From an optimization exercise on the open Yosys and OpenROAD flow, aimed at small area and a short achievable clock period; shortcuts taken in it are not production practice. RTL that was checked went through simulation tests only; none was proved equivalent to the original. Some runs may be left out. An edit can pass the tests and still lose a function that they never use. Only the layout flow was run in run 4; the RTL was not checked for function there.

### Met1 routing, run 1

(1 px per µm) Supply wires on this layer in gray.
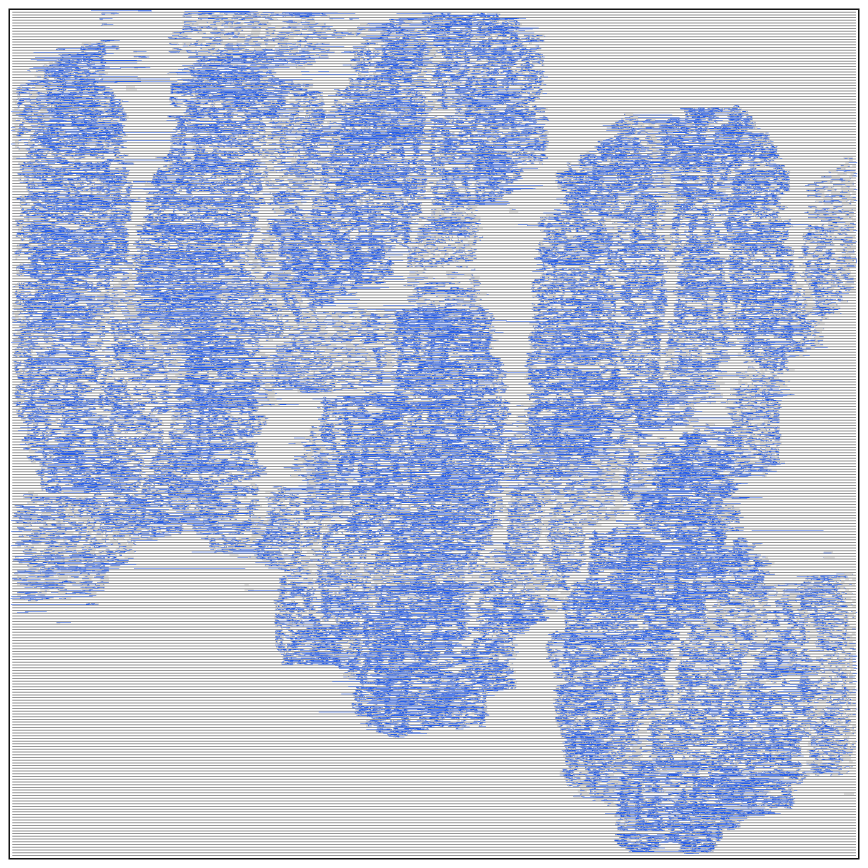
### M2 wires, run 1

(1 px per µm)
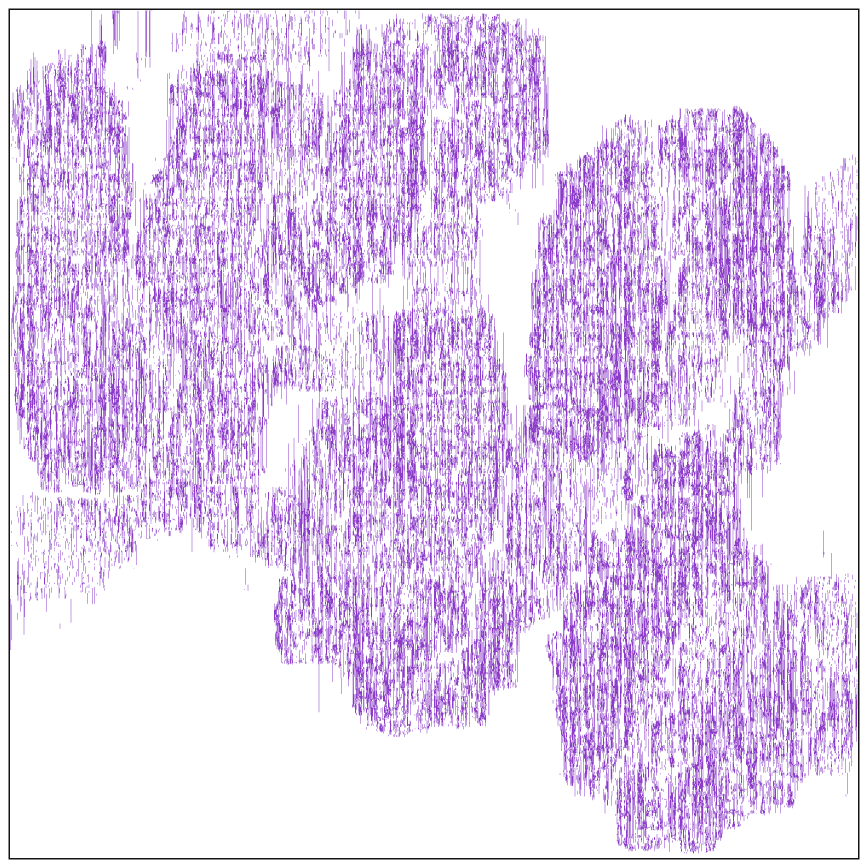
### Met3 routing, run 1

(1 px per µm)
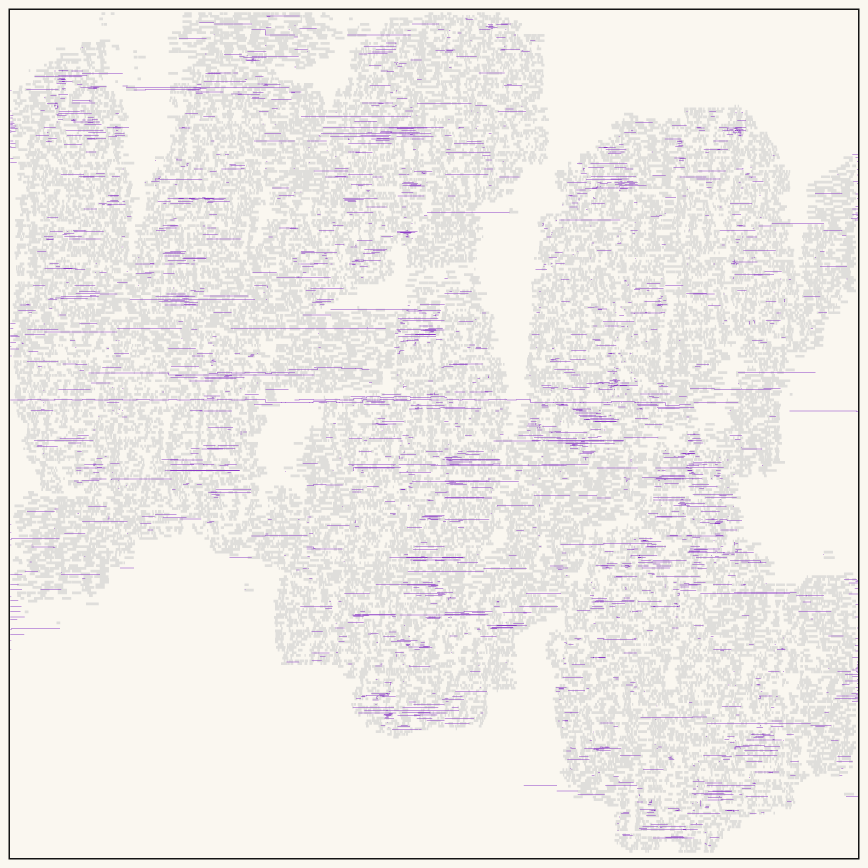
### Metal 4, run 1

(1 px per µm) Supply wires on this layer in gray.
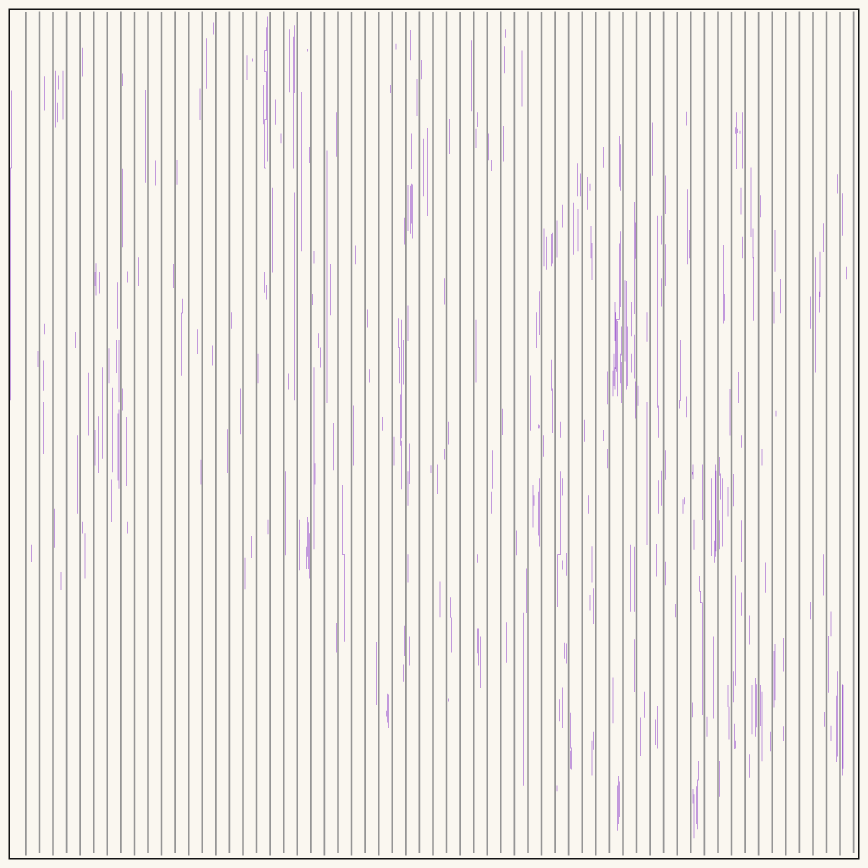
==> flow/run.sh <==
#!/bin/bash
# synth_recipe.tcl (not shown) runs the flow's synth.tcl, then flattens the netlist and writes it again
# the make line also repeats each setting of config.mk as NAME=value (left out here)
make -C /OpenROAD-flow-scripts/flow DESIGN_CONFIG=/design/flow/config.mk WORK_HOME=/design/flow/orfs CLKGATE_MAP_FILE= SYNTH_SCRIPT=/design/flow/synth_recipe.tcl finish
==> flow/config.mk <==
export PLATFORM = sky130hd
export DESIGN_NAME = QR_decomposition_v2
export DESIGN_NICKNAME = QR_decomposition_v2
export VERILOG_FILES = /design/flow/design.v
export SDC_FILE = /design/flow/constraint.sdc
export NUM_CORES = 4
export LEC_CHECK = 0
export ABC_CLOCK_PERIOD_IN_PS = 18000
export CAP_MARGIN = 20
export CORE_MARGIN = 2
export CORE_UTILIZATION = 35
export SETUP_SLACK_MARGIN = 0.5
export SLEW_MARGIN = 20
==> flow/constraint.sdc <==
create_clock -name core_clock -period 27.0 [get_ports {clk}]
set_input_delay 5.4000 -clock core_clock [delete_from_list [all_inputs] [get_ports {clk}]]
set_output_delay 5.4000 -clock core_clock [all_outputs]
set_load 0.01 [all_outputs]
==> flow/design.v <==
module QR_decomposition_v2(clk, rst_n,valid, in_1, in_2, in_3, in_4, out_1, out_2, out_3, out_4);
	parameter HOLD = 4;  
	input clk;
	input rst_n;
	input valid;  
	input signed [17-1:0] in_1, in_2, in_3, in_4;
	output signed [17-1:0] out_1, out_2, out_3, out_4;
	reg [2:0] counter;
	always @(posedge clk, negedge rst_n)begin
		if(!rst_n)begin
			counter <= 0;
		end
		else begin
			counter <= (valid)? (counter==3'd7)? 6'd0 : counter+1'b1 : counter;
		end
	end
	reg signed [17-1:0] in_skew_3[1*HOLD-1:0], in_skew_4[2*HOLD-1:0];
	reg signed [17-1:0] DU2[HOLD-1:0], DU3[HOLD-1:0];
	always @(posedge clk, negedge rst_n)begin
		if(!rst_n)begin
			in_skew_3[0] <= 17'd0;
			in_skew_4[0] <= 17'd0;
		end
		else begin
			in_skew_3[0] <= in_3;
			in_skew_4[0] <= in_4;
		end
	end
	generate
		genvar idx;
		for(idx=1; idx<1*HOLD; idx=idx+1)begin : in_skew_3_save
			always @(posedge clk, negedge rst_n)begin
				if(!rst_n)begin
					in_skew_3[idx] <= 17'd0;
				end
				else begin
					in_skew_3[idx] <= in_skew_3[idx-1];
				end
			end
		end
		for(idx=1; idx<2*HOLD; idx=idx+1)begin : in_skew_4_save
			always @(posedge clk, negedge rst_n)begin
				if(!rst_n)begin
					in_skew_4[idx] <= 17'd0;
				end
				else begin
					in_skew_4[idx] <= in_skew_4[idx-1];
				end
			end
		end
	endgenerate
	wire signed [17-1:0] xin_PE[6:1], yin_PE[6:1];
	wire signed [17-1:0] xout_PE[6:1], yout_PE[6:1];
	wire signed [16-1:0] angle_in_PE[6:1], angle_out_PE[6:1];
	reg signed [16-1:0] angle_dff_PE[6:1];
	wire map_flag_in_PE[6:1], map_flag_out_PE[6:1];
	reg map_flag_dff_PE[6:1];
	wire mode_in_PE[6:1], mode_out_PE[6:1];
	wire rote_zero_PE[6:1];
	assign xin_PE[1] = in_1;
	assign yin_PE[1] = in_2;
	assign xin_PE[2] = xout_PE[1];
	assign yin_PE[2] = in_skew_3[1*HOLD-1];
	assign xin_PE[3] = xout_PE[2];
	assign yin_PE[3] = in_skew_4[2*HOLD-1];
	assign mode_in_PE[1] = (counter ==         1'b0)? 1'b0: 1'b1;
	assign mode_in_PE[2] = (counter == ((1*HOLD)%8))? 1'b0: 1'b1;
	assign mode_in_PE[3] = (counter == ((2*HOLD)%8))? 1'b0: 1'b1;
	generate
		for(idx=1;idx<=3;idx=idx+1)begin : first_row_PE
			CORDIC_PE first_row_PE (.clk(clk), .rst_n(rst_n), .mode(mode_in_PE[idx]), .x(xin_PE[idx]), .y(yin_PE[idx]),
				 .angle(angle_in_PE[idx]), .map_flag(map_flag_in_PE[idx]), .rote_zero_in(1'b0),
				 .x_out(xout_PE[idx]), .y_out(yout_PE[idx]), 
				 .angle_out(angle_out_PE[idx]), .map_flag_out(map_flag_out_PE[idx]), .mode_out(mode_out_PE[idx]));
		end
		for (idx=1;idx<=3;idx=idx+1)begin : first_row_angle
			assign angle_in_PE[idx] = (mode_in_PE[idx])? angle_dff_PE[idx] : $signed(0);
		end
		for (idx=1;idx<=3;idx=idx+1)begin : first_row_flag
			assign map_flag_in_PE[idx] = (mode_in_PE[idx])? map_flag_dff_PE[idx] : $signed(0);
		end
		for (idx=1;idx<=3;idx=idx+1)begin : first_row_angle_dff
			always@(posedge clk, negedge rst_n)begin
				if(!rst_n) begin
					angle_dff_PE[idx] <= 16'd0;
				end
				else begin
					angle_dff_PE[idx] <= (mode_out_PE[idx]==1'b1)? angle_dff_PE[idx] : angle_out_PE[idx];
				end
			end
		end
		for (idx=1;idx<=3;idx=idx+1)begin : first_row_flag_dff
			always@(posedge clk, negedge rst_n)begin
				if(!rst_n) begin
				 map_flag_dff_PE[idx] <= 16'd0;
				end
				else begin
				 map_flag_dff_PE[idx] <= (mode_out_PE[idx]==1'b1)? map_flag_dff_PE[idx] : map_flag_out_PE[idx];
				end
			end
		end
	endgenerate
	assign xin_PE[4] = DU2[HOLD-1];
	assign yin_PE[4] = yout_PE[2];
	assign xin_PE[5] = xout_PE[4];
	assign yin_PE[5] = yout_PE[3];
	assign mode_in_PE[4] = (counter == (((2*HOLD+1)%8)))? 1'b0: 1'b1;
	assign mode_in_PE[5] = (counter == (((3*HOLD+1)%8)))? 1'b0: 1'b1;
	assign rote_zero_PE[4] = (counter == ((2*HOLD)%8))? 1'b1: 1'b0;
	assign rote_zero_PE[5] = (counter == ((3*HOLD)%8))? 1'b1: 1'b0;
	always @(posedge clk, negedge rst_n)begin
		if(!rst_n)begin
			DU2[0] <= 17'd0;
		end
		else begin
			DU2[0] <= yout_PE[1];
		end
	end
	generate 
		for(idx=1; idx<HOLD; idx=idx+1)begin : DU2_save
			always @(posedge clk, negedge rst_n)begin
				if(!rst_n)begin
					DU2[idx] <= 17'd0;
				end
				else begin
					DU2[idx] <= DU2[idx-1];
				end
			end
		end
		for(idx=4;idx<=5;idx=idx+1)begin : second_row_PE
			CORDIC_PE second_row_PE (.clk(clk), .rst_n(rst_n), .mode(mode_in_PE[idx]), .x(xin_PE[idx]), .y(yin_PE[idx]),
				 .angle(angle_in_PE[idx]), .map_flag(map_flag_in_PE[idx]), .rote_zero_in(rote_zero_PE[idx]),
				 .x_out(xout_PE[idx]), .y_out(yout_PE[idx]), 
				 .angle_out(angle_out_PE[idx]), .map_flag_out(map_flag_out_PE[idx]), .mode_out(mode_out_PE[idx]));
		end
		for (idx=4;idx<=5;idx=idx+1)begin : second_row_angle
			assign angle_in_PE[idx] = (mode_in_PE[idx])? angle_dff_PE[idx] : $signed(0);
		end
		for (idx=4;idx<=5;idx=idx+1)begin : second_row_flag
			assign map_flag_in_PE[idx] = (mode_in_PE[idx])? map_flag_dff_PE[idx] : $signed(0);
		end
		for (idx=4;idx<=5;idx=idx+1)begin : second_row_angle_dff
			always@(posedge clk, negedge rst_n)begin
				if(!rst_n) begin
					angle_dff_PE[idx] <= 16'd0;
				end
				else begin
					angle_dff_PE[idx] <= (mode_out_PE[idx]==1'b1)? angle_dff_PE[idx] : angle_out_PE[idx];
				end
			end
		end
		for (idx=4;idx<=5;idx=idx+1)begin : second_row_flag_dff
			always@(posedge clk, negedge rst_n)begin
				if(!rst_n) begin
				 map_flag_dff_PE[idx] <= 16'd0;
				end
				else begin
				 map_flag_dff_PE[idx] <= (mode_out_PE[idx]==1'b1)? map_flag_dff_PE[idx] : map_flag_out_PE[idx];
				end
			end
		end
	endgenerate
	assign xin_PE[6] = DU3[HOLD-1];
	assign yin_PE[6] = yout_PE[5];
	assign mode_in_PE[6] =  (counter == ((4*HOLD+2)%8))? 1'b0: 1'b1;
	assign rote_zero_PE[6] = (counter ==  ((4*HOLD+1)%8) || counter == ((4*HOLD)%8))? 1'b1: 1'b0;
	always @(posedge clk, negedge rst_n)begin
		if(!rst_n)begin
			DU3[0] <= 17'd0;
		end
		else begin
			DU3[0] <= yout_PE[4];
		end
	end
	generate 
		for(idx=1; idx<HOLD; idx=idx+1)begin : DU3_save
			always @(posedge clk, negedge rst_n)begin
				if(!rst_n)begin
					DU3[idx] <= 17'd0;
				end
				else begin
					DU3[idx] <= DU3[idx-1];
				end
			end
		end
		for(idx=6;idx<=6;idx=idx+1)begin : third_row_PE
			CORDIC_PE third_row_PE (.clk(clk), .rst_n(rst_n), .mode(mode_in_PE[idx]), .x(xin_PE[idx]), .y(yin_PE[idx]),
				 .angle(angle_in_PE[idx]), .map_flag(map_flag_in_PE[idx]), .rote_zero_in(rote_zero_PE[idx]),
				 .x_out(xout_PE[idx]), .y_out(yout_PE[idx]), 
				 .angle_out(angle_out_PE[idx]), .map_flag_out(map_flag_out_PE[idx]), .mode_out(mode_out_PE[idx]));
		end
		for (idx=6;idx<=6;idx=idx+1)begin : third_row_angle
			assign angle_in_PE[idx] = (mode_in_PE[idx])? angle_dff_PE[idx] : $signed(0);
		end
		for (idx=6;idx<=6;idx=idx+1)begin : third_row_flag
			assign map_flag_in_PE[idx] = (mode_in_PE[idx])? map_flag_dff_PE[idx] : $signed(0);
		end
		for (idx=6;idx<=6;idx=idx+1)begin : third_row_angle_dff
			always@(posedge clk, negedge rst_n)begin
				if(!rst_n) begin
					angle_dff_PE[idx] <= 16'd0;
				end
				else begin
					angle_dff_PE[idx] <= (mode_out_PE[idx]==1'b1)? angle_dff_PE[idx] : angle_out_PE[idx];
				end
			end
		end
		for (idx=6;idx<=6;idx=idx+1)begin : third_row_flag_dff
			always@(posedge clk, negedge rst_n)begin
				if(!rst_n) begin
				 map_flag_dff_PE[idx] <= 16'd0;
				end
				else begin
				 map_flag_dff_PE[idx] <= (mode_out_PE[idx]==1'b1)? map_flag_dff_PE[idx] : map_flag_out_PE[idx];
				end
			end
		end
	endgenerate
	reg signed [17-1:0] out_skew_2[1*HOLD-1:0], out_skew_1[2*HOLD-1:0];
	always @(posedge clk, negedge rst_n)begin
		if(!rst_n)begin
			out_skew_1[0] <= 17'd0;
			out_skew_2[0] <= 17'd0;
		end
		else begin
			out_skew_1[0] <= xout_PE[3];
			out_skew_2[0] <= xout_PE[5];
		end
	end	
	generate 
		for(idx=1; idx<1*HOLD; idx=idx+1)begin : out_skew_2_save
			always @(posedge clk, negedge rst_n)begin
				if(!rst_n)begin
					out_skew_2[idx] <= 17'd0;
				end
				else begin
					out_skew_2[idx] <= out_skew_2[idx-1];
				end
			end
		end
		for(idx=1; idx<2*HOLD; idx=idx+1)begin : out_skew_1_save
			always @(posedge clk, negedge rst_n)begin
				if(!rst_n)begin
					out_skew_1[idx] <= 17'd0;
				end
				else begin
					out_skew_1[idx] <= out_skew_1[idx-1];
				end
			end
		end
	endgenerate
	assign out_1 = out_skew_1[2*HOLD-1];
	assign out_2 = out_skew_2[1*HOLD-1];
	assign out_3 = xout_PE[6]; 
	assign out_4 = yout_PE[6];
endmodule
module CSD(in, out);
input signed [17-1:0] in;
output signed [17-1:0] out;
wire signed [17-1:0] xbuff1, xbuff3, xbuff6, xbuff9, xbuff12, xbuff14;
wire signed [17-1:0] add_buff1, add_buff2, add_buff3, add_buff4;
assign xbuff1 = in >>> 1;
assign xbuff3 = in >>> 3;
assign xbuff6 = in >>> 6;
assign xbuff9 = in >>> 9;
assign xbuff12= in >>> 12;
assign xbuff14= in >>> 14;
assign add_buff1 = xbuff1+xbuff3;
assign add_buff2 = xbuff6+xbuff9;
assign add_buff3 = xbuff12-xbuff14;
assign out = add_buff1 - add_buff2 -add_buff3 ;
endmodule
module CORDIC_PE_Acc(x, y, ang, mode, mu_in, map_in, rote_zero, x_out, y_out, ang_out, mu_out);
parameter SHIFT_STAGE = 0;
parameter signed ELEMENTARY_ANGLE = 16'b0011001001000011;
input signed [17-1:0] x, y;
input signed [16-1:0] ang;
input mode, mu_in, map_in, rote_zero;
output signed [17-1:0] x_out, y_out;
output signed [16-1:0] ang_out;
output mu_out;
wire mu;
assign mu = (rote_zero==1'b0) ? (mode==1'b0)? ((y<0)? 1'b1 : 1'b0) : ((map_in==1'b0)? mu_in : ~mu_in): ((ang<0)? 1'b0:1'b1);
assign mu_out = (rote_zero==1'b0) ? (mode==1'b0)? mu : mu_in : mu;
wire signed [17-1:0] Y_SHIFT, X_SHIFT;
assign X_SHIFT = (x>>>SHIFT_STAGE);
assign Y_SHIFT = (y>>>SHIFT_STAGE);
wire signed [17-1:0] Y_pre_add, X_pre_add;
assign X_pre_add = (mu==1'b1)? X_SHIFT : -(X_SHIFT);
assign Y_pre_add = (mu==1'b0)? Y_SHIFT : -(Y_SHIFT);
wire signed [16-1:0] ang_pre_add;
assign ang_pre_add = (mu==1'b0) ? ELEMENTARY_ANGLE : -(ELEMENTARY_ANGLE);
assign x_out = x + Y_pre_add;
assign y_out = X_pre_add + y;
assign ang_out = (rote_zero==1'b0)? (x|y)? ang + ang_pre_add : $signed(0) : ang+ang_pre_add;
endmodule
module CORDIC_PE(clk, rst_n, mode, x, y, angle, map_flag, rote_zero_in, x_out, y_out, angle_out, map_flag_out, mode_out);
	parameter DISTANCE = 7;  
	parameter DIVIDE = 6; 	 
	input clk, rst_n;
	input mode, map_flag, rote_zero_in;
	input signed [17-1:0] x, y;
	input signed [16-1:0] angle;
	output reg signed [17-1:0] x_out, y_out;
	output reg signed [16-1:0] angle_out;
	output reg map_flag_out;
	output reg mode_out;
		wire mode_in [13-1:0];
		wire map_in [13-1:0];
		wire rote_zero [13-1:0];
		reg mu_data[13-1:0];
		wire mu_in [13-1:0], mu_out[13-1:0];
		reg mode_data [2:0];
		reg map_data [2:0];
		reg rote_zero_data[2:0];
		reg signed [17-1:0] x_data [2:0], y_data [2:0];
		reg signed [16-1:0] angle_data [2:0];
	always @(posedge clk, negedge rst_n)begin
		if(!rst_n) begin
			mode_data[0] <= 1'b0;
			map_data[0] <= 1'b0;
			rote_zero_data[0] <= 1'b0;
			x_data[0] <= 17'd0;
			y_data[0] <= 17'd0;
			angle_data[0] <= 16'd0;
		end
		else begin
			mode_data[0] <= mode;
			map_data[0] <= (mode==1'b0)? (x<0)? 1'b1: 1'b0: map_data[0];
			rote_zero_data[0] <= rote_zero_in;
			x_data[0] <= (!rote_zero_in)? (mode==1'b0)? ((x<0)? -x: x): ((map_data[0]==1'b1)? -x: x): x;
			y_data[0] <= (!rote_zero_in)? (mode==1'b0)? y : ((map_data[0]==1'b1)? -y: y): y;
			angle_data[0] <= (!rote_zero_in)? (mode==1'b0)? 16'd0 : angle : 16'd0;
		end
	end
	always @(posedge clk, negedge rst_n) begin
		if(!rst_n) begin
			mode_data[2] <= 1'b0;
			map_data[2] <= 1'b0;
			rote_zero_data[2] <= 1'b0;
			x_data[2] <= 17'd0;
			y_data[2] <= 17'd0;
			angle_data[2] <= 16'd0;
		end
		else begin
			mode_data[2] <= mode_data[2-1];
			map_data[2] <= map_data[2-1];
			rote_zero_data[2] <= rote_zero_data[2-1];
			x_data[2] <= acc_stage[13-1].x_acc_out;
			y_data[2] <= acc_stage[13-1].y_acc_out;
			angle_data[2] <= acc_stage[13-1].ang_acc_out;
		end
	end
	wire signed [17-1:0] origin_x, origin_y, mapped_x, mapped_y;
	assign origin_x = x_data[2];
	assign origin_y = y_data[2];
	CSD scaling_x(.in(origin_x), .out(mapped_x));
	CSD scaling_y(.in(origin_y), .out(mapped_y));
	always @(posedge clk, negedge rst_n)begin
		if(!rst_n)begin
			x_out <= 17'd0;
			y_out <= 17'd0;
			angle_out <= 16'd0;
			map_flag_out <= 1'b0;
			mode_out <= 1'b1;
		end
		else begin
			x_out <= mapped_x; 
			y_out <= mapped_y;
			angle_out <= (mode_data[2]==1'b0)? (map_data[2])? -angle_data[2] : angle_data[2] : angle_data[2] ;
			map_flag_out <= map_data[2];
			mode_out <= mode_data[2];
		end
	end
	assign mode_in[0] = mode_data[0];
	assign map_in[0] = map_data[0];
	assign rote_zero[0] = rote_zero_data[0];
	parameter [16*13-1:0] elementary_angle = {
	16'b0011001001000011,
	16'b0001110110101100,
	16'b0000111110101101,
	16'b0000011111110101,
	16'b0000001111111110,
	16'b0000000111111111,
	16'b0000000011111111,
	16'b0000000001111111,
	16'b0000000000111111,
	16'b0000000000011111,
	16'b0000000000001111,
	16'b0000000000000111,
	16'b0000000000000011};
		genvar idx;
		generate
			for(idx=0; idx<13; idx=idx+1)begin : acc_stage
				wire signed [17-1:0] x_acc_in, y_acc_in, x_acc_out, y_acc_out;
				wire signed [16-1:0] ang_acc_in, ang_acc_out;
				if(idx == 0) begin : first
					assign x_acc_in = x_data[0];
					assign y_acc_in = y_data[0];
					assign ang_acc_in = angle_data[0];
				end
				else if(((idx%DISTANCE) == 0)) begin : from_reg
					assign x_acc_in = x_data[(idx/DISTANCE)];
					assign y_acc_in = y_data[(idx/DISTANCE)];
					assign ang_acc_in = angle_data[(idx/DISTANCE)];
				end
				else begin : from_prev
					assign x_acc_in = acc_stage[idx-1].x_acc_out;
					assign y_acc_in = acc_stage[idx-1].y_acc_out;
					assign ang_acc_in = acc_stage[idx-1].ang_acc_out;
				end
				CORDIC_PE_Acc #(.ELEMENTARY_ANGLE(elementary_angle[16*(13-idx-1) +: 16]), .SHIFT_STAGE(idx)) 
				  Stage_(.x(x_acc_in), .y(y_acc_in), .ang(ang_acc_in), .mode(mode_in[idx]), .mu_in(mu_in[idx]), .map_in(map_in[idx]), .rote_zero(rote_zero[idx]),
				         .x_out(x_acc_out), .y_out(y_acc_out),.ang_out(ang_acc_out),.mu_out(mu_out[idx]));
			end
			for(idx=0;idx<13;idx=idx+1)begin : mu_data_save
				always @(posedge clk, negedge rst_n)begin
					if(!rst_n) begin
						mu_data[idx] <= 1'b0;
					end
					else begin
						mu_data[idx] <= mu_out[idx];
					end
				end
				assign mu_in[idx] = mu_data[idx];
			end
			for(idx=1; idx<13; idx=idx+1)begin
				if(((idx%DISTANCE) == 0)) begin
					assign mode_in[idx] = mode_data[(idx/DISTANCE)];
					assign map_in[idx] = map_data[(idx/DISTANCE)];
					assign rote_zero[idx] = rote_zero_data[(idx/DISTANCE)];
				end
				else begin
					assign mode_in[idx] = mode_data[((idx-(idx%DISTANCE))/DISTANCE)];
					assign map_in[idx] = map_data[((idx-(idx%DISTANCE))/DISTANCE)];
					assign rote_zero[idx] = rote_zero_data[((idx-(idx%DISTANCE))/DISTANCE)];
				end
			end
			for(idx=0; idx<13; idx=idx+1)begin
				if(!((idx==13-1)&&(DIVIDE==0)))begin
					if((idx)%DISTANCE== (DISTANCE-1)) begin
						always @(posedge clk, negedge rst_n)begin
							if(!rst_n)begin
								mode_data[(idx+1)/DISTANCE] <= 1'b0;
								map_data[(idx+1)/DISTANCE] <= 1'b0;
								rote_zero_data[(idx+1)/DISTANCE] <= 1'b0;
								x_data[(idx+1)/DISTANCE] <= 17'd0;		
								y_data[(idx+1)/DISTANCE] <= 17'd0;		
								angle_data[(idx+1)/DISTANCE] <= 16'd0;		
							end
							else begin
								mode_data[(idx+1)/DISTANCE] <= mode_data[(idx+1)/DISTANCE-1];
								map_data[(idx+1)/DISTANCE] <= map_data[(idx+1)/DISTANCE-1];
								rote_zero_data[(idx+1)/DISTANCE] <= rote_zero_data[(idx+1)/DISTANCE-1];
								x_data[(idx+1)/DISTANCE] <= acc_stage[idx].x_acc_out;
								y_data[(idx+1)/DISTANCE] <= acc_stage[idx].y_acc_out;
								angle_data[(idx+1)/DISTANCE] <= acc_stage[idx].ang_acc_out;
							end
						end
					end
				end
			end
		endgenerate
endmodule
==> flow_summary.json, run 1 <==
{
  "multi_input_area_um2": 194100,
  "grt_usage_pct": 18.16,
  "first_pass_iters": 7,
  "core_um2": 711400,
  "cp_max_fo": 14,
  "finalNonFillerCells": 40470,
  "clock_path_buffers": 4,
  "rsz0062_at_grt": "no",
  "synth_common_cells": "3810 x ha_1, 3166 x xnor2_1, 3052 x inv_1",
  "synth_seq_cells": 1706,
  "tightest_slew_ns": 1.210,
  "finClkSkew_ns": 0.1139,
  "synth_xor_area_share_pct": 16.35,
  "cts_tree": "built",
  "initial_utilization_pct": 35.06,
  "place_congestion": 0.9088,
  "post_dp_cell_area_um2": 263200,
  "max_freq_ghz": 0.04034,
  "ff_latch_area_um2": 42710,
  "synth_most_common_cell": "ha_1",
  "timing.hold.ws_ns": 0.3174,
  "viasPerCell": 5.263,
  "port_buffers": 138,
  "status": "finished clean",
  "r2r_setup_slack_ns": 2.21,
  "final_layout_size_suffix_gt1_share_pct": 4.495,
  "layout.cells.most_common_list": "3808 x ha_1, 3152 x xnor2_1, 3041 x inv_1, 2764 x a21oi_1, 2480 x nor2_1",
  "synth_compound_area_share_pct": 21.18,
  "crit_type": "flop to flop",
  "synth_top_family_by_area": "adder cells",
  "cap_viol_max_count": 0,
  "drt_iter0_drc": 13340,
  "synth_area_um2": 249400,
  "worstPathArrival_ns": 25.55,
  "grt_max_degree": 156,
  "htree_levels": 4,
  "place_inst": 40010,
  "hold_violations": 0,
  "post_cts_buffers": 0,
  "slowest_stage": "or4_4",
  "synthTopCellsByArea": "ha_1 19%, dfrtp_1 17%, xnor2_1 11%",
  "slew_headroom_pct": 18.19,
  "cp-start-kind": "flop",
  "largest_registers": "first_row_PE.first_row_PE.x_data: 150 flops, first_row_PE.first_row_PE.y_data: 150 flops",
  "cts_made_buffers": 210,
  "drcViolationCount": 0,
  "area_growth_syn_to_layout_pct": 9.076,
  "period_needed_ns": 24.79,
  "synth_simple_gate_area_share_pct": 14.53,
  "antenna_found_initial": 18,
  "die_h_um": 848.1,
  "fillers": 72700,
  "crit_path_frequent_cell": "a21oi_1",
  "setup_viol": 0,
  "seq_area_frac_synth_pct": 17.12,
  "syn_avg_cell_area_um2": 8.160,
  "synthArstFlopShare_pct": 100.0,
  "ctsHoldBuffers": 0,
  "cts.clk_slew.worst_paths_ns": 0.06,
  "vias": 213000,
  "synth_cell_type_count": 127,
  "fp.dieArea_um2": 719300,
  "clock_sinks": 1706,
  "die_x_um": 848.1,
  "final_common_cell": "ha_1",
  "holdCritPathClass": "flop to flop",
  "cts_resized": 1,
  "post_drt_wl_per_cell_um": 16.74
}
-- 'Met1 routing' (at the start) --
The layer holds 47% of the routed length. The wires run mostly horizontal. The layer carries 317 mm of wire. The longest straight run is 113 µm.

-- 'M2 wires' (at the start) --
The layer holds 48% of the routed length. 29964 nets have wire on it. The layer carries 322 mm of wire. The longest straight run is 148 µm.

-- 'Met3 routing' (at the start) --
The layer holds 3.5% of the routed length. The layer carries 23.7 mm of wire. The wires run mostly horizontal.

-- 'Metal 4' (at the start) --
261 nets have wire on it. The layer carries 14600 µm of wire. The wires run mostly vertical. The longest straight run is 252 µm.

==> run 1: stage by stage <==
step / utilization [%] / worst slack, ns
2_1_floorplan: - / 0.8593
5_1_grt: 38.24 / 0.4806
6_report: 38.24 / 2.212
3_5_place_dp: 37.01 / 0.5536
4_1_cts: 38.03 / 0.7130
3_3_place_gp: 37.01 / 0.8943
==> run 1: area by class of cell <==
cell class | instances | area share (%)
sequential | 1706 | 15.70
clock buffer | 256 | 2.084
tap | 9516 | 4.377
antenna | 5 | 0.004600
timing repair inverter | 1 | 0.001840
multi-input combinational | 25260 | 71.37
inverter | 3080 | 4.267
clock inverter | 125 | 0.5892
timing repair buffer | 516 | 1.602
==> run 1: path summary, 6_finish.rpt <==
path                                                                             from                                                endpoint  cells past startpoint
worst max-delay path            second_row_PE[5].second_row_PE.x_data[0][6]$_DFF_PN0_  second_row_PE[5].second_row_PE.y_data[1][16]$_DFF_PN0_                    119
worst min-delay path                                        in_skew_4[3][6]$_DFF_PN0_                               in_skew_4[4][6]$_DFF_PN0_                      0
worst max register to register  second_row_PE[5].second_row_PE.x_data[0][6]$_DFF_PN0_  second_row_PE[5].second_row_PE.y_data[1][16]$_DFF_PN0_                    119
worst min register to register                              in_skew_4[3][6]$_DFF_PN0_                               in_skew_4[4][6]$_DFF_PN0_                      0
max in group asynchronous                                                       rst_n     first_row_PE[3].first_row_PE.mode_data[0]$_DFF_PN0_                      6
min in group asynchronous                                                       rst_n        third_row_PE[6].third_row_PE.y_out[12]$_DFF_PN0_                      1
==> run 1: layer usage <==
layer  up-vias  part of all wire (%)  GRT usage (%)  wire (µm)
met3       779                   3.5          1.347      23740
met1    101500                    47          24.54     316800
met5         -                0.0031              0         21
met4         4                   2.2          3.675      14580
li1     106900                     -              -          -
met2      3747                    48          31.76     322300
==> run 1: critical path: cells and delay by family, from the launching register on <==
kind            cells  cell delay, ns
xor+xnor           12            1.91
compound gates     71           13.48
fa+ha+maj           7            2.75
simple gates       23            4.83
buf+inv             4            0.54
mux                 2            0.64
flops               1            0.43
==> run 1: cell families (layout without fill, tap and decap cells) <==
logic type / count (synthesis) / in the layout
xor+xnor: 4624 / 4624
buf+inv: 3594 / 3978
mux: 243 / 244
other cells: 0 / 5
compound gates: 8400 / 8402
fa+ha+maj: 4460 / 4460
flops: 1706 / 1706
simple gates: 7533 / 7533
--- run 2 (changed files replaced; the others as in run 1) ---
removed: flow/run.sh
==> flow/design.v <==
module QR_decomposition_v2(clk, rst_n,valid, in_1, in_2, in_3, in_4, out_1, out_2, out_3, out_4);
	parameter HOLD = 4;
	input clk;
	input rst_n;
	input valid;
	input signed [17-1:0] in_1, in_2, in_3, in_4;
	output signed [17-1:0] out_1, out_2, out_3, out_4;
	reg [2:0] counter;
	always @(posedge clk, negedge rst_n) begin
		if (!rst_n) counter <= 3'd0;
		else if (valid) counter <= counter + 3'd1;
	end
	reg signed [17-1:0] in_skew_3[1*HOLD-1:0], in_skew_4[2*HOLD-1:0];
	reg signed [17-1:0] DU2[HOLD-1:0], DU3[HOLD-1:0];
	reg signed [17-1:0] out_skew_2[1*HOLD-1:0], out_skew_1[2*HOLD-1:0];
	wire signed [17-1:0] xin_PE[6:1], yin_PE[6:1];
	wire signed [17-1:0] xout_PE[6:1], yout_PE[6:1];
	wire mode_PE[6:1], rz_PE[6:1];
	wire signed [17-1:0] DU2_c, DU3_c, out_skew_1_c, out_skew_2_c;
	CSD csd_du2(.in(DU2[0]), .out(DU2_c));
	CSD csd_du3(.in(DU3[0]), .out(DU3_c));
	CSD csd_os1(.in(out_skew_1[0]), .out(out_skew_1_c));
	CSD csd_os2(.in(out_skew_2[0]), .out(out_skew_2_c));
	integer i;
	always @(posedge clk, negedge rst_n) begin
		if (!rst_n) begin
			for (i = 0; i < HOLD; i = i + 1) begin
				in_skew_3[i] <= 0; DU2[i] <= 0; DU3[i] <= 0; out_skew_2[i] <= 0;
			end
			for (i = 0; i < 2*HOLD; i = i + 1) begin
				in_skew_4[i] <= 0; out_skew_1[i] <= 0;
			end
		end else begin
			in_skew_3[0] <= in_3;
			in_skew_4[0] <= in_4;
			DU2[0] <= yout_PE[1];
			DU3[0] <= yout_PE[4];
			out_skew_1[0] <= xout_PE[3];
			out_skew_2[0] <= xout_PE[5];
			DU2[1] <= DU2_c;
			DU3[1] <= DU3_c;
			out_skew_1[1] <= out_skew_1_c;
			out_skew_2[1] <= out_skew_2_c;
			for (i = 1; i < HOLD; i = i + 1) in_skew_3[i] <= in_skew_3[i-1];
			for (i = 2; i < HOLD; i = i + 1) begin
				DU2[i] <= DU2[i-1]; DU3[i] <= DU3[i-1]; out_skew_2[i] <= out_skew_2[i-1];
			end
			for (i = 1; i < 2*HOLD; i = i + 1) in_skew_4[i] <= in_skew_4[i-1];
			for (i = 2; i < 2*HOLD; i = i + 1) out_skew_1[i] <= out_skew_1[i-1];
		end
	end
	assign xin_PE[1] = in_1;           assign yin_PE[1] = in_2;
	assign xin_PE[2] = xout_PE[1];     assign yin_PE[2] = in_skew_3[HOLD-1];
	assign xin_PE[3] = xout_PE[2];     assign yin_PE[3] = in_skew_4[2*HOLD-1];
	assign xin_PE[4] = DU2[HOLD-1];    assign yin_PE[4] = yout_PE[2];
	assign xin_PE[5] = xout_PE[4];     assign yin_PE[5] = yout_PE[3];
	assign xin_PE[6] = DU3[HOLD-1];    assign yin_PE[6] = yout_PE[5];
	assign mode_PE[1] = (counter != 3'd0);
	assign mode_PE[2] = (counter != 3'd4);
	assign mode_PE[3] = (counter != 3'd0);
	assign mode_PE[4] = (counter != 3'd1);
	assign mode_PE[5] = (counter != 3'd5);
	assign mode_PE[6] = (counter != 3'd2);
	assign rz_PE[1] = 1'b0;
	assign rz_PE[2] = 1'b0;
	assign rz_PE[3] = 1'b0;
	assign rz_PE[4] = (counter == 3'd0);
	assign rz_PE[5] = (counter == 3'd4);
	assign rz_PE[6] = (counter == 3'd0) | (counter == 3'd1);
	localparam [15:0] CUTS_FIRST = 16'b0100010001000010;  
	localparam [15:0] CUTS_MID   = 16'b0100100010001000;  
	localparam [15:0] CUTS_LAST  = 16'b1000100010001000;  
	CORDIC_PE #(.CUTS(CUTS_FIRST), .CSD_X(0), .CSD_Y(0), .CSD_OUT(0)) pe1 (.clk(clk), .rst_n(rst_n),
		.mode(mode_PE[1]), .rz(rz_PE[1]), .x(xin_PE[1]), .y(yin_PE[1]), .x_out(xout_PE[1]), .y_out(yout_PE[1]));
	CORDIC_PE #(.CUTS(CUTS_MID), .CSD_X(1), .CSD_Y(0), .CSD_OUT(0)) pe2 (.clk(clk), .rst_n(rst_n),
		.mode(mode_PE[2]), .rz(rz_PE[2]), .x(xin_PE[2]), .y(yin_PE[2]), .x_out(xout_PE[2]), .y_out(yout_PE[2]));
	CORDIC_PE #(.CUTS(CUTS_MID), .CSD_X(1), .CSD_Y(0), .CSD_OUT(0)) pe3 (.clk(clk), .rst_n(rst_n),
		.mode(mode_PE[3]), .rz(rz_PE[3]), .x(xin_PE[3]), .y(yin_PE[3]), .x_out(xout_PE[3]), .y_out(yout_PE[3]));
	CORDIC_PE #(.CUTS(CUTS_MID), .CSD_X(0), .CSD_Y(1), .CSD_OUT(0)) pe4 (.clk(clk), .rst_n(rst_n),
		.mode(mode_PE[4]), .rz(rz_PE[4]), .x(xin_PE[4]), .y(yin_PE[4]), .x_out(xout_PE[4]), .y_out(yout_PE[4]));
	CORDIC_PE #(.CUTS(CUTS_MID), .CSD_X(1), .CSD_Y(1), .CSD_OUT(0)) pe5 (.clk(clk), .rst_n(rst_n),
		.mode(mode_PE[5]), .rz(rz_PE[5]), .x(xin_PE[5]), .y(yin_PE[5]), .x_out(xout_PE[5]), .y_out(yout_PE[5]));
	CORDIC_PE #(.CUTS(CUTS_LAST), .CSD_X(0), .CSD_Y(1), .CSD_OUT(1)) pe6 (.clk(clk), .rst_n(rst_n),
		.mode(mode_PE[6]), .rz(rz_PE[6]), .x(xin_PE[6]), .y(yin_PE[6]), .x_out(xout_PE[6]), .y_out(yout_PE[6]));
	assign out_1 = out_skew_1[2*HOLD-1];
	assign out_2 = out_skew_2[HOLD-1];
	assign out_3 = xout_PE[6];
	assign out_4 = yout_PE[6];
endmodule
module CSD(in, out);
input signed [17-1:0] in;
output signed [17-1:0] out;
wire signed [17-1:0] xbuff1, xbuff3, xbuff6, xbuff9, xbuff12, xbuff14;
wire signed [17-1:0] add_buff1, add_buff2, add_buff3, add_buff4;
assign xbuff1 = in >>> 1;
assign xbuff3 = in >>> 3;
assign xbuff6 = in >>> 6;
assign xbuff9 = in >>> 9;
assign xbuff12= in >>> 12;
assign xbuff14= in >>> 14;
assign add_buff1 = xbuff1+xbuff3;
assign add_buff2 = xbuff6+xbuff9;
assign add_buff3 = xbuff12-xbuff14;
assign out = add_buff1 - add_buff2 -add_buff3 ;
endmodule
module CORDIC_PE_Acc(x, y, mu, x_out, y_out);
parameter SHIFT_STAGE = 0;
input signed [17-1:0] x, y;
input mu;
output signed [17-1:0] x_out, y_out;
wire signed [17-1:0] X_SHIFT = x >>> SHIFT_STAGE;
wire signed [17-1:0] Y_SHIFT = y >>> SHIFT_STAGE;
CSA_add add_x(.a(x), .b(Y_SHIFT ^ {17{mu}}), .ci(mu), .s(x_out));
CSA_add add_y(.a(y), .b(X_SHIFT ^ {17{!mu}}), .ci(!mu), .s(y_out));
endmodule
module CSA_add(a, b, ci, s);
input [17-1:0] a, b;
input ci;
output [17-1:0] s;
wire [17-1:0] p0 = a ^ b;
wire [17-1:0] g0 = a & b;
genvar l, j;
generate
	for (l = 0; l <= 5; l = l + 1) begin : lv
		wire [17-1:0] g, p;
		if (l == 0) begin : init
			assign g = {g0[17-1:1], g0[0] | (p0[0] & ci)};
			assign p = p0;
		end else begin : tree
			for (j = 0; j < 17; j = j + 1) begin : b
				if ((j >> (l-1)) & 1) begin : comb
					assign g[j] = lv[l-1].g[j] | (lv[l-1].p[j] & lv[l-1].g[((j >> (l-1)) << (l-1)) - 1]);
					assign p[j] = lv[l-1].p[j] & lv[l-1].p[((j >> (l-1)) << (l-1)) - 1];
				end else begin : keep
					assign g[j] = lv[l-1].g[j];
					assign p[j] = lv[l-1].p[j];
				end
			end
		end
	end
endgenerate
assign s = p0 ^ {lv[5].g[17-2:0], ci};
endmodule
module CORDIC_PE(clk, rst_n, mode, rz, x, y, x_out, y_out);
	parameter [15:0] CUTS = 16'b0100100010001000;
	parameter CSD_X = 0;    
	parameter CSD_Y = 0;    
	parameter CSD_OUT = 0;  
	localparam [12:0] RZ_MU = 13'b1000011010001;
	input clk, rst_n;
	input mode, rz;
	input signed [17-1:0] x, y;
	output signed [17-1:0] x_out, y_out;
	reg map_s;
	reg [12:0] mu_s;
	genvar e;
	generate
		for (e = 0; e < 16; e = e + 1) begin : el
			wire signed [17-1:0] xi, yi;
			wire mi, ri, pi;
			wire signed [17-1:0] xo, yo;
			if (e == 0) begin : head
				assign xi = x;
				assign yi = y;
				assign mi = mode;
				assign ri = rz;
				assign pi = map_s;
			end else begin : link
				assign xi = el[e-1].xq;
				assign yi = el[e-1].yq;
				assign mi = el[e-1].mq;
				assign ri = el[e-1].rq;
				assign pi = el[e-1].pq;
			end
			if (e == 0 || e == 15) begin : csd
				if ((e == 0) ? CSD_X : CSD_OUT) begin : cx
					CSD scaling_x(.in(xi), .out(xo));
				end else begin : nx
					assign xo = xi;
				end
				if ((e == 0) ? CSD_Y : CSD_OUT) begin : cy
					CSD scaling_y(.in(yi), .out(yo));
				end else begin : ny
					assign yo = yi;
				end
			end else if (e == 1) begin : entry
				wire nx = !ri & (mi ? pi : xi[17-1]);
				wire ny = !ri & mi & pi;
				assign xo = (xi ^ {17{nx}}) + nx;
				assign yo = (yi ^ {17{ny}}) + ny;
				always @(posedge clk, negedge rst_n) begin
					if (!rst_n) map_s <= 1'b0;
					else if (!mi) map_s <= xi[17-1];
				end
			end else begin : rot
				wire mu = ri ? RZ_MU[e-2] : (!mi ? yi[17-1] : (pi ^ mu_s[e-2]));
				CORDIC_PE_Acc #(.SHIFT_STAGE(e-2)) stage_(.x(xi), .y(yi), .mu(mu), .x_out(xo), .y_out(yo));
				always @(posedge clk, negedge rst_n) begin
					if (!rst_n) mu_s[e-2] <= 1'b0;
					else if (ri | !mi) mu_s[e-2] <= mu;
				end
			end
			wire signed [17-1:0] xq, yq;
			wire mq, rq, pq;
			if (CUTS[e]) begin : cut
				reg signed [17-1:0] xr, yr;
				reg mr, rr, pr;
				always @(posedge clk, negedge rst_n) begin
					if (!rst_n) begin
						xr <= 0; yr <= 0; mr <= 1'b0; rr <= 1'b0; pr <= 1'b0;
					end else begin
						xr <= xo; yr <= yo; mr <= mi; rr <= ri; pr <= pi;
					end
				end
				assign xq = xr; assign yq = yr; assign mq = mr; assign rq = rr; assign pq = pr;
			end else begin : pass
				assign xq = xo; assign yq = yo; assign mq = mi; assign rq = ri; assign pq = pi;
			end
		end
	endgenerate
	assign x_out = el[15].xq;
	assign y_out = el[15].yq;
endmodule
==> flow/flow/run.sh <==
#!/bin/bash
# Layout flow: the standard flow, except that Yosys does not extract
# full/half adder cells before ABC, so ABC maps each register-to-register
# cone of the CORDIC adder chains as a whole. Registers are unchanged.
set -euo pipefail
sed 's/CLKGATE_MAP_FILE= /CLKGATE_MAP_FILE= ADDER_MAP_FILE= /' standard.sh > standard_noadders.sh
grep -q 'ADDER_MAP_FILE= ' standard_noadders.sh
bash standard_noadders.sh > flow_make.log 2>&1
==> flow/standard.sh <==
#!/bin/bash
# synth_recipe.tcl (not shown) runs the flow's synth.tcl, then flattens the netlist and writes it again
# the make line also repeats each setting of config.mk as NAME=value (left out here)
make -C /OpenROAD-flow-scripts/flow DESIGN_CONFIG=/design/flow/config.mk WORK_HOME=/design/flow/orfs CLKGATE_MAP_FILE= SYNTH_SCRIPT=/design/flow/synth_recipe.tcl "${@:-finish}"
==> flow/config.mk <==
export PLATFORM = sky130hd
export DESIGN_NAME = QR_decomposition_v2
export DESIGN_NICKNAME = QR_decomposition_v2
export VERILOG_FILES = /design/flow/design.v
export SDC_FILE = /design/flow/constraint.sdc
export NUM_CORES = 4
export LEC_CHECK = 0
export ABC_AREA = 1
export ABC_CLOCK_PERIOD_IN_PS = 18000
export CAP_MARGIN = 20
export CORE_MARGIN = 2
export CORE_UTILIZATION = 35
export SETUP_SLACK_MARGIN = 0.5
export SLEW_MARGIN = 20
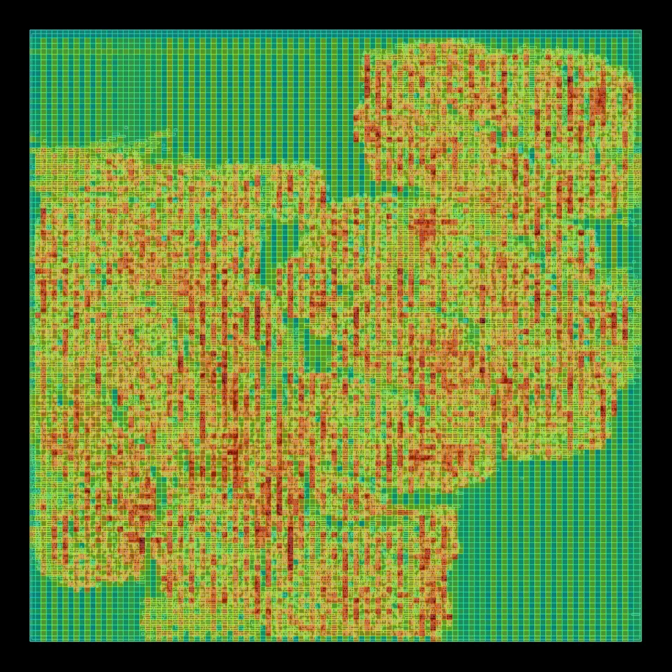
*Routing congestion map, run 2*
aggregate global-route resource usage: 19.24%
M3 GR Usage: 1.236%
Layout Utilization: 37.81%

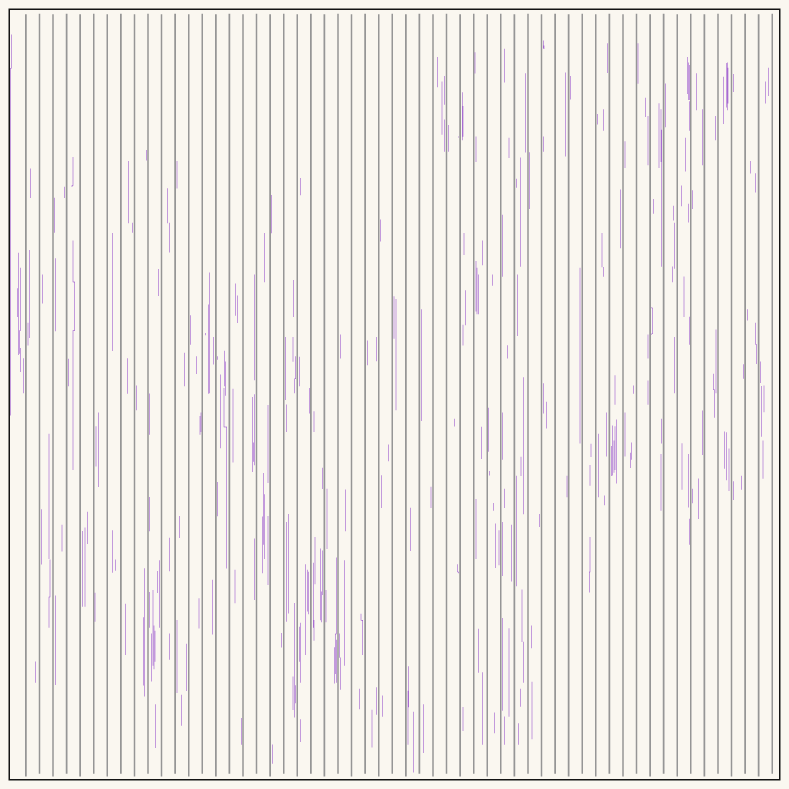
*Metal 4, run 2*
(1 px per µm) Supply wires on this layer in gray.
The layer carries 13100 µm of wire. The wires run mostly vertical. 207 nets have wire on it. The longest straight run is 347 µm. The layer holds 2.2% of the routed length.

==> run 2 against run 1 <==
Still clean. Hold slack worse by 0.0043 ns. Core utilization decreased by 0.43 points. Final cell count is 13% higher. Sequential share of layout area grew 1.1 points. Critical path type unchanged.
==> flow_summary.json, run 2 <==
{
  "synth_seq_cells": 1475,
  "final_common_cell": "nand2_1",
  "setup_ws_ns": 15.93,
  "synth_cell_type_count": 82,
  "port_buffers": 138,
  "dpl.hpwl_mm": 485.3,
  "stdcell_area_um2": 220100,
  "htree_levels": 4,
  "timing.hold.ws_ns": 0.3131,
  "synth_compound_area_share_pct": 7.421,
  "synthTopCellsByArea": "nand2_1 30%, dfrtp_1 18%, inv_1 9.9%",
  "viasPerCell": 4.780,
  "clock_path_buffers": 4,
  "cts.clk_slew.worst_paths_ns": 0.07,
  "cap_viol_max_count": 0,
  "root_buffer": "clkbuf_16",
  "cp_data_required_time_ns": 27.85,
  "largest_registers": "in_skew_4: 136 flops, out_skew_1: 135 flops",
  "vias": 218200,
  "gr-total-overflow": 0,
  "synth-edff-count": 0,
  "grt_max_degree": 136,
  "cp-start-kind": "flop",
  "synth_top_area_share_pct": 29.56,
  "top_register": "in_skew_4",
  "final_layout_size_suffix_gt1_share_pct": 3.835,
  "end_kind": "flop",
  "totalWireLength_mm": 590.2,
  "synth-main-ff-cell": "dfrtp_1",
  "finalCritPeriodShare_pct": 40.99,
  "synth_most_common_cell": "nand2_1",
  "clock_sinks": 1475,
  "synth_top_family_by_area": "simple AND/OR/NAND/NOR gates",
  "cts_tree": "built",
  "synth_area_um2": 204800,
  "synth_xor_area_share_pct": 12.44,
  "slew_headroom_pct": 32.81,
  "crit_path_frequent_cell": "nand2_1",
  "grt-busiest-layer": "met2",
  "holdCritPathClass": "flop to flop",
  "place_congestion": 0.8926,
  "cts_resized": 0,
  "ctsHoldBuffers": 0,
  "rsz0062_at_grt": "no",
  "setup_viol": 0,
  "grtUsageMet2_pct": 34.32,
  "synth_common_cells": "16.12k x nand2_1, 5415 x inv_1, 4003 x nand3_1",
  "final_antenna_net_count": 0,
  "largest_reg_flops": 136,
  "use_met1_pct": 25.45,
  "worstPathArrival_ns": 11.92,
  "area_growth_syn_to_layout_pct": 7.499,
  "syn_avg_cell_area_um2": 5.418,
  "grt_pass1_wl_mm": 971.1,
  "clock_latency_ns": 0.97,
  "synthArstFlopShare_pct": 100.0,
  "synthAdderAreaFrac_pct": 0.1387,
  "cts_made_buffers": 189,
  "seq_area_frac_synth_pct": 18.02,
  "cp_slowest_stage_delay_ns": 0.65,
  "period_needed_ns": 11.07,
  "fp.dieArea_um2": 591200,
  "post_drt_wl_per_cell_um": 12.93,
  "hold_violations": 0,
  "crit_type": "flop to flop",
  "grt_pass1_vias": 199100,
  "status": "finished clean",
  "place_ws_ns": 15.97,
  "setup_tns_ns": 0,
  "cp_max_fo": 37,
  "initial_utilization_pct": 35.17,
  "first_pass_iters": 7,
  "max_freq_ghz": 0.09035,
  "tightest_slew_ns": 1.001,
  "post_cts_buffers": 0,
  "netlist_instances": 37800,
  "drt_iter0_drc": 13520,
  "layout.cells.most_common_list": "16.12k x nand2_1, 5415 x inv_1, 4003 x nand3_1, 2822 x nor2_1, 2290 x xor2_1",
  "antenna_found_initial": 9,
  "synth_mux_area_share_pct": 0.02200,
  "die_x_um": 768.9,
  "yosys_warnings": 18,
  "layout.nets": 37810,
  "syn_nets": 37870,
  "die_h_um": 768.9,
  "drcViolationCount": 0,
  "finClkSkew_ns": 0.09334,
  "synth_area_leader_cell": "nand2_1",
  "place_inst": 45300,
  "drv_slew": 0,
  "io_pins": 139,
  "synth_simple_gate_area_share_pct": 50.39,
  "slowest_stage": "dfrtp_1",
  "post_dp_cell_area_um2": 213600
}
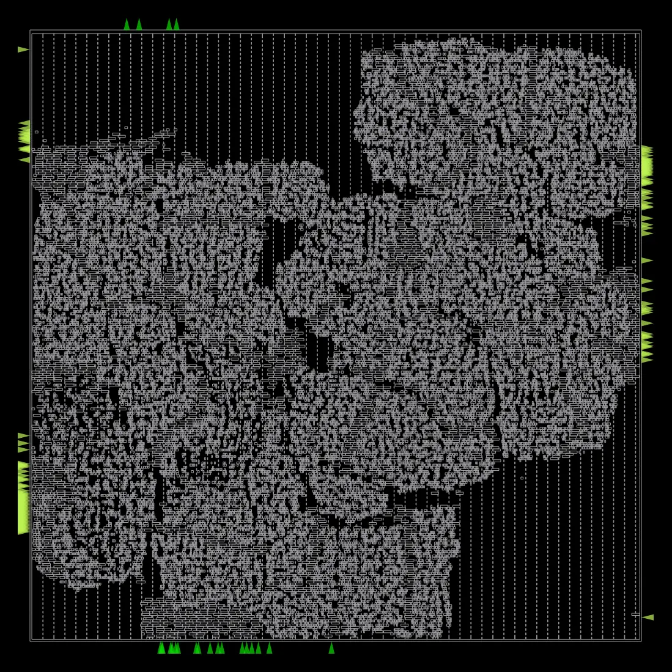
*Placement view, run 2*
sequential cell area share: 16.77%
Filler Cells Inserted: 64.34k
Finished Layout Cells: 45.65k
area of the core: 582300 µm²
row cnt: 280

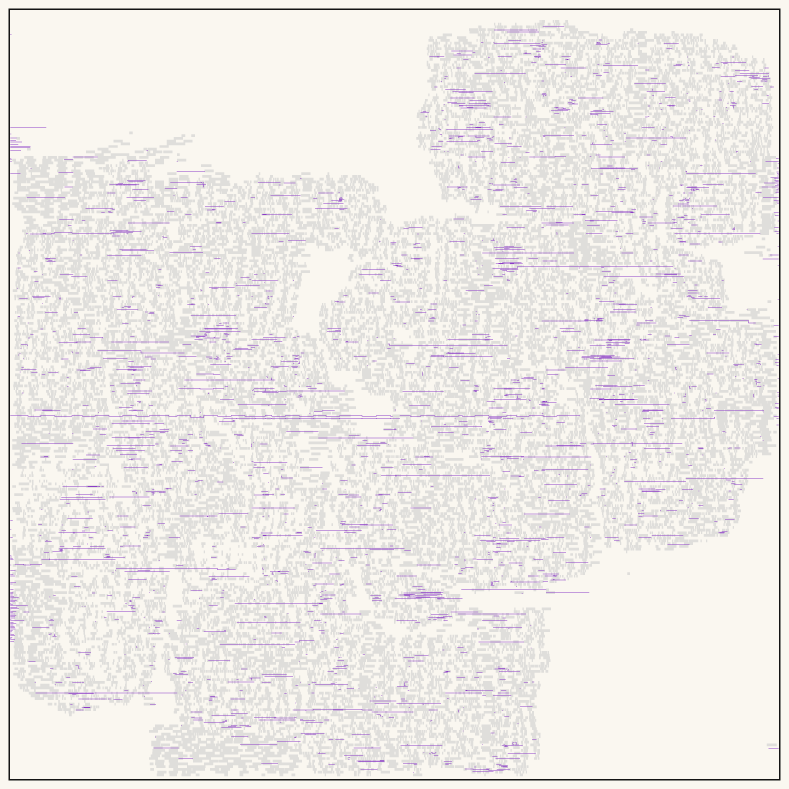
*Met3 routing, run 2*
(1 px per µm)
The layer carries 18500 µm of wire. 1462 nets have wire on it. The wires run mostly horizontal. The longest straight run is 156 µm. The layer holds 3.1% of the routed length.

==> run 2: cells by family (layout without fill, tap and decap cells) <==
family | after synthesis | after routing
and+or+nand+nor | 24780 | 24780
buffers and inverters | 6001 | 6096
xor gates and xnor gates | 2900 | 2900
AOI/OAI and AO/OA | 2612 | 2612
DFF | 1475 | 1475
adders and majority gates | 28 | 28
muxes | 4 | 4
other | 0 | 2
==> run 2: worst paths after layout <==
check / start / endpoint / slack [ns] / depth (start not counted)
min in group asynchronous: rst_n / pe5.el[11].cut.yr[6]$_DFF_PN0_ / 4.48 / 1
max: pe3.el[3].cut.mr$_DFF_PN0_ / pe1.el[6].cut.yr[15]$_DFF_PN0_ / 15.93 / 70
max reg2reg: pe3.el[3].cut.mr$_DFF_PN0_ / pe1.el[6].cut.yr[15]$_DFF_PN0_ / 15.93 / 70
min reg2reg: pe1.el[14].cut.yr[8]$_DFF_PN0_ / DU2[0][8]$_DFF_PN0_ / 0.31 / 0
max in group asynchronous: rst_n / pe3.el[14].cut.xr[2]$_DFF_PN0_ / 17.83 / 7
min: pe1.el[14].cut.yr[8]$_DFF_PN0_ / DU2[0][8]$_DFF_PN0_ / 0.31 / 0
==> run 2: routing by layer <==
layer / vias up / routed length (µm)
met5: - / 12
met4: 2 / 13090
met3: 653 / 18450
met2: 3376 / 277200
met1: 97640 / 281400
li1: 116500 / -
==> run 2: critical path: cells and delay by family, from the launching register on <==
family / cells / cell delay (ns)
buffers and inverters: 5 / 0.98
AO/OA/AOI/OAI: 4 / 0.82
flip-flops: 1 / 0.65
AND/OR/NAND/NOR: 61 / 8.41
==> run 2: area by class of cell <==
type,instances,area (µm²)
Antenna cell,2,5.005
Clock buffer,227,5114
Clock inverter,118,1404
Fill cell,64340,362100
Inverter,5537,20780
Multi-Input combinational cell,30320,144200
Sequential cell,1475,36910
Tap cell,7755,9703
Timing Repair Buffer,214,1989
## Run 3: what changed since run 2
==> flow/run.sh (new file) <==
#!/bin/bash
# synth_recipe.tcl (not shown) runs the flow's synth.tcl, then flattens the netlist and writes it again
# the make line also repeats each setting of config.mk as NAME=value (left out here)
make -C /OpenROAD-flow-scripts/flow DESIGN_CONFIG=/design/flow/config.mk WORK_HOME=/design/flow/orfs CLKGATE_MAP_FILE= SYNTH_SCRIPT=/design/flow/synth_recipe.tcl finish
removed: flow/flow/run.sh
removed: flow/standard.sh
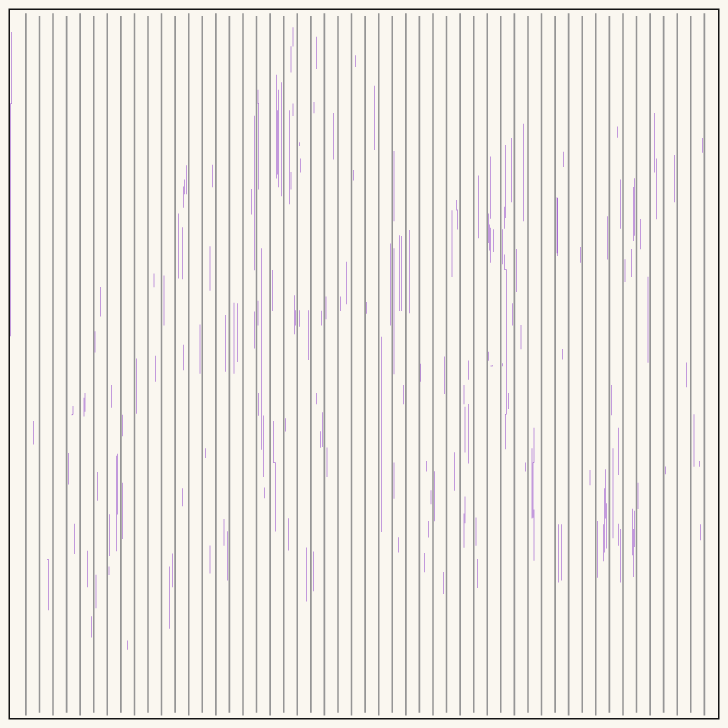
*Metal 4, run 3*
(1 px per µm) Supply wires on this layer in gray.
The wires run mostly vertical. 108 nets have wire on it. The longest straight run is 232 µm. The layer carries 7840 µm of wire. The layer holds 2.2% of the routed length.

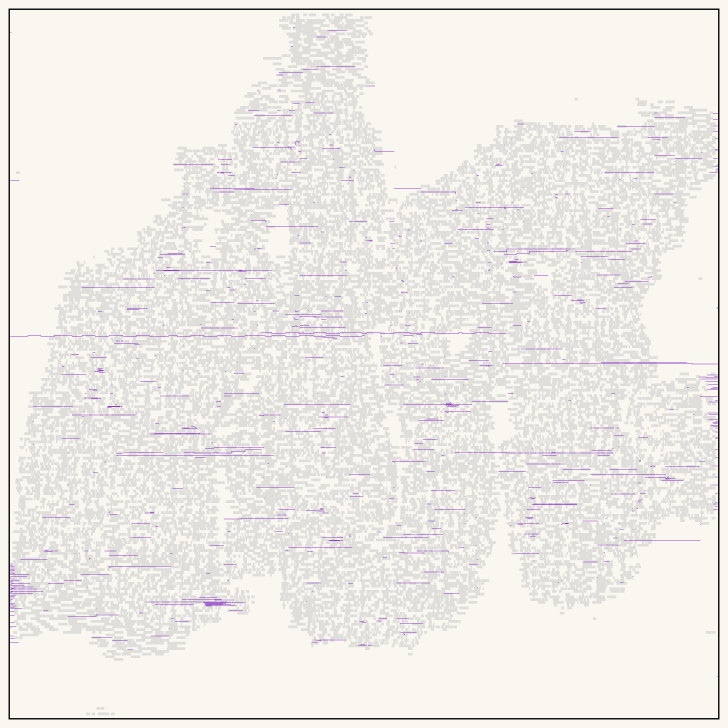
*Met3 routing, run 3*
(1 px per µm)
The layer carries 8510 µm of wire. The wires run mostly horizontal. The longest straight run is 190 µm. The layer holds 2.4% of the routed length. 453 nets have wire on it.

==> run 3 against run 2 <==
Still clean on timing, DRC and antenna. Sequential share of layout area grew 2.8 points. Register-to-register slack lost 4.0 ns. First-iteration DRC count shrank 67%. Die area shrank 15%. Core utilization grew 0.48 points. Sequential cell count is the same. Clock-buffer cell count shrank 4. Critical path depth grew 21. Global-route usage shrank 4.7 points. Hold slack gained 0.0067 ns.
==> flow_summary.json, run 3 <==
{
  "status": "finished clean",
  "hold_violations": 0,
  "grt_max_degree": 143,
  "final_common_cell": "inv_1",
  "period_needed_ns": 15.07,
  "max_freq_ghz": 0.06637,
  "die_h_um": 708.0,
  "clock_sinks": 1475,
  "synth_area_leader_cell": "dfrtp_1",
  "crit_path_frequent_cell": "nand2_1",
  "port_buffers": 138,
  "crit_type": "flop to flop",
  "synth_most_common_cell": "inv_1",
  "num_rows": 258,
  "synth_top_area_share_pct": 21.28,
  "dpl.hpwl_mm": 306.8,
  "slew_headroom_pct": 27.04,
  "largest_registers": "in_skew_4: 136 flops, out_skew_1: 135 flops",
  "fp.dieArea_um2": 501200,
  "tightest_slew_ns": 1.092,
  "synth_cell_type_count": 65,
  "post_cts_buffers": 0,
  "netlist_instances": 19980,
  "clock_path_buffers": 4,
  "finalCritPeriodShare_pct": 55.81,
  "seq_area_frac_synth_pct": 21.28,
  "setup_ws_ns": 11.93,
  "final_layout_size_suffix_gt1_share_pct": 2.995,
  "synth-edff-count": 0,
  "cp_slowest_stage_delay_ns": 0.58,
  "path_delay_family": "simple AND/OR/NAND/NOR gates",
  "core_um2": 493600,
  "holdCritPathClass": "flop to flop",
  "rsz0062_at_grt": "no",
  "setup_tns_ns": 0,
  "timing.hold.ws_ns": 0.3198,
  "post_dp_cell_area_um2": 182800,
  "post_drt_wl_per_cell_um": 13.44,
  "setup_viol": 0,
  "grt_usage_pct": 14.52,
  "initial_utilization_pct": 35.14,
  "htree_levels": 4,
  "grt_pass1_wl_mm": 613.4,
  "finClkSkew_ns": 0.07570,
  "place_congestion": 0.8569,
  "cts.clk_slew.worst_paths_ns": 0.06,
  "root_buffer": "clkbuf_16",
  "synth_common_cells": "3768 x inv_1, 2633 x xor2_1, 2596 x nand2_1",
  "totalWireLength_mm": 361.0,
  "synthArstFlopShare_pct": 100.0,
  "drt_iter0_drc": 4464,
  "drv_slew": 0,
  "worstPathArrival_ns": 15.89,
  "cp_data_required_time_ns": 27.82,
  "slowest_stage": "nand2_2",
  "die_x_um": 708.0,
  "top_register": "in_skew_4",
  "ctsHoldBuffers": 0,
  "ff2ff_path_depth": 91,
  "cts_made_buffers": 176,
  "cap_viol_max_count": 0,
  "antenna_found_initial": 3,
  "layout.cells.most_common_list": "3768 x inv_1, 2633 x xor2_1, 2596 x nand2_1, 2557 x ha_1, 1475 x dfrtp_1",
  "synthTopCellsByArea": "dfrtp_1 21%, ha_1 18%, xor2_1 13%",
  "layout.nets": 23940,
  "final_antenna_net_count": 0,
  "drcViolationCount": 0,
  "place_ws_ns": 11.98,
  "first_pass_iters": 7
}
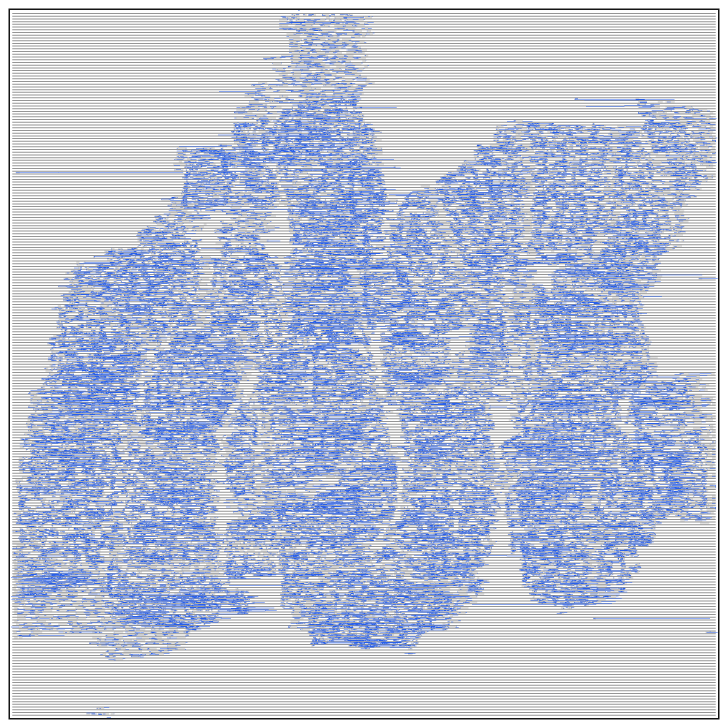
*Met1 routing, run 3*
(1 px per µm) Supply wires on this layer in gray.
23054 nets have wire on it. The longest straight run is 125 µm. The wires run mostly horizontal. The layer carries 163 mm of wire. The layer holds 45% of the routed length.

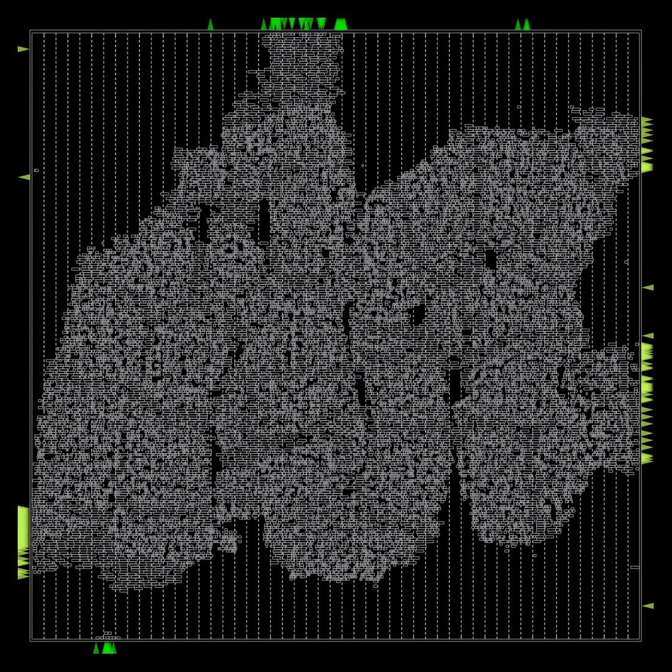
*Placement view, run 3*
Filler Cells Inserted: 49.56k
sequential cells: 1475
Layout Utilization: 38.29%
sequential cell area share: 19.53%
Finished Layout Cells: 26.87k

run 3: cell count changes after synthesis, moves of 214 or more:
| cell | before | now |
|---|---|---|
| a21boi_0 | 244 | 7 |
| a21o_1 | 53 | 291 |
| a21oi_1 | 956 | 1410 |
| fa_1 | 0 | 1082 |
| ha_1 | 0 | 2557 |
| inv_1 | 5415 | 3768 |
| nand2_1 | 16124 | 2596 |
| nand3_1 | 4003 | 806 |
| nand3b_1 | 365 | 75 |
| nor2_1 | 2825 | 506 |
| o21ai_0 | 766 | 552 |
| or2_2 | 561 | 128 |
| xnor2_1 | 601 | 1196 |
| xor2_1 | 2290 | 2633 |
run 3: area by class of cell:
type	count	area [µm²]
clock buffers	223	4822
diodes	2	5.005
inverters	3795	14250
flip-flops and latches	1475	36910
well taps	6500	8133
clock inverters	96	1351
repair buffers	227	2103
fillers	49560	304600
multi-input cells	14550	121400
run 3: cell families after synthesis:
logic type	Yosys count	share of synthesized area (%)
AOI/OAI and AO/OA	2710	8.882
xor gates and xnor gates	3833	19.37
adders and majority gates	3639	30.93
buffers and inverters	3957	8.730
DFF	1475	21.28
muxes	21	0.1270
and+or+nand+nor	4347	10.67
run 3: worst paths after layout:
check,from,to,slack [ns]
worst max-delay path,pe1.el[1].cut.pr$_DFF_PN0_,pe1.el[6].cut.xr[16]$_DFF_PN0_,11.93
worst min-delay path,pe3.el[14].cut.xr[14]$_DFF_PN0_,out_skew_1[0][14]$_DFF_PN0_,0.32
worst max register to register,pe1.el[1].cut.pr$_DFF_PN0_,pe1.el[6].cut.xr[16]$_DFF_PN0_,11.93
worst min register to register,pe3.el[14].cut.xr[14]$_DFF_PN0_,out_skew_1[0][14]$_DFF_PN0_,0.32
max in group asynchronous,rst_n,in_skew_3[1][1]$_DFF_PN0_,18.79
min in group asynchronous,rst_n,pe6.el[11].cut.xr[4]$_DFF_PN0_,4.44
run 3: per-layer routing:
metal | track usage (%) | vias up | wire length, µm
met1 | 18.19 | 57820 | 163400
met4 | 3.149 | 2 | 7842
met5 | 0 | - | 11
met3 | 1.325 | 415 | 8509
li1 | - | 63790 | -
met2 | 26.85 | 1040 | 181300
## Run 4: what changed since run 3
--- a/flow/design.v
+++ b/flow/design.v
@@ -67,7 +67,7 @@
 	assign rz_PE[4] = (counter == 3'd0);
 	assign rz_PE[5] = (counter == 3'd4);
 	assign rz_PE[6] = (counter == 3'd0) | (counter == 3'd1);
-	localparam [15:0] CUTS_FIRST = 16'b0100010001000010;  
+	localparam [15:0] CUTS_FIRST = 16'b0100010001000100;  
 	localparam [15:0] CUTS_MID   = 16'b0100100010001000;  
 	localparam [15:0] CUTS_LAST  = 16'b1000100010001000;  
 	CORDIC_PE #(.CUTS(CUTS_FIRST), .CSD_X(0), .CSD_Y(0), .CSD_OUT(0)) pe1 (.clk(clk), .rst_n(rst_n),
@@ -117,29 +117,54 @@
 input [17-1:0] a, b;
 input ci;
 output [17-1:0] s;
-wire [17-1:0] p0 = a ^ b;
-wire [17-1:0] g0 = a & b;
-genvar l, j;
+wire [17-1:0] p = a ^ b;
+wire [17-1:0] g = a & b;
+wire [17:0] g0 = {g, ci};
+wire [17:0] p0 = {p, 1'b0};
+wire [17:0] g1, p1, g2, p2, g3, p3, g4, p4, d1, d2, d3;
+genvar i;
 generate
-	for (l = 0; l <= 5; l = l + 1) begin : lv
-		wire [17-1:0] g, p;
-		if (l == 0) begin : init
-			assign g = {g0[17-1:1], g0[0] | (p0[0] & ci)};
-			assign p = p0;
-		end else begin : tree
-			for (j = 0; j < 17; j = j + 1) begin : b
-				if ((j >> (l-1)) & 1) begin : comb
-					assign g[j] = lv[l-1].g[j] | (lv[l-1].p[j] & lv[l-1].g[((j >> (l-1)) << (l-1)) - 1]);
-					assign p[j] = lv[l-1].p[j] & lv[l-1].p[((j >> (l-1)) << (l-1)) - 1];
-				end else begin : keep
-					assign g[j] = lv[l-1].g[j];
-					assign p[j] = lv[l-1].p[j];
-				end
-			end
+	for (i = 0; i < 18; i = i + 1) begin : up
+		if (i % 2 == 1) begin : l1
+			assign g1[i] = g0[i] | (p0[i] & g0[i-1]); assign p1[i] = p0[i] & p0[i-1];
+		end else begin : k1
+			assign g1[i] = g0[i]; assign p1[i] = p0[i];
+		end
+		if (i % 4 == 3) begin : l2
+			assign g2[i] = g1[i] | (p1[i] & g1[i-2]); assign p2[i] = p1[i] & p1[i-2];
+		end else begin : k2
+			assign g2[i] = g1[i]; assign p2[i] = p1[i];
+		end
+		if (i % 8 == 7) begin : l3
+			assign g3[i] = g2[i] | (p2[i] & g2[i-4]); assign p3[i] = p2[i] & p2[i-4];
+		end else begin : k3
+			assign g3[i] = g2[i]; assign p3[i] = p2[i];
+		end
+		if (i % 16 == 15) begin : l4
+			assign g4[i] = g3[i] | (p3[i] & g3[i-8]); assign p4[i] = p3[i] & p3[i-8];
+		end else begin : k4
+			assign g4[i] = g3[i]; assign p4[i] = p3[i];
+		end
+		if (i == 11) begin : m1
+			assign d1[i] = g4[i] | (p4[i] & g4[7]);
+		end else if (i == 17) begin : m1b
+			assign d1[i] = g4[i] | (p4[i] & g4[15]);
+		end else begin : n1
+			assign d1[i] = g4[i];
+		end
+		if (i % 4 == 1 && i >= 5) begin : m2
+			assign d2[i] = d1[i] | (p1[i] & d1[i-2]);
+		end else begin : n2
+			assign d2[i] = d1[i];
+		end
+		if (i % 2 == 0 && i >= 2) begin : m3
+			assign d3[i] = d2[i] | (p0[i] & d2[i-1]);
+		end else begin : n3
+			assign d3[i] = d2[i];
 		end
 	end
 endgenerate
-assign s = p0 ^ {lv[5].g[17-2:0], ci};
+assign s = p ^ d3[17-1:0];
 endmodule
 module CORDIC_PE(clk, rst_n, mode, rz, x, y, x_out, y_out);
 	parameter [15:0] CUTS = 16'b0100100010001000;
==> flow/flow/run.sh (new file) <==
#!/bin/bash
# Layout flow: the standard flow with two changes.
# - Yosys does not extract full/half adder cells before ABC, so ABC maps each
#   register-to-register cone of the CORDIC adder chains as a whole.
#   Registers are unchanged.
# - Timing repair (floorplan, CTS, global route) aims for more setup slack
#   than the 0.5 ns the design's settings ask for; the clock and the
#   constraints are the design's.
set -euo pipefail
MARGIN=18.5
sed -e 's/CLKGATE_MAP_FILE= /CLKGATE_MAP_FILE= ADDER_MAP_FILE= /' \
    -e "s/SETUP_SLACK_MARGIN=[0-9.]*/SETUP_SLACK_MARGIN=$MARGIN/" standard.sh > standard_mod.sh
grep -q 'ADDER_MAP_FILE= ' standard_mod.sh
grep -q "SETUP_SLACK_MARGIN=$MARGIN" standard_mod.sh
bash standard_mod.sh > flow_make.log 2>&1
==> flow/standard.sh (new file) <==
#!/bin/bash
# synth_recipe.tcl (not shown) runs the flow's synth.tcl, then flattens the netlist and writes it again
# the make line also repeats each setting of config.mk as NAME=value (left out here)
make -C /OpenROAD-flow-scripts/flow DESIGN_CONFIG=/design/flow/config.mk WORK_HOME=/design/flow/orfs CLKGATE_MAP_FILE= SYNTH_SCRIPT=/design/flow/synth_recipe.tcl "${@:-finish}"
removed: flow/run.sh
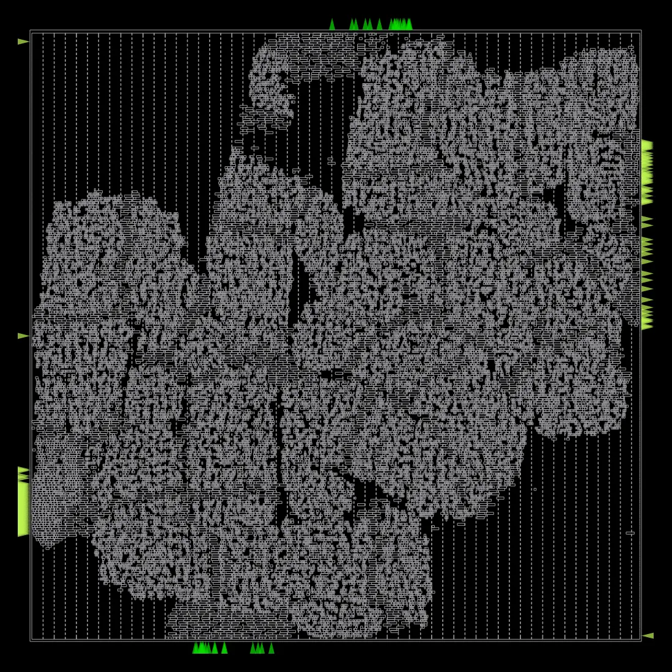
*Placement view, run 4*
Finished Layout Cells: 44.58k
sequential cell area share: 15.62%
Layout Utilization: 41.57%
area of the core: 569400 µm²
row cnt: 277

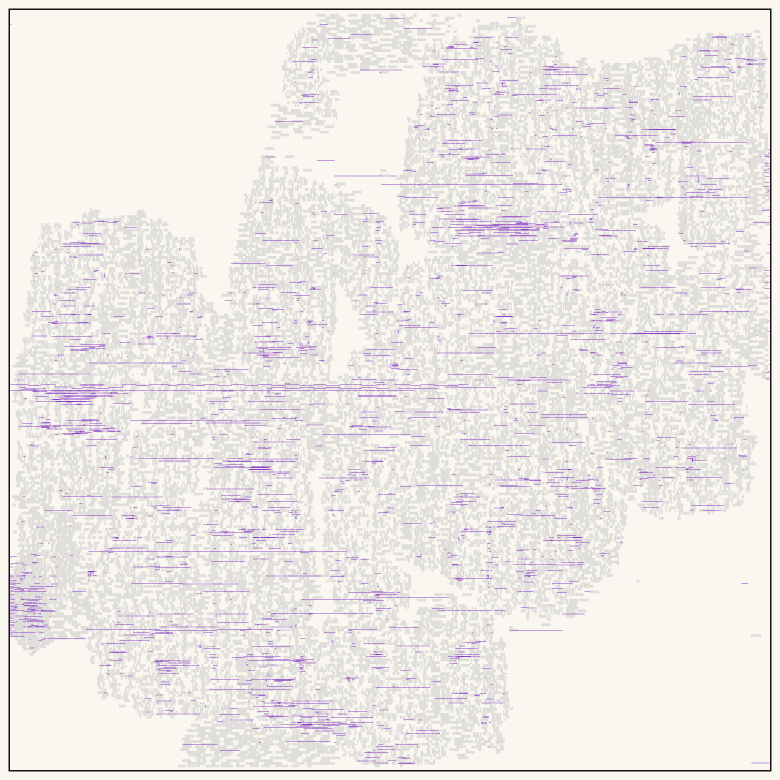
*Met3 routing, run 4*
(1 px per µm)
The longest straight run is 404 µm. 1657 nets have wire on it.

==> run 4 against run 3 <==
Now fails the layout checks on max-capacitance violations, max-slew violations. Setup slack improved by 4.4 ns. Sequential share of layout area fell by 3.9 points. Via count increased by 75%. Final cell count rose by 66%. Synthesized area grew 15%. Core utilization grew 3.3 points.
==> flow_summary.json, run 4 <==
{
  "status": "finished with violations",
  "violatedChecks": "max-capacitance violations, max-slew violations",
  "holdCritPathClass": "flop to flop",
  "initial_utilization_pct": 35.14,
  "yosys_warnings": 18,
  "cap_viol_max_count": 2,
  "synth_top_area_share_pct": 28.23,
  "cts_tree": "built",
  "max_freq_ghz": 0.09359,
  "cp-start-kind": "input port",
  "grt_pass1_wl_mm": 921.8,
  "synth_top_family_by_area": "simple AND/OR/NAND/NOR gates",
  "grt_usage_pct": 18.60,
  "io_pins": 139,
  "globalRouteMet3Util_pct": 1.383,
  "cp-startpoint": "in_2[6]",
  "place_congestion": 0.8979,
  "setup_viol": 0,
  "clock_latency_ns": 0.93,
  "synthArstFlopShare_pct": 100.0,
  "dpl.hpwl_mm": 450.5,
  "first_pass_iters": 10,
  "die_h_um": 760.1,
  "hold_violations": 0,
  "clock_sinks": 1474,
  "synth_cell_type_count": 93,
  "largest_registers": "in_skew_4: 136 flops, out_skew_1: 135 flops",
  "antenna_found_initial": 5,
  "clock_path_buffers": 4,
  "vias": 214800,
  "synth_compound_area_share_pct": 7.037,
  "gr-total-overflow": 0,
  "synth_seq_cells": 1474,
  "cp_slowest_stage_delay_ns": 0.47,
  "finClkSkew_ns": 0.07157,
  "period_needed_ns": 10.68,
  "die_x_um": 760.1,
  "place_ws_ns": 14.32,
  "netlist_instances": 35680,
  "cts.clk_slew.worst_paths_ns": 0.06,
  "synth_most_common_cell": "nand2_1",
  "drt_iter0_drc": 12690,
  "layout.nets": 36970,
  "crit_path_frequent_cell": "buf_4",
  "ff2ff_path_depth": 72,
  "htree_levels": 4,
  "synth_xor_area_share_pct": 13.53,
  "drcViolationCount": 0,
  "cp_max_fo": 3,
  "timing.rr.end": "pe6.el[15].cut.yr[15]$_DFF_PN0_",
  "drv_slew": 10,
  "post_drt_wl_per_cell_um": 13.25,
  "seq_area_frac_synth_pct": 18.44,
  "timing.hold.ws_ns": 0.3197,
  "synth_common_cells": "15.05k x nand2_1, 5054 x inv_1, 3761 x nand3_1",
  "synth-main-ff-cell": "dfrtp_1",
  "ctsHoldBuffers": 0,
  "final_antenna_net_count": 0,
  "grt_max_degree": 179,
  "synth_area_leader_cell": "nand2_1",
  "syn_nets": 35750,
  "root_buffer": "clkbuf_16",
  "largest_reg_flops": 136,
  "synth_mux_area_share_pct": 0.01626,
  "worstPathArrival_ns": 11.48,
  "port_buffers": 138,
  "fp.dieArea_um2": 577700,
  "grtUsageMet2_pct": 33.21,
  "place_inst": 42940,
  "end_kind": "flop",
  "grt-busiest-layer": "met2",
  "syn_avg_cell_area_um2": 5.607,
  "final_layout_size_suffix_gt1_share_pct": 14.22,
  "cp_data_required_time_ns": 27.79,
  "cts_made_buffers": 184,
  "synth_simple_gate_area_share_pct": 49.08,
  "rsz0062_at_grt": "yes",
  "synthAdderAreaFrac_pct": 0.1182,
  "final_common_cell": "nand2_1",
  "finalCritPeriodShare_pct": 39.57,
  "area_growth_syn_to_layout_pct": 18.31,
  "endpoint": "pe1.el[2].cut.yr[11]$_DFF_PN0_",
  "setup_ws_ns": 16.32,
  "synth_area_um2": 200100,
  "hold_start": "DU3[1][10]$_DFF_PN0_",
  "slew_headroom_pct": -9.636,
  "r2r_setup_slack_ns": 18.77,
  "setup_tns_ns": 0,
  "viasPerCell": 4.818,
  "top_register": "in_skew_4",
  "use_met1_pct": 24.26,
  "r2r_start": "pe6.el[11].cut.pr$_DFF_PN0_",
  "totalWireLength_mm": 590.8,
  "crit_type": "input port to flop",
  "layout.cells.most_common_list": "14.28k x nand2_1, 4966 x inv_1, 3481 x nand3_1, 2333 x xor2_1, 1882 x nor2_1",
  "synthTopCellsByArea": "nand2_1 28%, dfrtp_1 18%, xor2_1 11%",
  "tightest_slew_ns": 1.627,
  "grt_pass1_vias": 190900,
  "slowest_stage": "clkdlybuf4s50_1",
  "synth-edff-count": 0
}
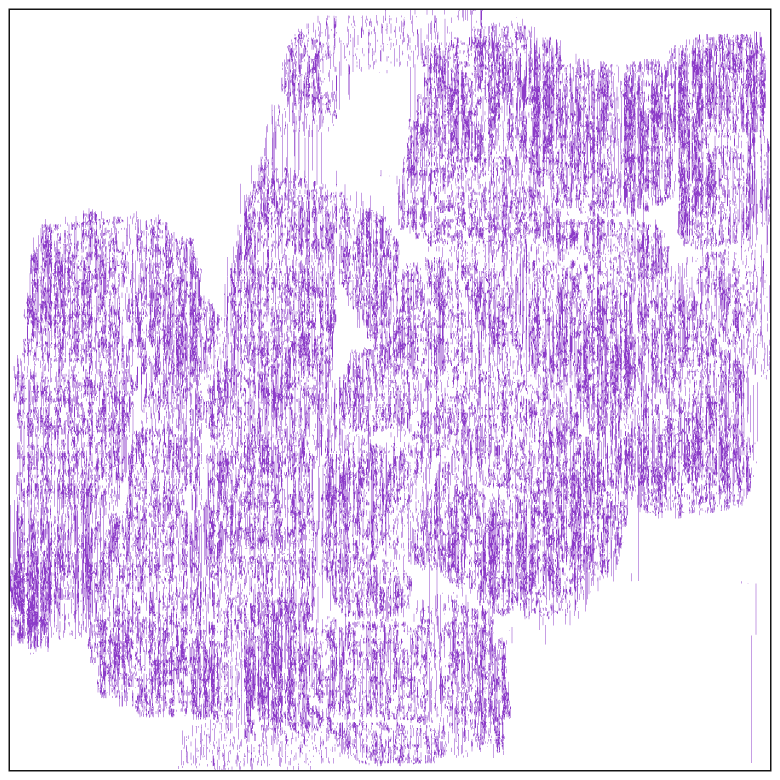
*M2 wires, run 4*
(1 px per µm)
The layer holds 48% of the routed length. 30141 nets have wire on it.

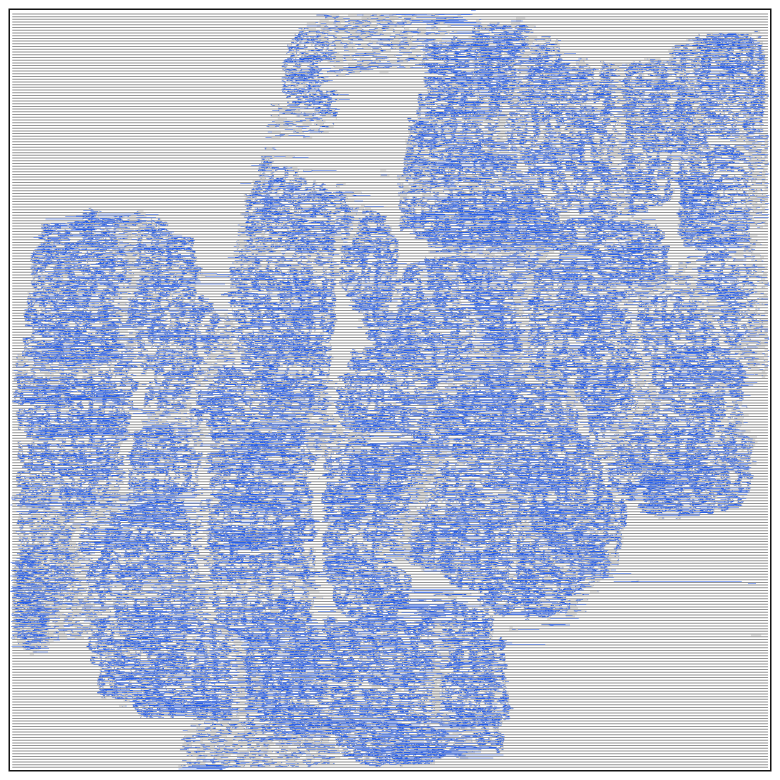
*Met1 routing, run 4*
(1 px per µm) Supply wires on this layer in gray.
The layer holds 45% of the routed length. The longest straight run is 130 µm. The layer carries 269 mm of wire.

## run 4: worst min path at each step
stage	endpoint	slack, ns	depth (start not counted)
5_1_grt	DU3[2][10]$_DFF_PN0_	0.34	0
3_3_place_gp	in_skew_3[1][5]$_DFF_PN0_	0.33	0
6_report	DU3[2][10]$_DFF_PN0_	0.32	0
3_5_place_dp	DU2[0][4]$_DFF_PN0_	0.33	0
2_1_floorplan	DU2[0][10]$_DFF_PN0_	0.33	0
4_1_cts	DU3[2][10]$_DFF_PN0_	0.33	0
## run 4: final cells by class
type | count | area (µm²)
Inverter | 5256 | 20180
Timing Repair Buffer | 1354 | 12030
Timing Repair inverter | 8 | 73.82
Fill cell | 60630 | 332700
Multi-Input combinational cell | 28620 | 151700
Clock inverter | 102 | 1200
Tap cell | 7533 | 9425
Sequential cell | 1474 | 36970
Antenna cell | 5 | 12.51
Clock buffer | 229 | 5099
## run 4: timing repair
action | CTS | global route
endpoints found under the setup margin | 905 | 861
setup buffers | 252 | 889
cloned | 40 | 119
pin swaps | 94 | 667
hold endpoints to repair | 0 | 0
resized for setup | 367 | 2531
## run 4: metrics by stage
stage	util [%]	instance area, µm²
2_1_floorplan	-	200200
3_3_place_gp	36.47	207700
3_5_place_dp	36.47	207700
4_1_cts	38.29	218100
5_1_grt	41.57	236700
6_report	41.57	236700
## run 4: per-layer routing
metal / up-vias / part of all wire, %
met4: 0 / 2.6
met5: - / 0
li1: 112700 / -
met1: 97310 / 45
met3: 847 / 3.9
met2: 3953 / 48
## run 4: cells by family after synthesis
kind of cell             count (synthesis)
adder cells (fa/ha/maj)                 23
AO/OA/AOI/OAI                         2339
multiplexers                             3
AND/OR/NAND/NOR                      23060
XOR/XNOR                              3061
buffers and inverters                 5727
flip-flops                            1474
## run 4: critical path: cells and delay by family
kind	cells	cell delay, ns
XOR/XNOR	3	0.54
buffers and inverters	36	4.39
AND/OR/NAND/NOR	9	0.98
AO/OA/AOI/OAI	1	0.14
--- run 5: outline of the changes from run 4 ---
flow/design.v: 248 -> 404 lines; modules unchanged: 2
  QR_decomposition_v2: edited, 89 -> 111 lines
  CSD: edited, 16 -> 104 lines
  CORDIC_PE: edited, 80 -> 126 lines
==> module CSD as of run 5 <==
module CSD(in, out);
input signed [17-1:0] in;
output signed [17-1:0] out;
wire s = in[16];
wire s1 = in[1] ^ in[3];
wire c2 = in[1] & in[3];
wire s3 = in[2] ^ in[4] ^ ~in[7];
wire c4 = (in[2] & in[4]) | (in[2] & ~in[7]) | (in[4] & ~in[7]);
wire s5 = in[3] ^ in[5] ^ ~in[8];
wire c6 = (in[3] & in[5]) | (in[3] & ~in[8]) | (in[5] & ~in[8]);
wire s7 = in[4] ^ in[6];
wire c8 = in[4] & in[6];
wire s9 = ~in[6] ^ ~in[9] ^ ~in[12];
wire c10 = (~in[6] & ~in[9]) | (~in[6] & ~in[12]) | (~in[9] & ~in[12]);
wire s11 = ~in[10] ^ ~in[13] ^ in[15];
wire c12 = (~in[10] & ~in[13]) | (~in[10] & in[15]) | (~in[13] & in[15]);
wire s13 = 1'b1 ^ s3;
wire c14 = 1'b1 & s3;
wire s15 = ~in[11] ^ ~in[14] ^ ~s;
wire c16 = (~in[11] & ~in[14]) | (~in[11] & ~s) | (~in[14] & ~s);
wire s17 = 1'b1 ^ s5 ^ c4;
wire c18 = (1'b1 & s5) | (1'b1 & c4) | (s5 & c4);
wire s19 = ~in[9] ^ ~in[12] ^ ~in[15];
wire c20 = (~in[9] & ~in[12]) | (~in[9] & ~in[15]) | (~in[12] & ~in[15]);
wire s21 = 1'b1 ^ s7 ^ c6;
wire c22 = (1'b1 & s7) | (1'b1 & c6) | (s7 & c6);
wire s23 = in[5] ^ in[7] ^ ~in[10];
wire c24 = (in[5] & in[7]) | (in[5] & ~in[10]) | (in[7] & ~in[10]);
wire s25 = ~in[13] ^ s ^ c8;
wire c26 = (~in[13] & s) | (~in[13] & c8) | (s & c8);
wire s27 = in[6] ^ in[8] ^ ~in[11];
wire c28 = (in[6] & in[8]) | (in[6] & ~in[11]) | (in[8] & ~in[11]);
wire s29 = ~in[14] ^ 1'b1;
wire c30 = ~in[14] & 1'b1;
wire s31 = in[7] ^ in[9] ^ ~in[12];
wire c32 = (in[7] & in[9]) | (in[7] & ~in[12]) | (in[9] & ~in[12]);
wire s33 = ~in[15] ^ 1'b1;
wire c34 = ~in[15] & 1'b1;
wire s35 = in[8] ^ in[10] ^ ~in[13];
wire c36 = (in[8] & in[10]) | (in[8] & ~in[13]) | (in[10] & ~in[13]);
wire s37 = in[9] ^ in[11];
wire c38 = in[9] & in[11];
wire s39 = in[10] ^ in[12];
wire c40 = in[10] & in[12];
wire s41 = in[14] ^ 1'b1;
wire c42 = in[14] & 1'b1;
wire s43 = c2 ^ s11 ^ s13;
wire c44 = (c2 & s11) | (c2 & s13) | (s11 & s13);
wire s45 = s15 ^ s17 ^ c12;
wire c46 = (s15 & s17) | (s15 & c12) | (s17 & c12);
wire s47 = s19 ^ s21 ^ c16;
wire c48 = (s19 & s21) | (s19 & c16) | (s21 & c16);
wire s49 = s23 ^ s25 ^ c20;
wire c50 = (s23 & s25) | (s23 & c20) | (s25 & c20);
wire s51 = s27 ^ s29 ^ c24;
wire c52 = (s27 & s29) | (s27 & c24) | (s29 & c24);
wire s53 = s31 ^ s33 ^ c28;
wire c54 = (s31 & s33) | (s31 & c28) | (s33 & c28);
wire s55 = s ^ s35 ^ c32;
wire c56 = (s & s35) | (s & c32) | (s35 & c32);
wire s57 = ~in[14] ^ 1'b1 ^ s37;
wire c58 = (~in[14] & 1'b1) | (~in[14] & s37) | (1'b1 & s37);
wire s59 = ~in[15] ^ 1'b1 ^ s39;
wire c60 = (~in[15] & 1'b1) | (~in[15] & s39) | (1'b1 & s39);
wire s61 = in[11] ^ in[13] ^ s;
wire c62 = (in[11] & in[13]) | (in[11] & s) | (in[13] & s);
wire s63 = in[12] ^ in[14];
wire c64 = in[12] & in[14];
wire s65 = in[13] ^ in[15];
wire c66 = in[13] & in[15];
wire s67 = s1 ^ s9;
wire c68 = s1 & s9;
wire s69 = c10 ^ s43 ^ c42;
wire c70 = (c10 & s43) | (c10 & c42) | (s43 & c42);
wire s71 = c14 ^ s45 ^ c44;
wire c72 = (c14 & s45) | (c14 & c44) | (s45 & c44);
wire s73 = c18 ^ s47 ^ c46;
wire c74 = (c18 & s47) | (c18 & c46) | (s47 & c46);
wire s75 = c22 ^ s49 ^ c48;
wire c76 = (c22 & s49) | (c22 & c48) | (s49 & c48);
wire s77 = c26 ^ s51 ^ c50;
wire c78 = (c26 & s51) | (c26 & c50) | (s51 & c50);
wire s79 = c30 ^ s53 ^ c52;
wire c80 = (c30 & s53) | (c30 & c52) | (s53 & c52);
wire s81 = c34 ^ s55 ^ c54;
wire c82 = (c34 & s55) | (c34 & c54) | (s55 & c54);
wire s83 = c36 ^ s57 ^ c56;
wire c84 = (c36 & s57) | (c36 & c56) | (s57 & c56);
wire s85 = c38 ^ s59 ^ c58;
wire c86 = (c38 & s59) | (c38 & c58) | (s59 & c58);
wire s87 = c40 ^ s61 ^ c60;
wire c88 = (c40 & s61) | (c40 & c60) | (s61 & c60);
wire s89 = 1'b1 ^ s63 ^ c62;
wire c90 = (1'b1 & s63) | (1'b1 & c62) | (s63 & c62);
wire s91 = 1'b1 ^ s65 ^ c64;
wire c92 = (1'b1 & s65) | (1'b1 & c64) | (s65 & c64);
wire s93 = in[14] ^ ~s ^ c66;
wire c94 = (in[14] & ~s) | (in[14] & c66) | (~s & c66);
wire s95 = in[15] ^ 1'b1;
wire c96 = in[15] & 1'b1;
wire [16:0] ra = {1'b1, ~s, s95, s93, s91, s89, s87, s85, s83, s81, s79, s77, s75, s73, s71, s69, s41};
wire [16:0] rb = {1'b0, c96, c94, c92, c90, c88, c86, c84, c82, c80, c78, c76, c74, c72, c70, c68, s67};
CSA_add final_add(.a(ra), .b(rb), .ci(1'b0), .s(out));
endmodule
==> flow/flow/run.sh (replaced) <==
#!/bin/bash
# Layout flow: the standard flow with two changes.
# - Yosys does not extract full/half adder cells before ABC, so ABC maps each
#   register-to-register cone of the CORDIC adder chains as a whole.
#   Registers are unchanged.
# - Timing repair (floorplan, CTS, global route) aims for more setup slack,
#   without gate cloning,
#   than the 0.5 ns the design's settings ask for; the clock and the
#   constraints are the design's.
set -euo pipefail
MARGIN=19
sed -e 's/CLKGATE_MAP_FILE= /CLKGATE_MAP_FILE= ADDER_MAP_FILE= /' \
    -e "s/SETUP_SLACK_MARGIN=[0-9.]*/SETUP_SLACK_MARGIN=$MARGIN/" standard.sh > standard_mod.sh
grep -q 'ADDER_MAP_FILE= ' standard_mod.sh
grep -q "SETUP_SLACK_MARGIN=$MARGIN" standard_mod.sh
SKIP_GATE_CLONING=1 bash standard_mod.sh > flow_make.log 2>&1
--- a/flow/config.mk
+++ b/flow/config.mk
@@ -8,7 +8,7 @@
 export ABC_AREA = 1
 export ABC_CLOCK_PERIOD_IN_PS = 18000
-export CAP_MARGIN = 20
+export CAP_MARGIN = 30
 export CORE_MARGIN = 2
 export CORE_UTILIZATION = 35
 export SETUP_SLACK_MARGIN = 0.5
-export SLEW_MARGIN = 20
+export SLEW_MARGIN = 30
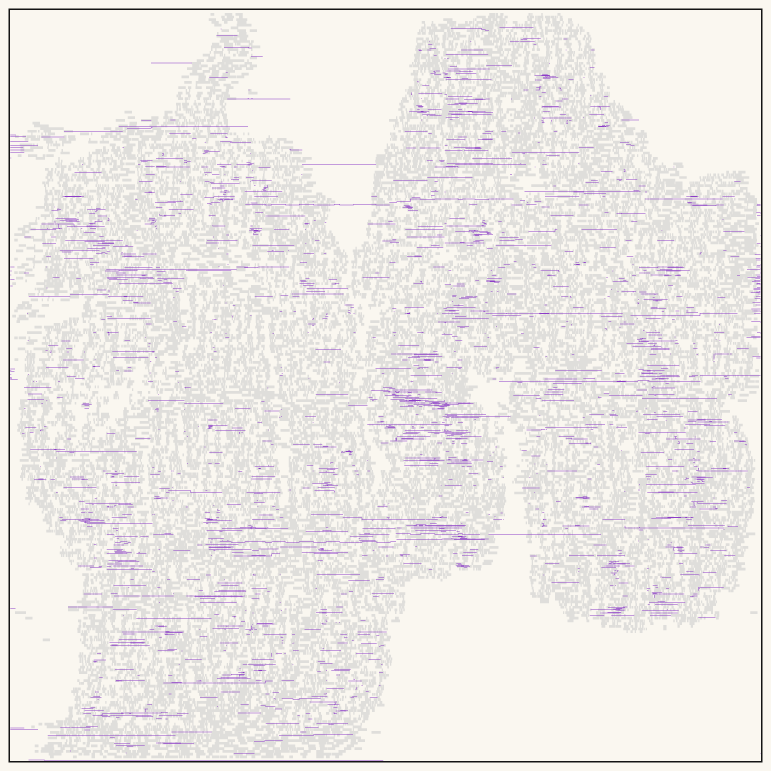
*Met3 routing, run 5*
(1 px per µm)
The wires run mostly horizontal. The layer holds 3.7% of the routed length. The layer carries 20.9 mm of wire. 1454 nets have wire on it.

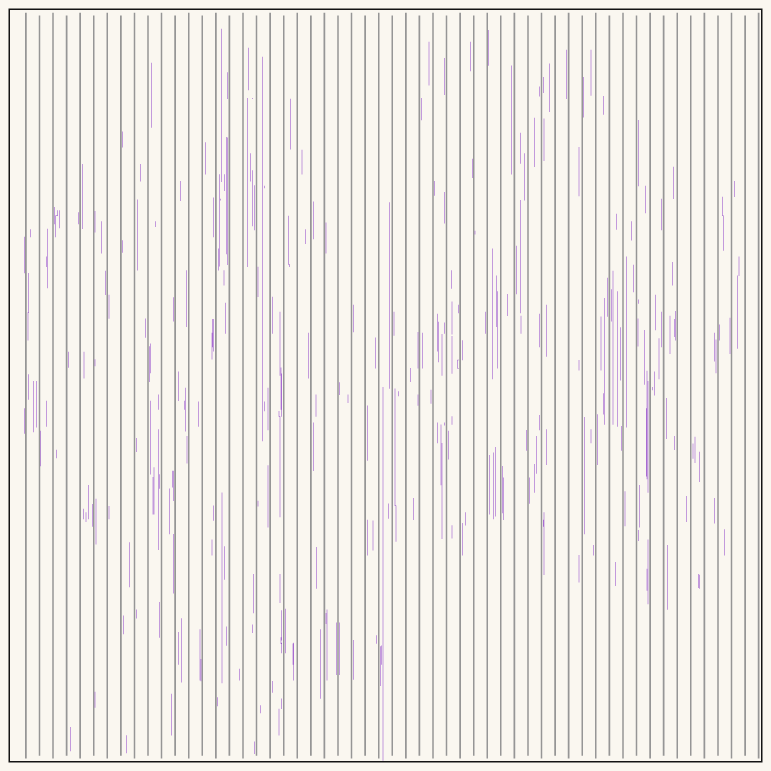
*Metal 4, run 5*
(1 px per µm) Supply wires on this layer in gray.
The layer carries 11500 µm of wire. The wires run mostly vertical. 214 nets have wire on it.

==> run 5 against run 4 <==
The run now finishes clean. Global-route usage increased by 0.067 points. Synthesized area decreased by 2.4%. Maximum frequency increased by 40%. Synthesized cell count decreased by 2.3%. Sequential share of layout area decreased by 0.18 points.
==> flow_summary.json, run 5 <==
{
  "max_freq_ghz": 0.1311,
  "htree_levels": 4,
  "synth_most_common_cell": "nand2_1",
  "first_pass_iters": 18,
  "synth-main-ff-cell": "dfrtp_1",
  "clock_latency_ns": 0.97,
  "post_dp_cell_area_um2": 202700,
  "totalWireLength_mm": 573.5,
  "largest_registers": "in_skew_4: 136 flops, out_skew_1: 135 flops",
  "endpoint": "pe4.el[12].cut.yr[10]$_DFF_PN0_",
  "port_buffers": 138,
  "synth-edff-count": 0,
  "synth_area_leader_cell": "nand2_1",
  "synth_seq_cells": 1494,
  "crit_type": "flop to flop",
  "fp.dieArea_um2": 563900,
  "clock_path_buffers": 4,
  "setup_ws_ns": 19.37,
  "status": "finished clean",
  "fillers": 59370,
  "holdCritPathClass": "flop to flop",
  "yosys_warnings": 19,
  "layout.nets": 36010,
  "clock_sinks": 1494,
  "cp_slowest_stage_delay_ns": 0.46,
  "finClkSkew_ns": 0.08457,
  "place_inst": 42040,
  "viasPerCell": 4.760,
  "gr-total-overflow": 0,
  "die_h_um": 750.9,
  "setup_tns_ns": 0,
  "core_um2": 556400,
  "synth_top_area_share_pct": 28.07,
  "holdPathEnd": "DU2[0][3]$_DFF_P_",
  "vias": 207300,
  "r2r_setup_slack_ns": 19.37,
  "timing.rr.end": "pe4.el[12].cut.yr[10]$_DFF_PN0_",
  "root_buffer": "clkbuf_16",
  "hold_start": "pe1.el[15].cut.yr[3]$_DFF_PN0_",
  "ctsHoldBuffers": 0,
  "num_rows": 274,
  "slowest_stage": "dfrtp_2",
  "grt_usage_pct": 18.66,
  "synth_cell_type_count": 98,
  "final_common_cell": "nand2_1",
  "synthTopCellsByArea": "nand2_1 28%, dfrtp_1 13%, xor2_1 10%",
  "worstPathArrival_ns": 8.42,
  "antenna_found_initial": 10,
  "timing.hold.ws_ns": 0.3048,
  "syn_avg_cell_area_um2": 5.604,
  "drt_iter0_drc": 12280,
  "cts_tree": "built",
  "area_growth_syn_to_layout_pct": 16.98,
  "cts_made_buffers": 190,
  "hold_violations": 0,
  "period_needed_ns": 7.625,
  "crit_path_frequent_cell": "nand2_1",
  "grt_max_degree": 149,
  "setup_viol": 0,
  "drv_slew": 0,
  "finalCritPeriodShare_pct": 28.24,
  "synth_common_cells": "14.60k x nand2_1, 4840 x inv_1, 3585 x nand3_1",
  "rsz0062_at_grt": "yes",
  "ff2ff_path_depth": 65,
  "synthArstFlopShare_pct": 70.21,
  "layout.cells.most_common_list": "13.89k x nand2_1, 4764 x inv_1, 3369 x nand3_1, 2201 x xor2_1, 1864 x nor2_1",
  "ff_latch_area_um2": 35260,
  "r2r_start": "pe4.el[8].cut.mr$_DFF_PN0_",
  "netlist_instances": 34850,
  "grt_pass1_wl_mm": 893.1,
  "stdcell_area_um2": 228400,
  "place_ws_ns": 16.84,
  "cp_max_fo": 8,
  "grt_pass1_vias": 183900,
  "end_kind": "flop",
  "cp-startpoint": "pe4.el[8].cut.mr$_DFF_PN0_",
  "io_pins": 139,
  "top_register": "in_skew_4",
  "synth_area_um2": 195300,
  "multi_input_area_um2": 145500,
  "largest_reg_flops": 136,
  "post_drt_wl_per_cell_um": 13.17,
  "dpl.hpwl_mm": 445.9,
  "final_layout_size_suffix_gt1_share_pct": 14.24,
  "final_antenna_net_count": 0,
  "die_x_um": 750.9,
  "cap_viol_max_count": 0,
  "slew_headroom_pct": 28.34,
  "cts.clk_slew.worst_paths_ns": 0.06,
  "tightest_slew_ns": 1.068,
  "place_congestion": 0.8994,
  "cp-start-kind": "flop",
  "hold_depth": 0,
  "drcViolationCount": 0,
  "cp_data_required_time_ns": 27.80,
  "initial_utilization_pct": 35.09,
  "syn_nets": 34920,
  "seq_area_frac_synth_pct": 18.01
}
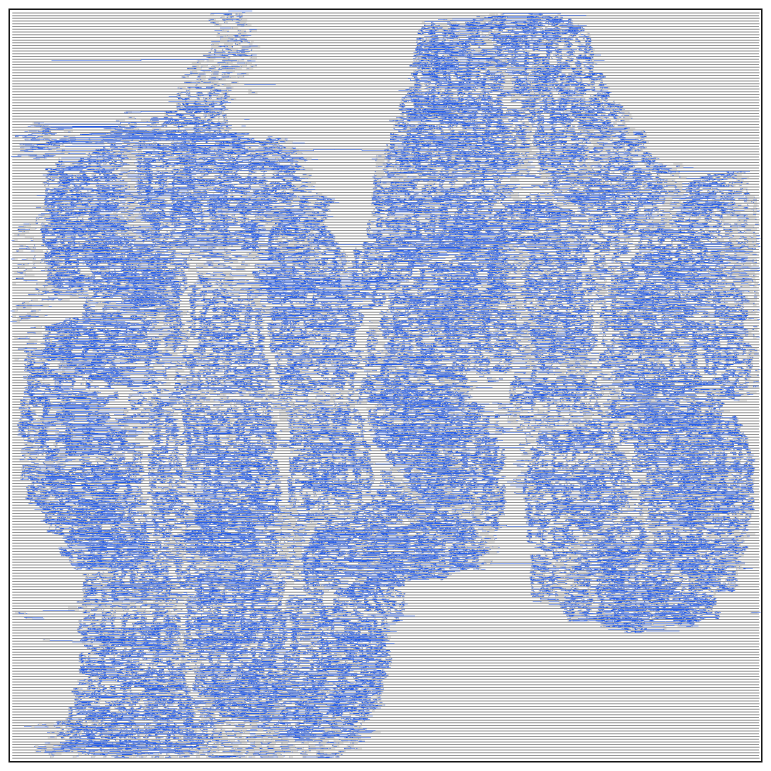
*Met1 routing, run 5*
(1 px per µm) Supply wires on this layer in gray.
The layer carries 267 mm of wire. The wires run mostly horizontal. The layer holds 47% of the routed length. 34728 nets have wire on it.

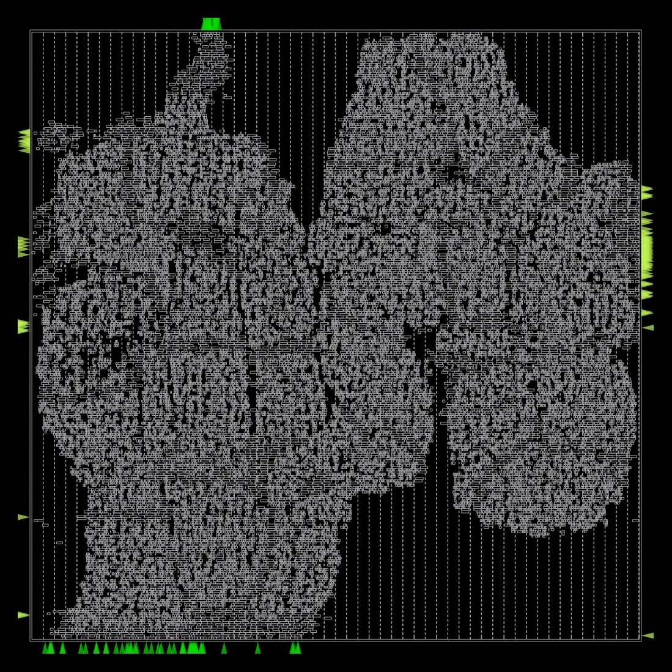
*Placement view, run 5*
Layout Utilization: 41.05%
Finished Layout Cells: 43.55k
sequential cell area share: 15.43%

## run 5: cell types whose count changed after synthesis, moves of 52 or more
cell | before | now
dfrtp_1 | 1474 | 1049
dfxtp_1 | 0 | 445
inv_1 | 5054 | 4840
inv_2 | 176 | 277
nand2_1 | 15047 | 14600
nand2_2 | 470 | 622
nand3_1 | 3761 | 3585
nand4_1 | 184 | 110
nor2_1 | 2074 | 2002
nor3_1 | 140 | 88
or2_1 | 97 | 152
or2_2 | 529 | 469
xnor2_1 | 533 | 609
xor2_1 | 2496 | 2337
## run 5: timing repair
item                                    CTS  global route
endpoints found under the setup margin  694           788
gates cloned                              0             0
pin swaps                                49           580
setup buffers                           115          1037
gates resized for setup                 278          2219
## run 5: kinds of logic (layout without fill, tap and decap cells)
group                    count (synthesis)  after routing  share of synthesized area, %
AO/OA/AOI/OAI                         2294           2294                         7.055
XOR/XNOR                              3022           3022                         13.86
adder cells (fa/ha/maj)                 10             10                       0.05190
buffers and inverters                 5596           6848                         11.80
flip-flops                            1494           1494                         18.01
multiplexers                             4              4                       0.02307
other                                    1              6                      0.001920
AND/OR/NAND/NOR                      22420          22420                         49.20
## run 5: worst max-delay path: cells and delay by family, from the launching register on
family                 cells  cell delay, ns
AND/OR/NAND/NOR           51            4.70
AO/OA/AOI/OAI              5            0.94
buffers and inverters      8            1.16
XOR/XNOR                   1            0.18
flip-flops                 1            0.46
## run 5: routing by layer
metal	global-route usage (%)	vias to the layer above	wire (µm)
li1	-	109300	-
met1	24.55	93940	266900
met2	33.49	3442	274200
met3	1.389	635	20910
met4	3.543	0	11540
met5	0	-	0
## run 5: final cells by class
cell class | instances | area share [%]
tap | 7452 | 4.082
inverter | 5154 | 8.587
antenna | 5 | 0.005477
timing repair buffer | 1342 | 5.317
multi-input combinational | 27760 | 63.69
clock buffer | 246 | 2.354
clock inverter | 106 | 0.5335
sequential | 1494 | 15.43
## Run 6: what changed since run 5
--- a/flow/config.mk
+++ b/flow/config.mk
@@ -9,6 +9,7 @@
 export ABC_CLOCK_PERIOD_IN_PS = 18000
 export CAP_MARGIN = 30
 export CORE_MARGIN = 2
-export CORE_UTILIZATION = 35
+export CORE_UTILIZATION = 55
+export PLACE_DENSITY = 0.72
 export SETUP_SLACK_MARGIN = 0.5
 export SLEW_MARGIN = 30
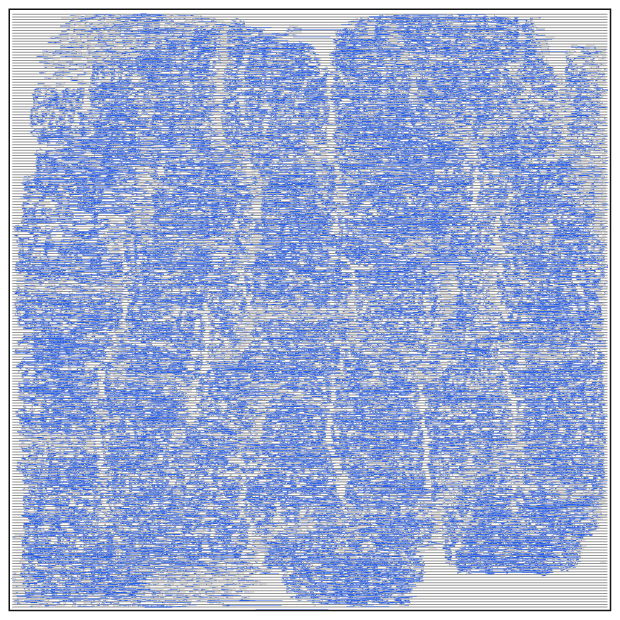
*Met1 routing, run 6*
(1 px per µm) Supply wires on this layer in gray.
The wires run mostly horizontal. The layer carries 236 mm of wire.

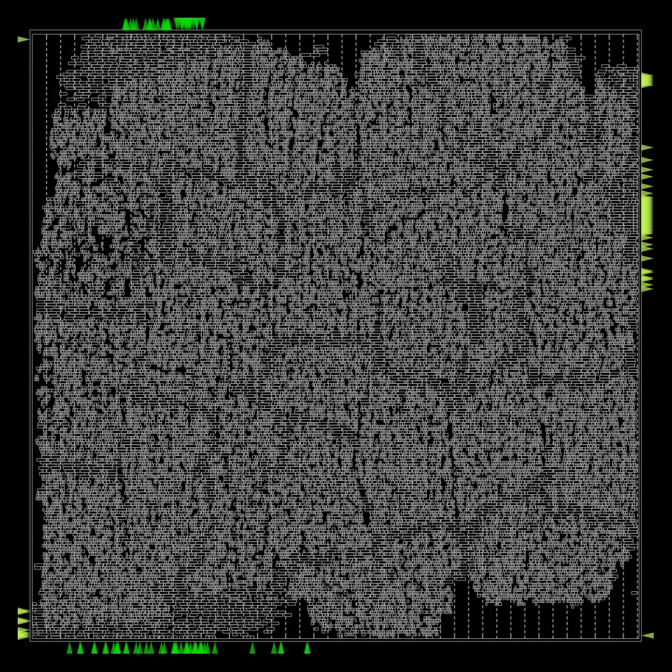
*Placement view, run 6*
area of the core: 353000 µm²
Finished Layout Cells: 40.64k
Filler Cells Inserted: 34.18k

==> run 6 against run 5 <==
Hold slack better by 0.013 ns. First-iteration DRC count is 15% higher. Maximum frequency is 1.7% lower. Sequential share of layout area is 0.47 points higher.
==> flow_summary.json, run 6 <==
{
  "path_depth": 60,
  "viasPerCell": 5.139,
  "cp_data_required_time_ns": 27.85,
  "clock_path_buffers": 4,
  "largest_registers": "in_skew_4: 136 flops, out_skew_1: 135 flops",
  "top_register": "in_skew_4",
  "cp_max_fo": 8,
  "io_pins": 139,
  "worstPathArrival_ns": 8.61,
  "cp-start-kind": "flop",
  "endpoint": "pe5.el[8].cut.yr[10]$_DFF_PN0_",
  "htree_levels": 4,
  "rsz0062_at_grt": "yes",
  "vias": 208800,
  "place_congestion": 0.9193,
  "syn_avg_cell_area_um2": 5.604,
  "first_pass_iters": 8,
  "num_rows": 218,
  "layout.nets": 35830,
  "area_growth_syn_to_layout_pct": 13.54,
  "crit_buf_inv": 8,
  "end_kind": "flop",
  "initial_utilization_pct": 55.32,
  "tightest_slew_ns": 1.139,
  "synth_simple_gate_area_share_pct": 49.20,
  "post_dp_cell_area_um2": 199300,
  "clock_sinks": 1494,
  "drv_slew": 0,
  "setup_viol": 0,
  "setup_tns_ns": 0,
  "drt_iter0_drc": 14170,
  "crit_type": "flop to flop",
  "netlist_instances": 34850,
  "synth-edff-count": 0,
  "max_freq_ghz": 0.1289,
  "fp.dieArea_um2": 359800,
  "hold_depth": 0,
  "synth_mux_area_share_pct": 0.02307,
  "synth_cell_type_count": 98,
  "cts.clk_slew.worst_paths_ns": 0.06,
  "grt_pass1_wl_mm": 853.4,
  "clock_latency_ns": 0.93,
  "synthTopCellsByArea": "nand2_1 28%, dfrtp_1 13%, xor2_1 10%",
  "antenna_found_initial": 8,
  "holdCritPathClass": "flop to flop",
  "ctsHoldBuffers": 0,
  "drcViolationCount": 0,
  "grt_max_degree": 157,
  "finalCritPeriodShare_pct": 28.74,
  "cts_tree": "built",
  "post_drt_wl_per_cell_um": 13.38,
  "synth_area_leader_cell": "nand2_1",
  "slew_headroom_pct": 23.80,
  "synth_seq_cells": 1494,
  "die_x_um": 599.8,
  "gr-total-overflow": 0,
  "final_layout_size_suffix_gt1_share_pct": 13.02,
  "period_needed_ns": 7.759,
  "final_antenna_net_count": 0,
  "holdPathEnd": "out_skew_1[0][16]$_DFF_P_",
  "synth_most_common_cell": "nand2_1",
  "root_buffer": "clkbuf_16",
  "status": "finished clean",
  "cap_viol_max_count": 0,
  "cp_slowest_stage_delay_ns": 0.50,
  "grt_pass1_vias": 183900,
  "synth-main-ff-cell": "dfrtp_1",
  "synth_top_area_share_pct": 28.07,
  "largest_reg_flops": 136,
  "stdcell_area_um2": 221700,
  "synth_compound_area_share_pct": 7.055,
  "syn_nets": 34920,
  "final_common_cell": "nand2_1",
  "totalWireLength_mm": 543.6,
  "synthAdderAreaFrac_pct": 0.05190,
  "finClkSkew_ns": 0.06127,
  "r2r_setup_slack_ns": 19.24,
  "path_delay_family": "simple AND/OR/NAND/NOR gates",
  "yosys_warnings": 19,
  "synth_top_family_by_area": "simple AND/OR/NAND/NOR gates",
  "cp-startpoint": "pe5.el[4].cut.pr$_DFF_PN0_",
  "synth_area_um2": 195300,
  "synth_xor_area_share_pct": 13.86,
  "grt_usage_pct": 27.83,
  "synthArstFlopShare_pct": 70.21,
  "die_h_um": 599.8,
  "dpl.hpwl_mm": 417.9,
  "r2r_start": "pe5.el[4].cut.pr$_DFF_PN0_",
  "ff2ff_path_depth": 60,
  "cts_made_buffers": 176,
  "layout.cells.most_common_list": "14.05k x nand2_1, 4791 x inv_1, 3414 x nand3_1, 2217 x xor2_1, 1863 x nor2_1",
  "slowest_stage": "dfrtp_2",
  "timing.rr.end": "pe5.el[8].cut.yr[10]$_DFF_PN0_",
  "crit_path_frequent_cell": "nand2_1",
  "port_buffers": 138,
  "seq_area_frac_synth_pct": 18.01
}
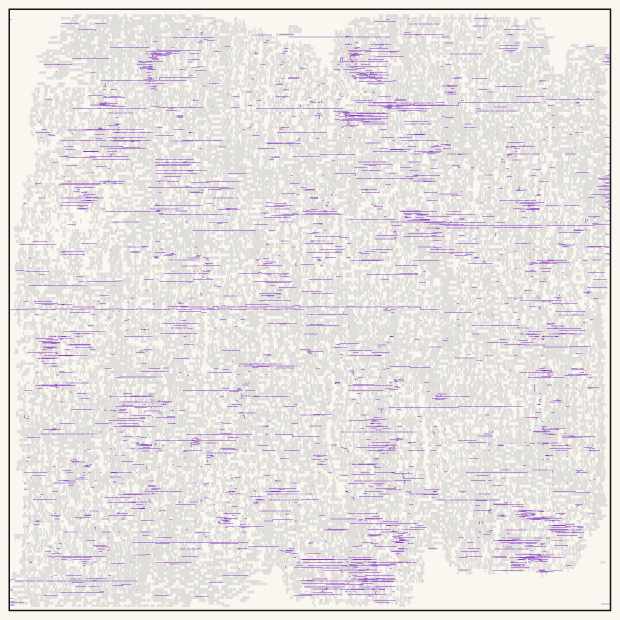
*Met3 routing, run 6*
(1 px per µm)
1811 nets have wire on it. The wires run mostly horizontal.

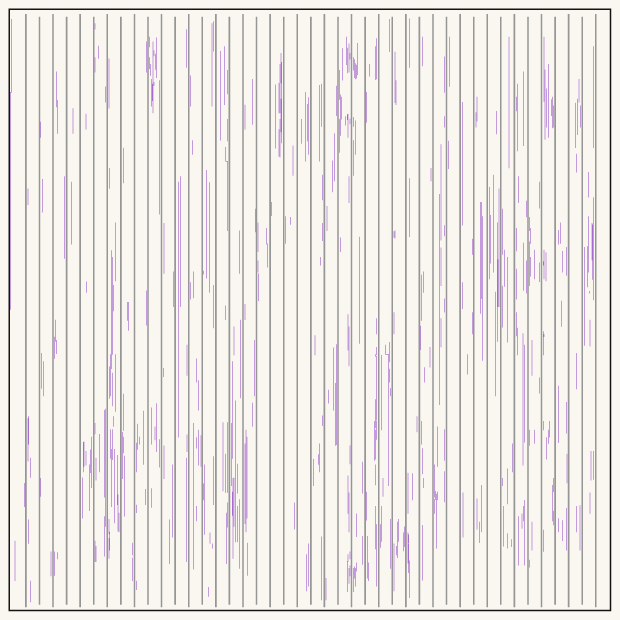
*Metal 4, run 6*
(1 px per µm) Supply wires on this layer in gray.
The layer holds 3.1% of the routed length. 372 nets have wire on it. The wires run mostly vertical. The longest straight run is 256 µm. The layer carries 16800 µm of wire.

[run 6: changes by cell type in the layout (fill, tap and decap cells not counted), moves of 15 or more]
cell | before | now
nand3_2 | 319 | 280
nand2_4 | 217 | 177
nand3_1 | 3369 | 3414
clkbuf_16 | 199 | 182
xor2_1 | 2201 | 2217
inv_1 | 4764 | 4791
a21oi_2 | 151 | 136
inv_2 | 302 | 278
xor2_4 | 34 | 16
nand2_1 | 13891 | 14047
a21oi_1 | 600 | 616
nand2_2 | 1125 | 1011
buf_4 | 966 | 817
[run 6: cells by family (layout without fill, tap and decap cells)]
kind of cell	count (synthesis)	count (layout)
compound gates	2294	2294
fa+ha+maj	10	10
flops	1494	1494
mux	4	4
buf+inv	5596	6655
other cells	1	4
xor+xnor	3022	3022
simple gates	22420	22420
[run 6: through the flow]
stage | cells | worst slack (ns) | util (%) | hold slack [ns]
after floorplan | 34850 | 20.73 | - | 0.3096
after global placement | 39320 | 17.08 | 56.46 | 0.3103
after detailed placement | 39320 | 17.10 | 56.47 | 0.3121
after CTS | 39720 | 18.97 | 58.79 | 0.3075
after global routing | 40640 | 18.74 | 62.81 | 0.3277
final | 40640 | 19.24 | 62.82 | 0.3182
[run 6: final cells by class]
class / count / area, µm²
Multi-Input combinational cell: 27760 / 144000
Clock inverter: 104 / 1316
Inverter: 5154 / 19620
Antenna cell: 3 / 7.507
Clock buffer: 219 / 4863
Timing Repair Buffer: 1178 / 10700
Fill cell: 34180 / 131200
Sequential cell: 1494 / 35260
Tap cell: 4730 / 5918
[run 6: layer usage]
metal | GRT usage [%] | vias to the layer above | share of wire [%]
met5 | 0 | - | 0
met4 | 7.825 | 0 | 3.1
met3 | 1.929 | 957 | 4.3
met2 | 51.31 | 4381 | 49
met1 | 34.56 | 94530 | 44
li1 | - | 109000 | -
[run 6: repair_timing]
item                                    CTS  global route
setup buffers                            82           910
pin swaps                                43           442
endpoints found under the setup margin  738           769
resized for setup                       247          1829

==> screenshots <==
Routing congestion map.
image #1
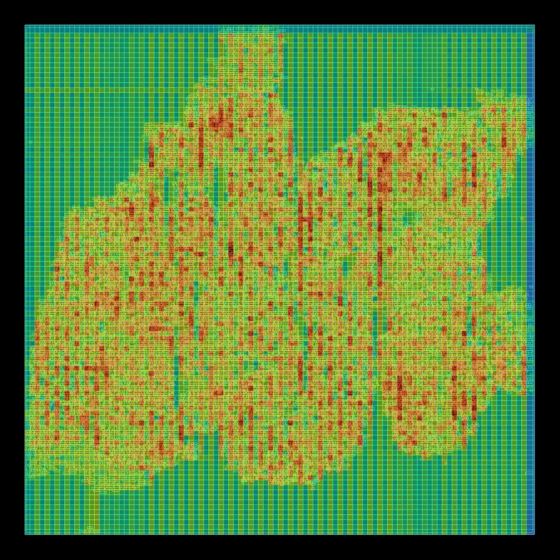
image #2
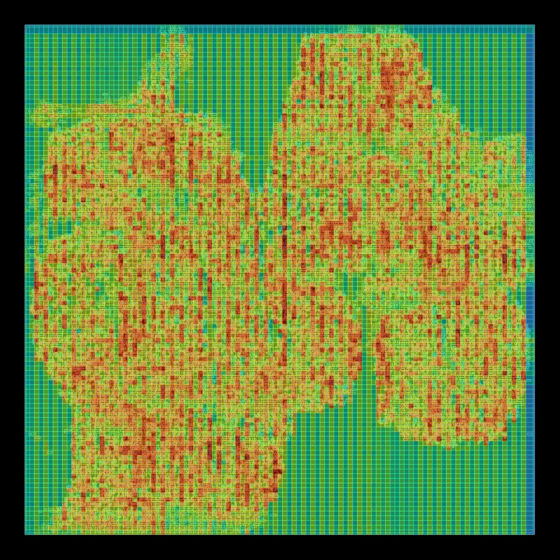
image #3
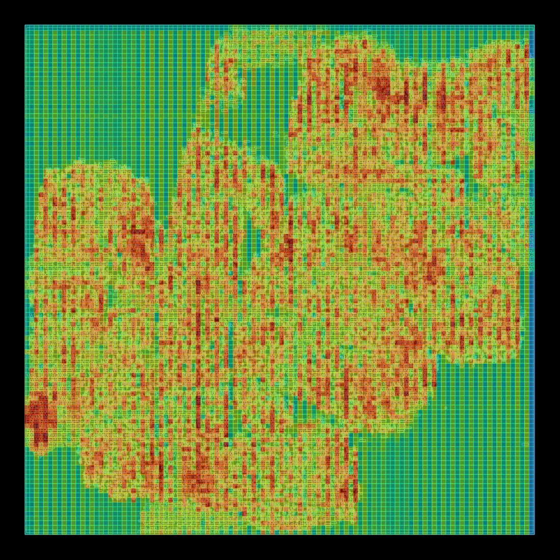
image #4
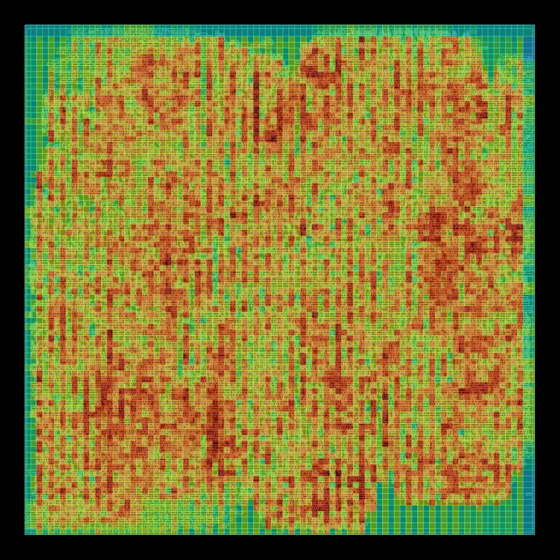
image #5
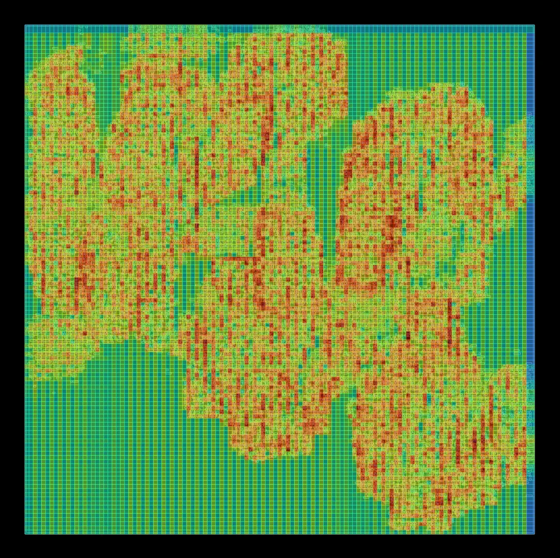
run 4: image #3
run 6: image #4
run 3: image #1
run 1: image #5
run 5: image #2
- highest track usage: image #4
- lowest track usage: image #1


==> layout pictures side by side <==
M2 wires.
(1 px per µm)
panel A
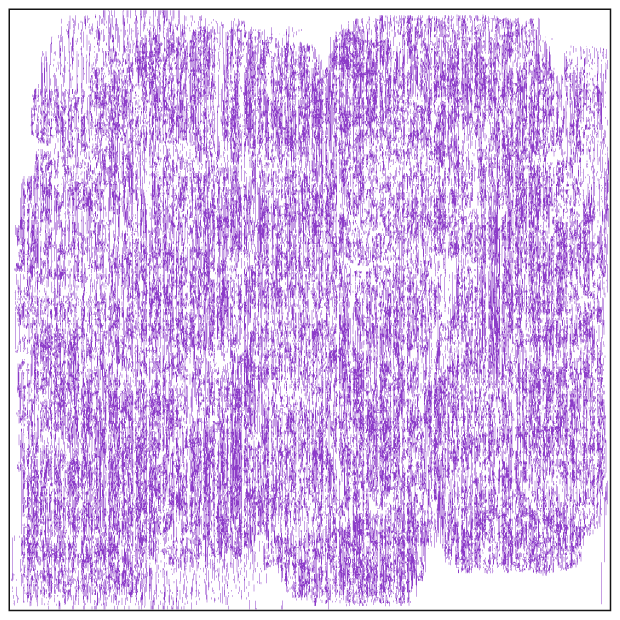
panel B
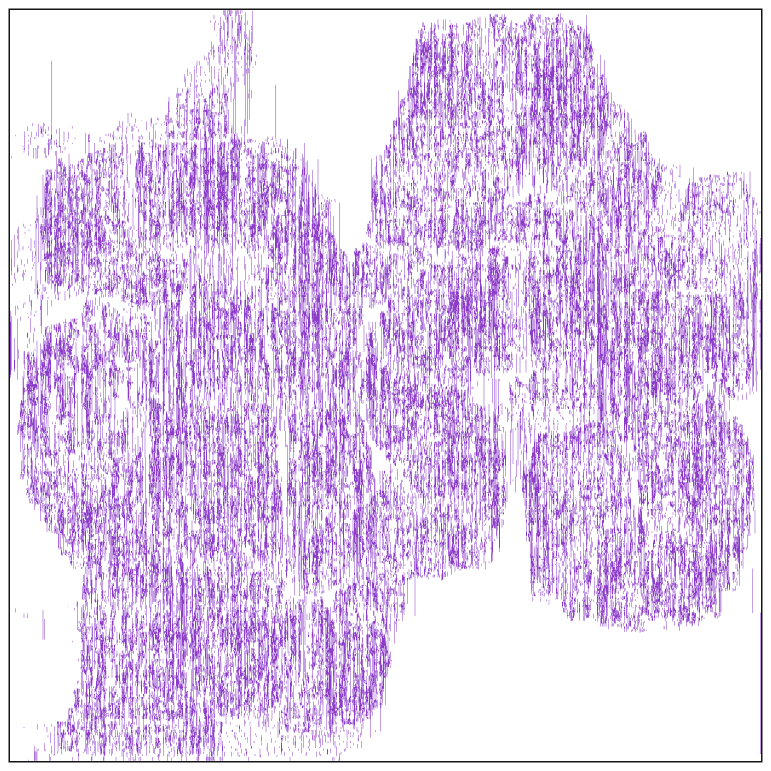
panel C
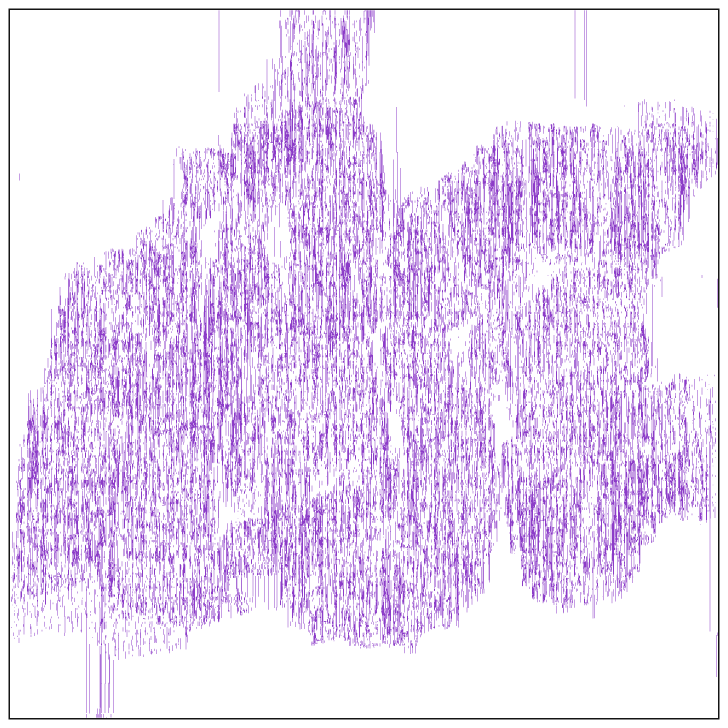
run 3: panel C
run 5: panel B
run 6: panel A
The one with the smallest die is panel A.

port drivers added, routing unchanged:
No port has a modelled driver above. Below, the same layouts with a new extraction and two added sets of constraints. Step 1, drivers: a clkbuf_16 drives clk and a buf_2 each remaining input, both assumed. Step 2, shift: input delay + t, output delay - t, t = (earliest + latest rising clock arrival at the registers) / 2. This alone moves slack from input paths to output paths. a / b / c = ideal ports / drivers / drivers and shift; a / b = the first two.
| run | t, ns | slack for setup (ns) | worst setup path at the end | clock arrival spread, ns |
|---|---|---|---|---|
| run 1 | 1.060 | 2.212 / 2.212 / 2.212 | register to register | 0.132 / 0.133 |
| run 2 | 1.027 | 15.932 / 15.932 / 15.932 | register to register | 0.136 / 0.136 |
| run 3 | 0.995 | 11.932 / 11.932 / 11.932 | register to register | 0.104 / 0.104 |
| run 4 | 1.016 | 16.315 / 16.396 / 15.380 | input to register | 0.087 / 0.086 |
| run 5 | 1.048 | 19.375 / 19.375 / 18.578 | input, reset recovery | 0.104 / 0.105 |
| run 6 | 0.997 | 19.241 / 19.241 / 18.688 | input, reset recovery | 0.071 / 0.071 |
For run 4, which loses most, drivers alone change the setup slack by +0.081 ns; drivers and shift together by -0.935 ns. Setup slack includes reset recovery checks.
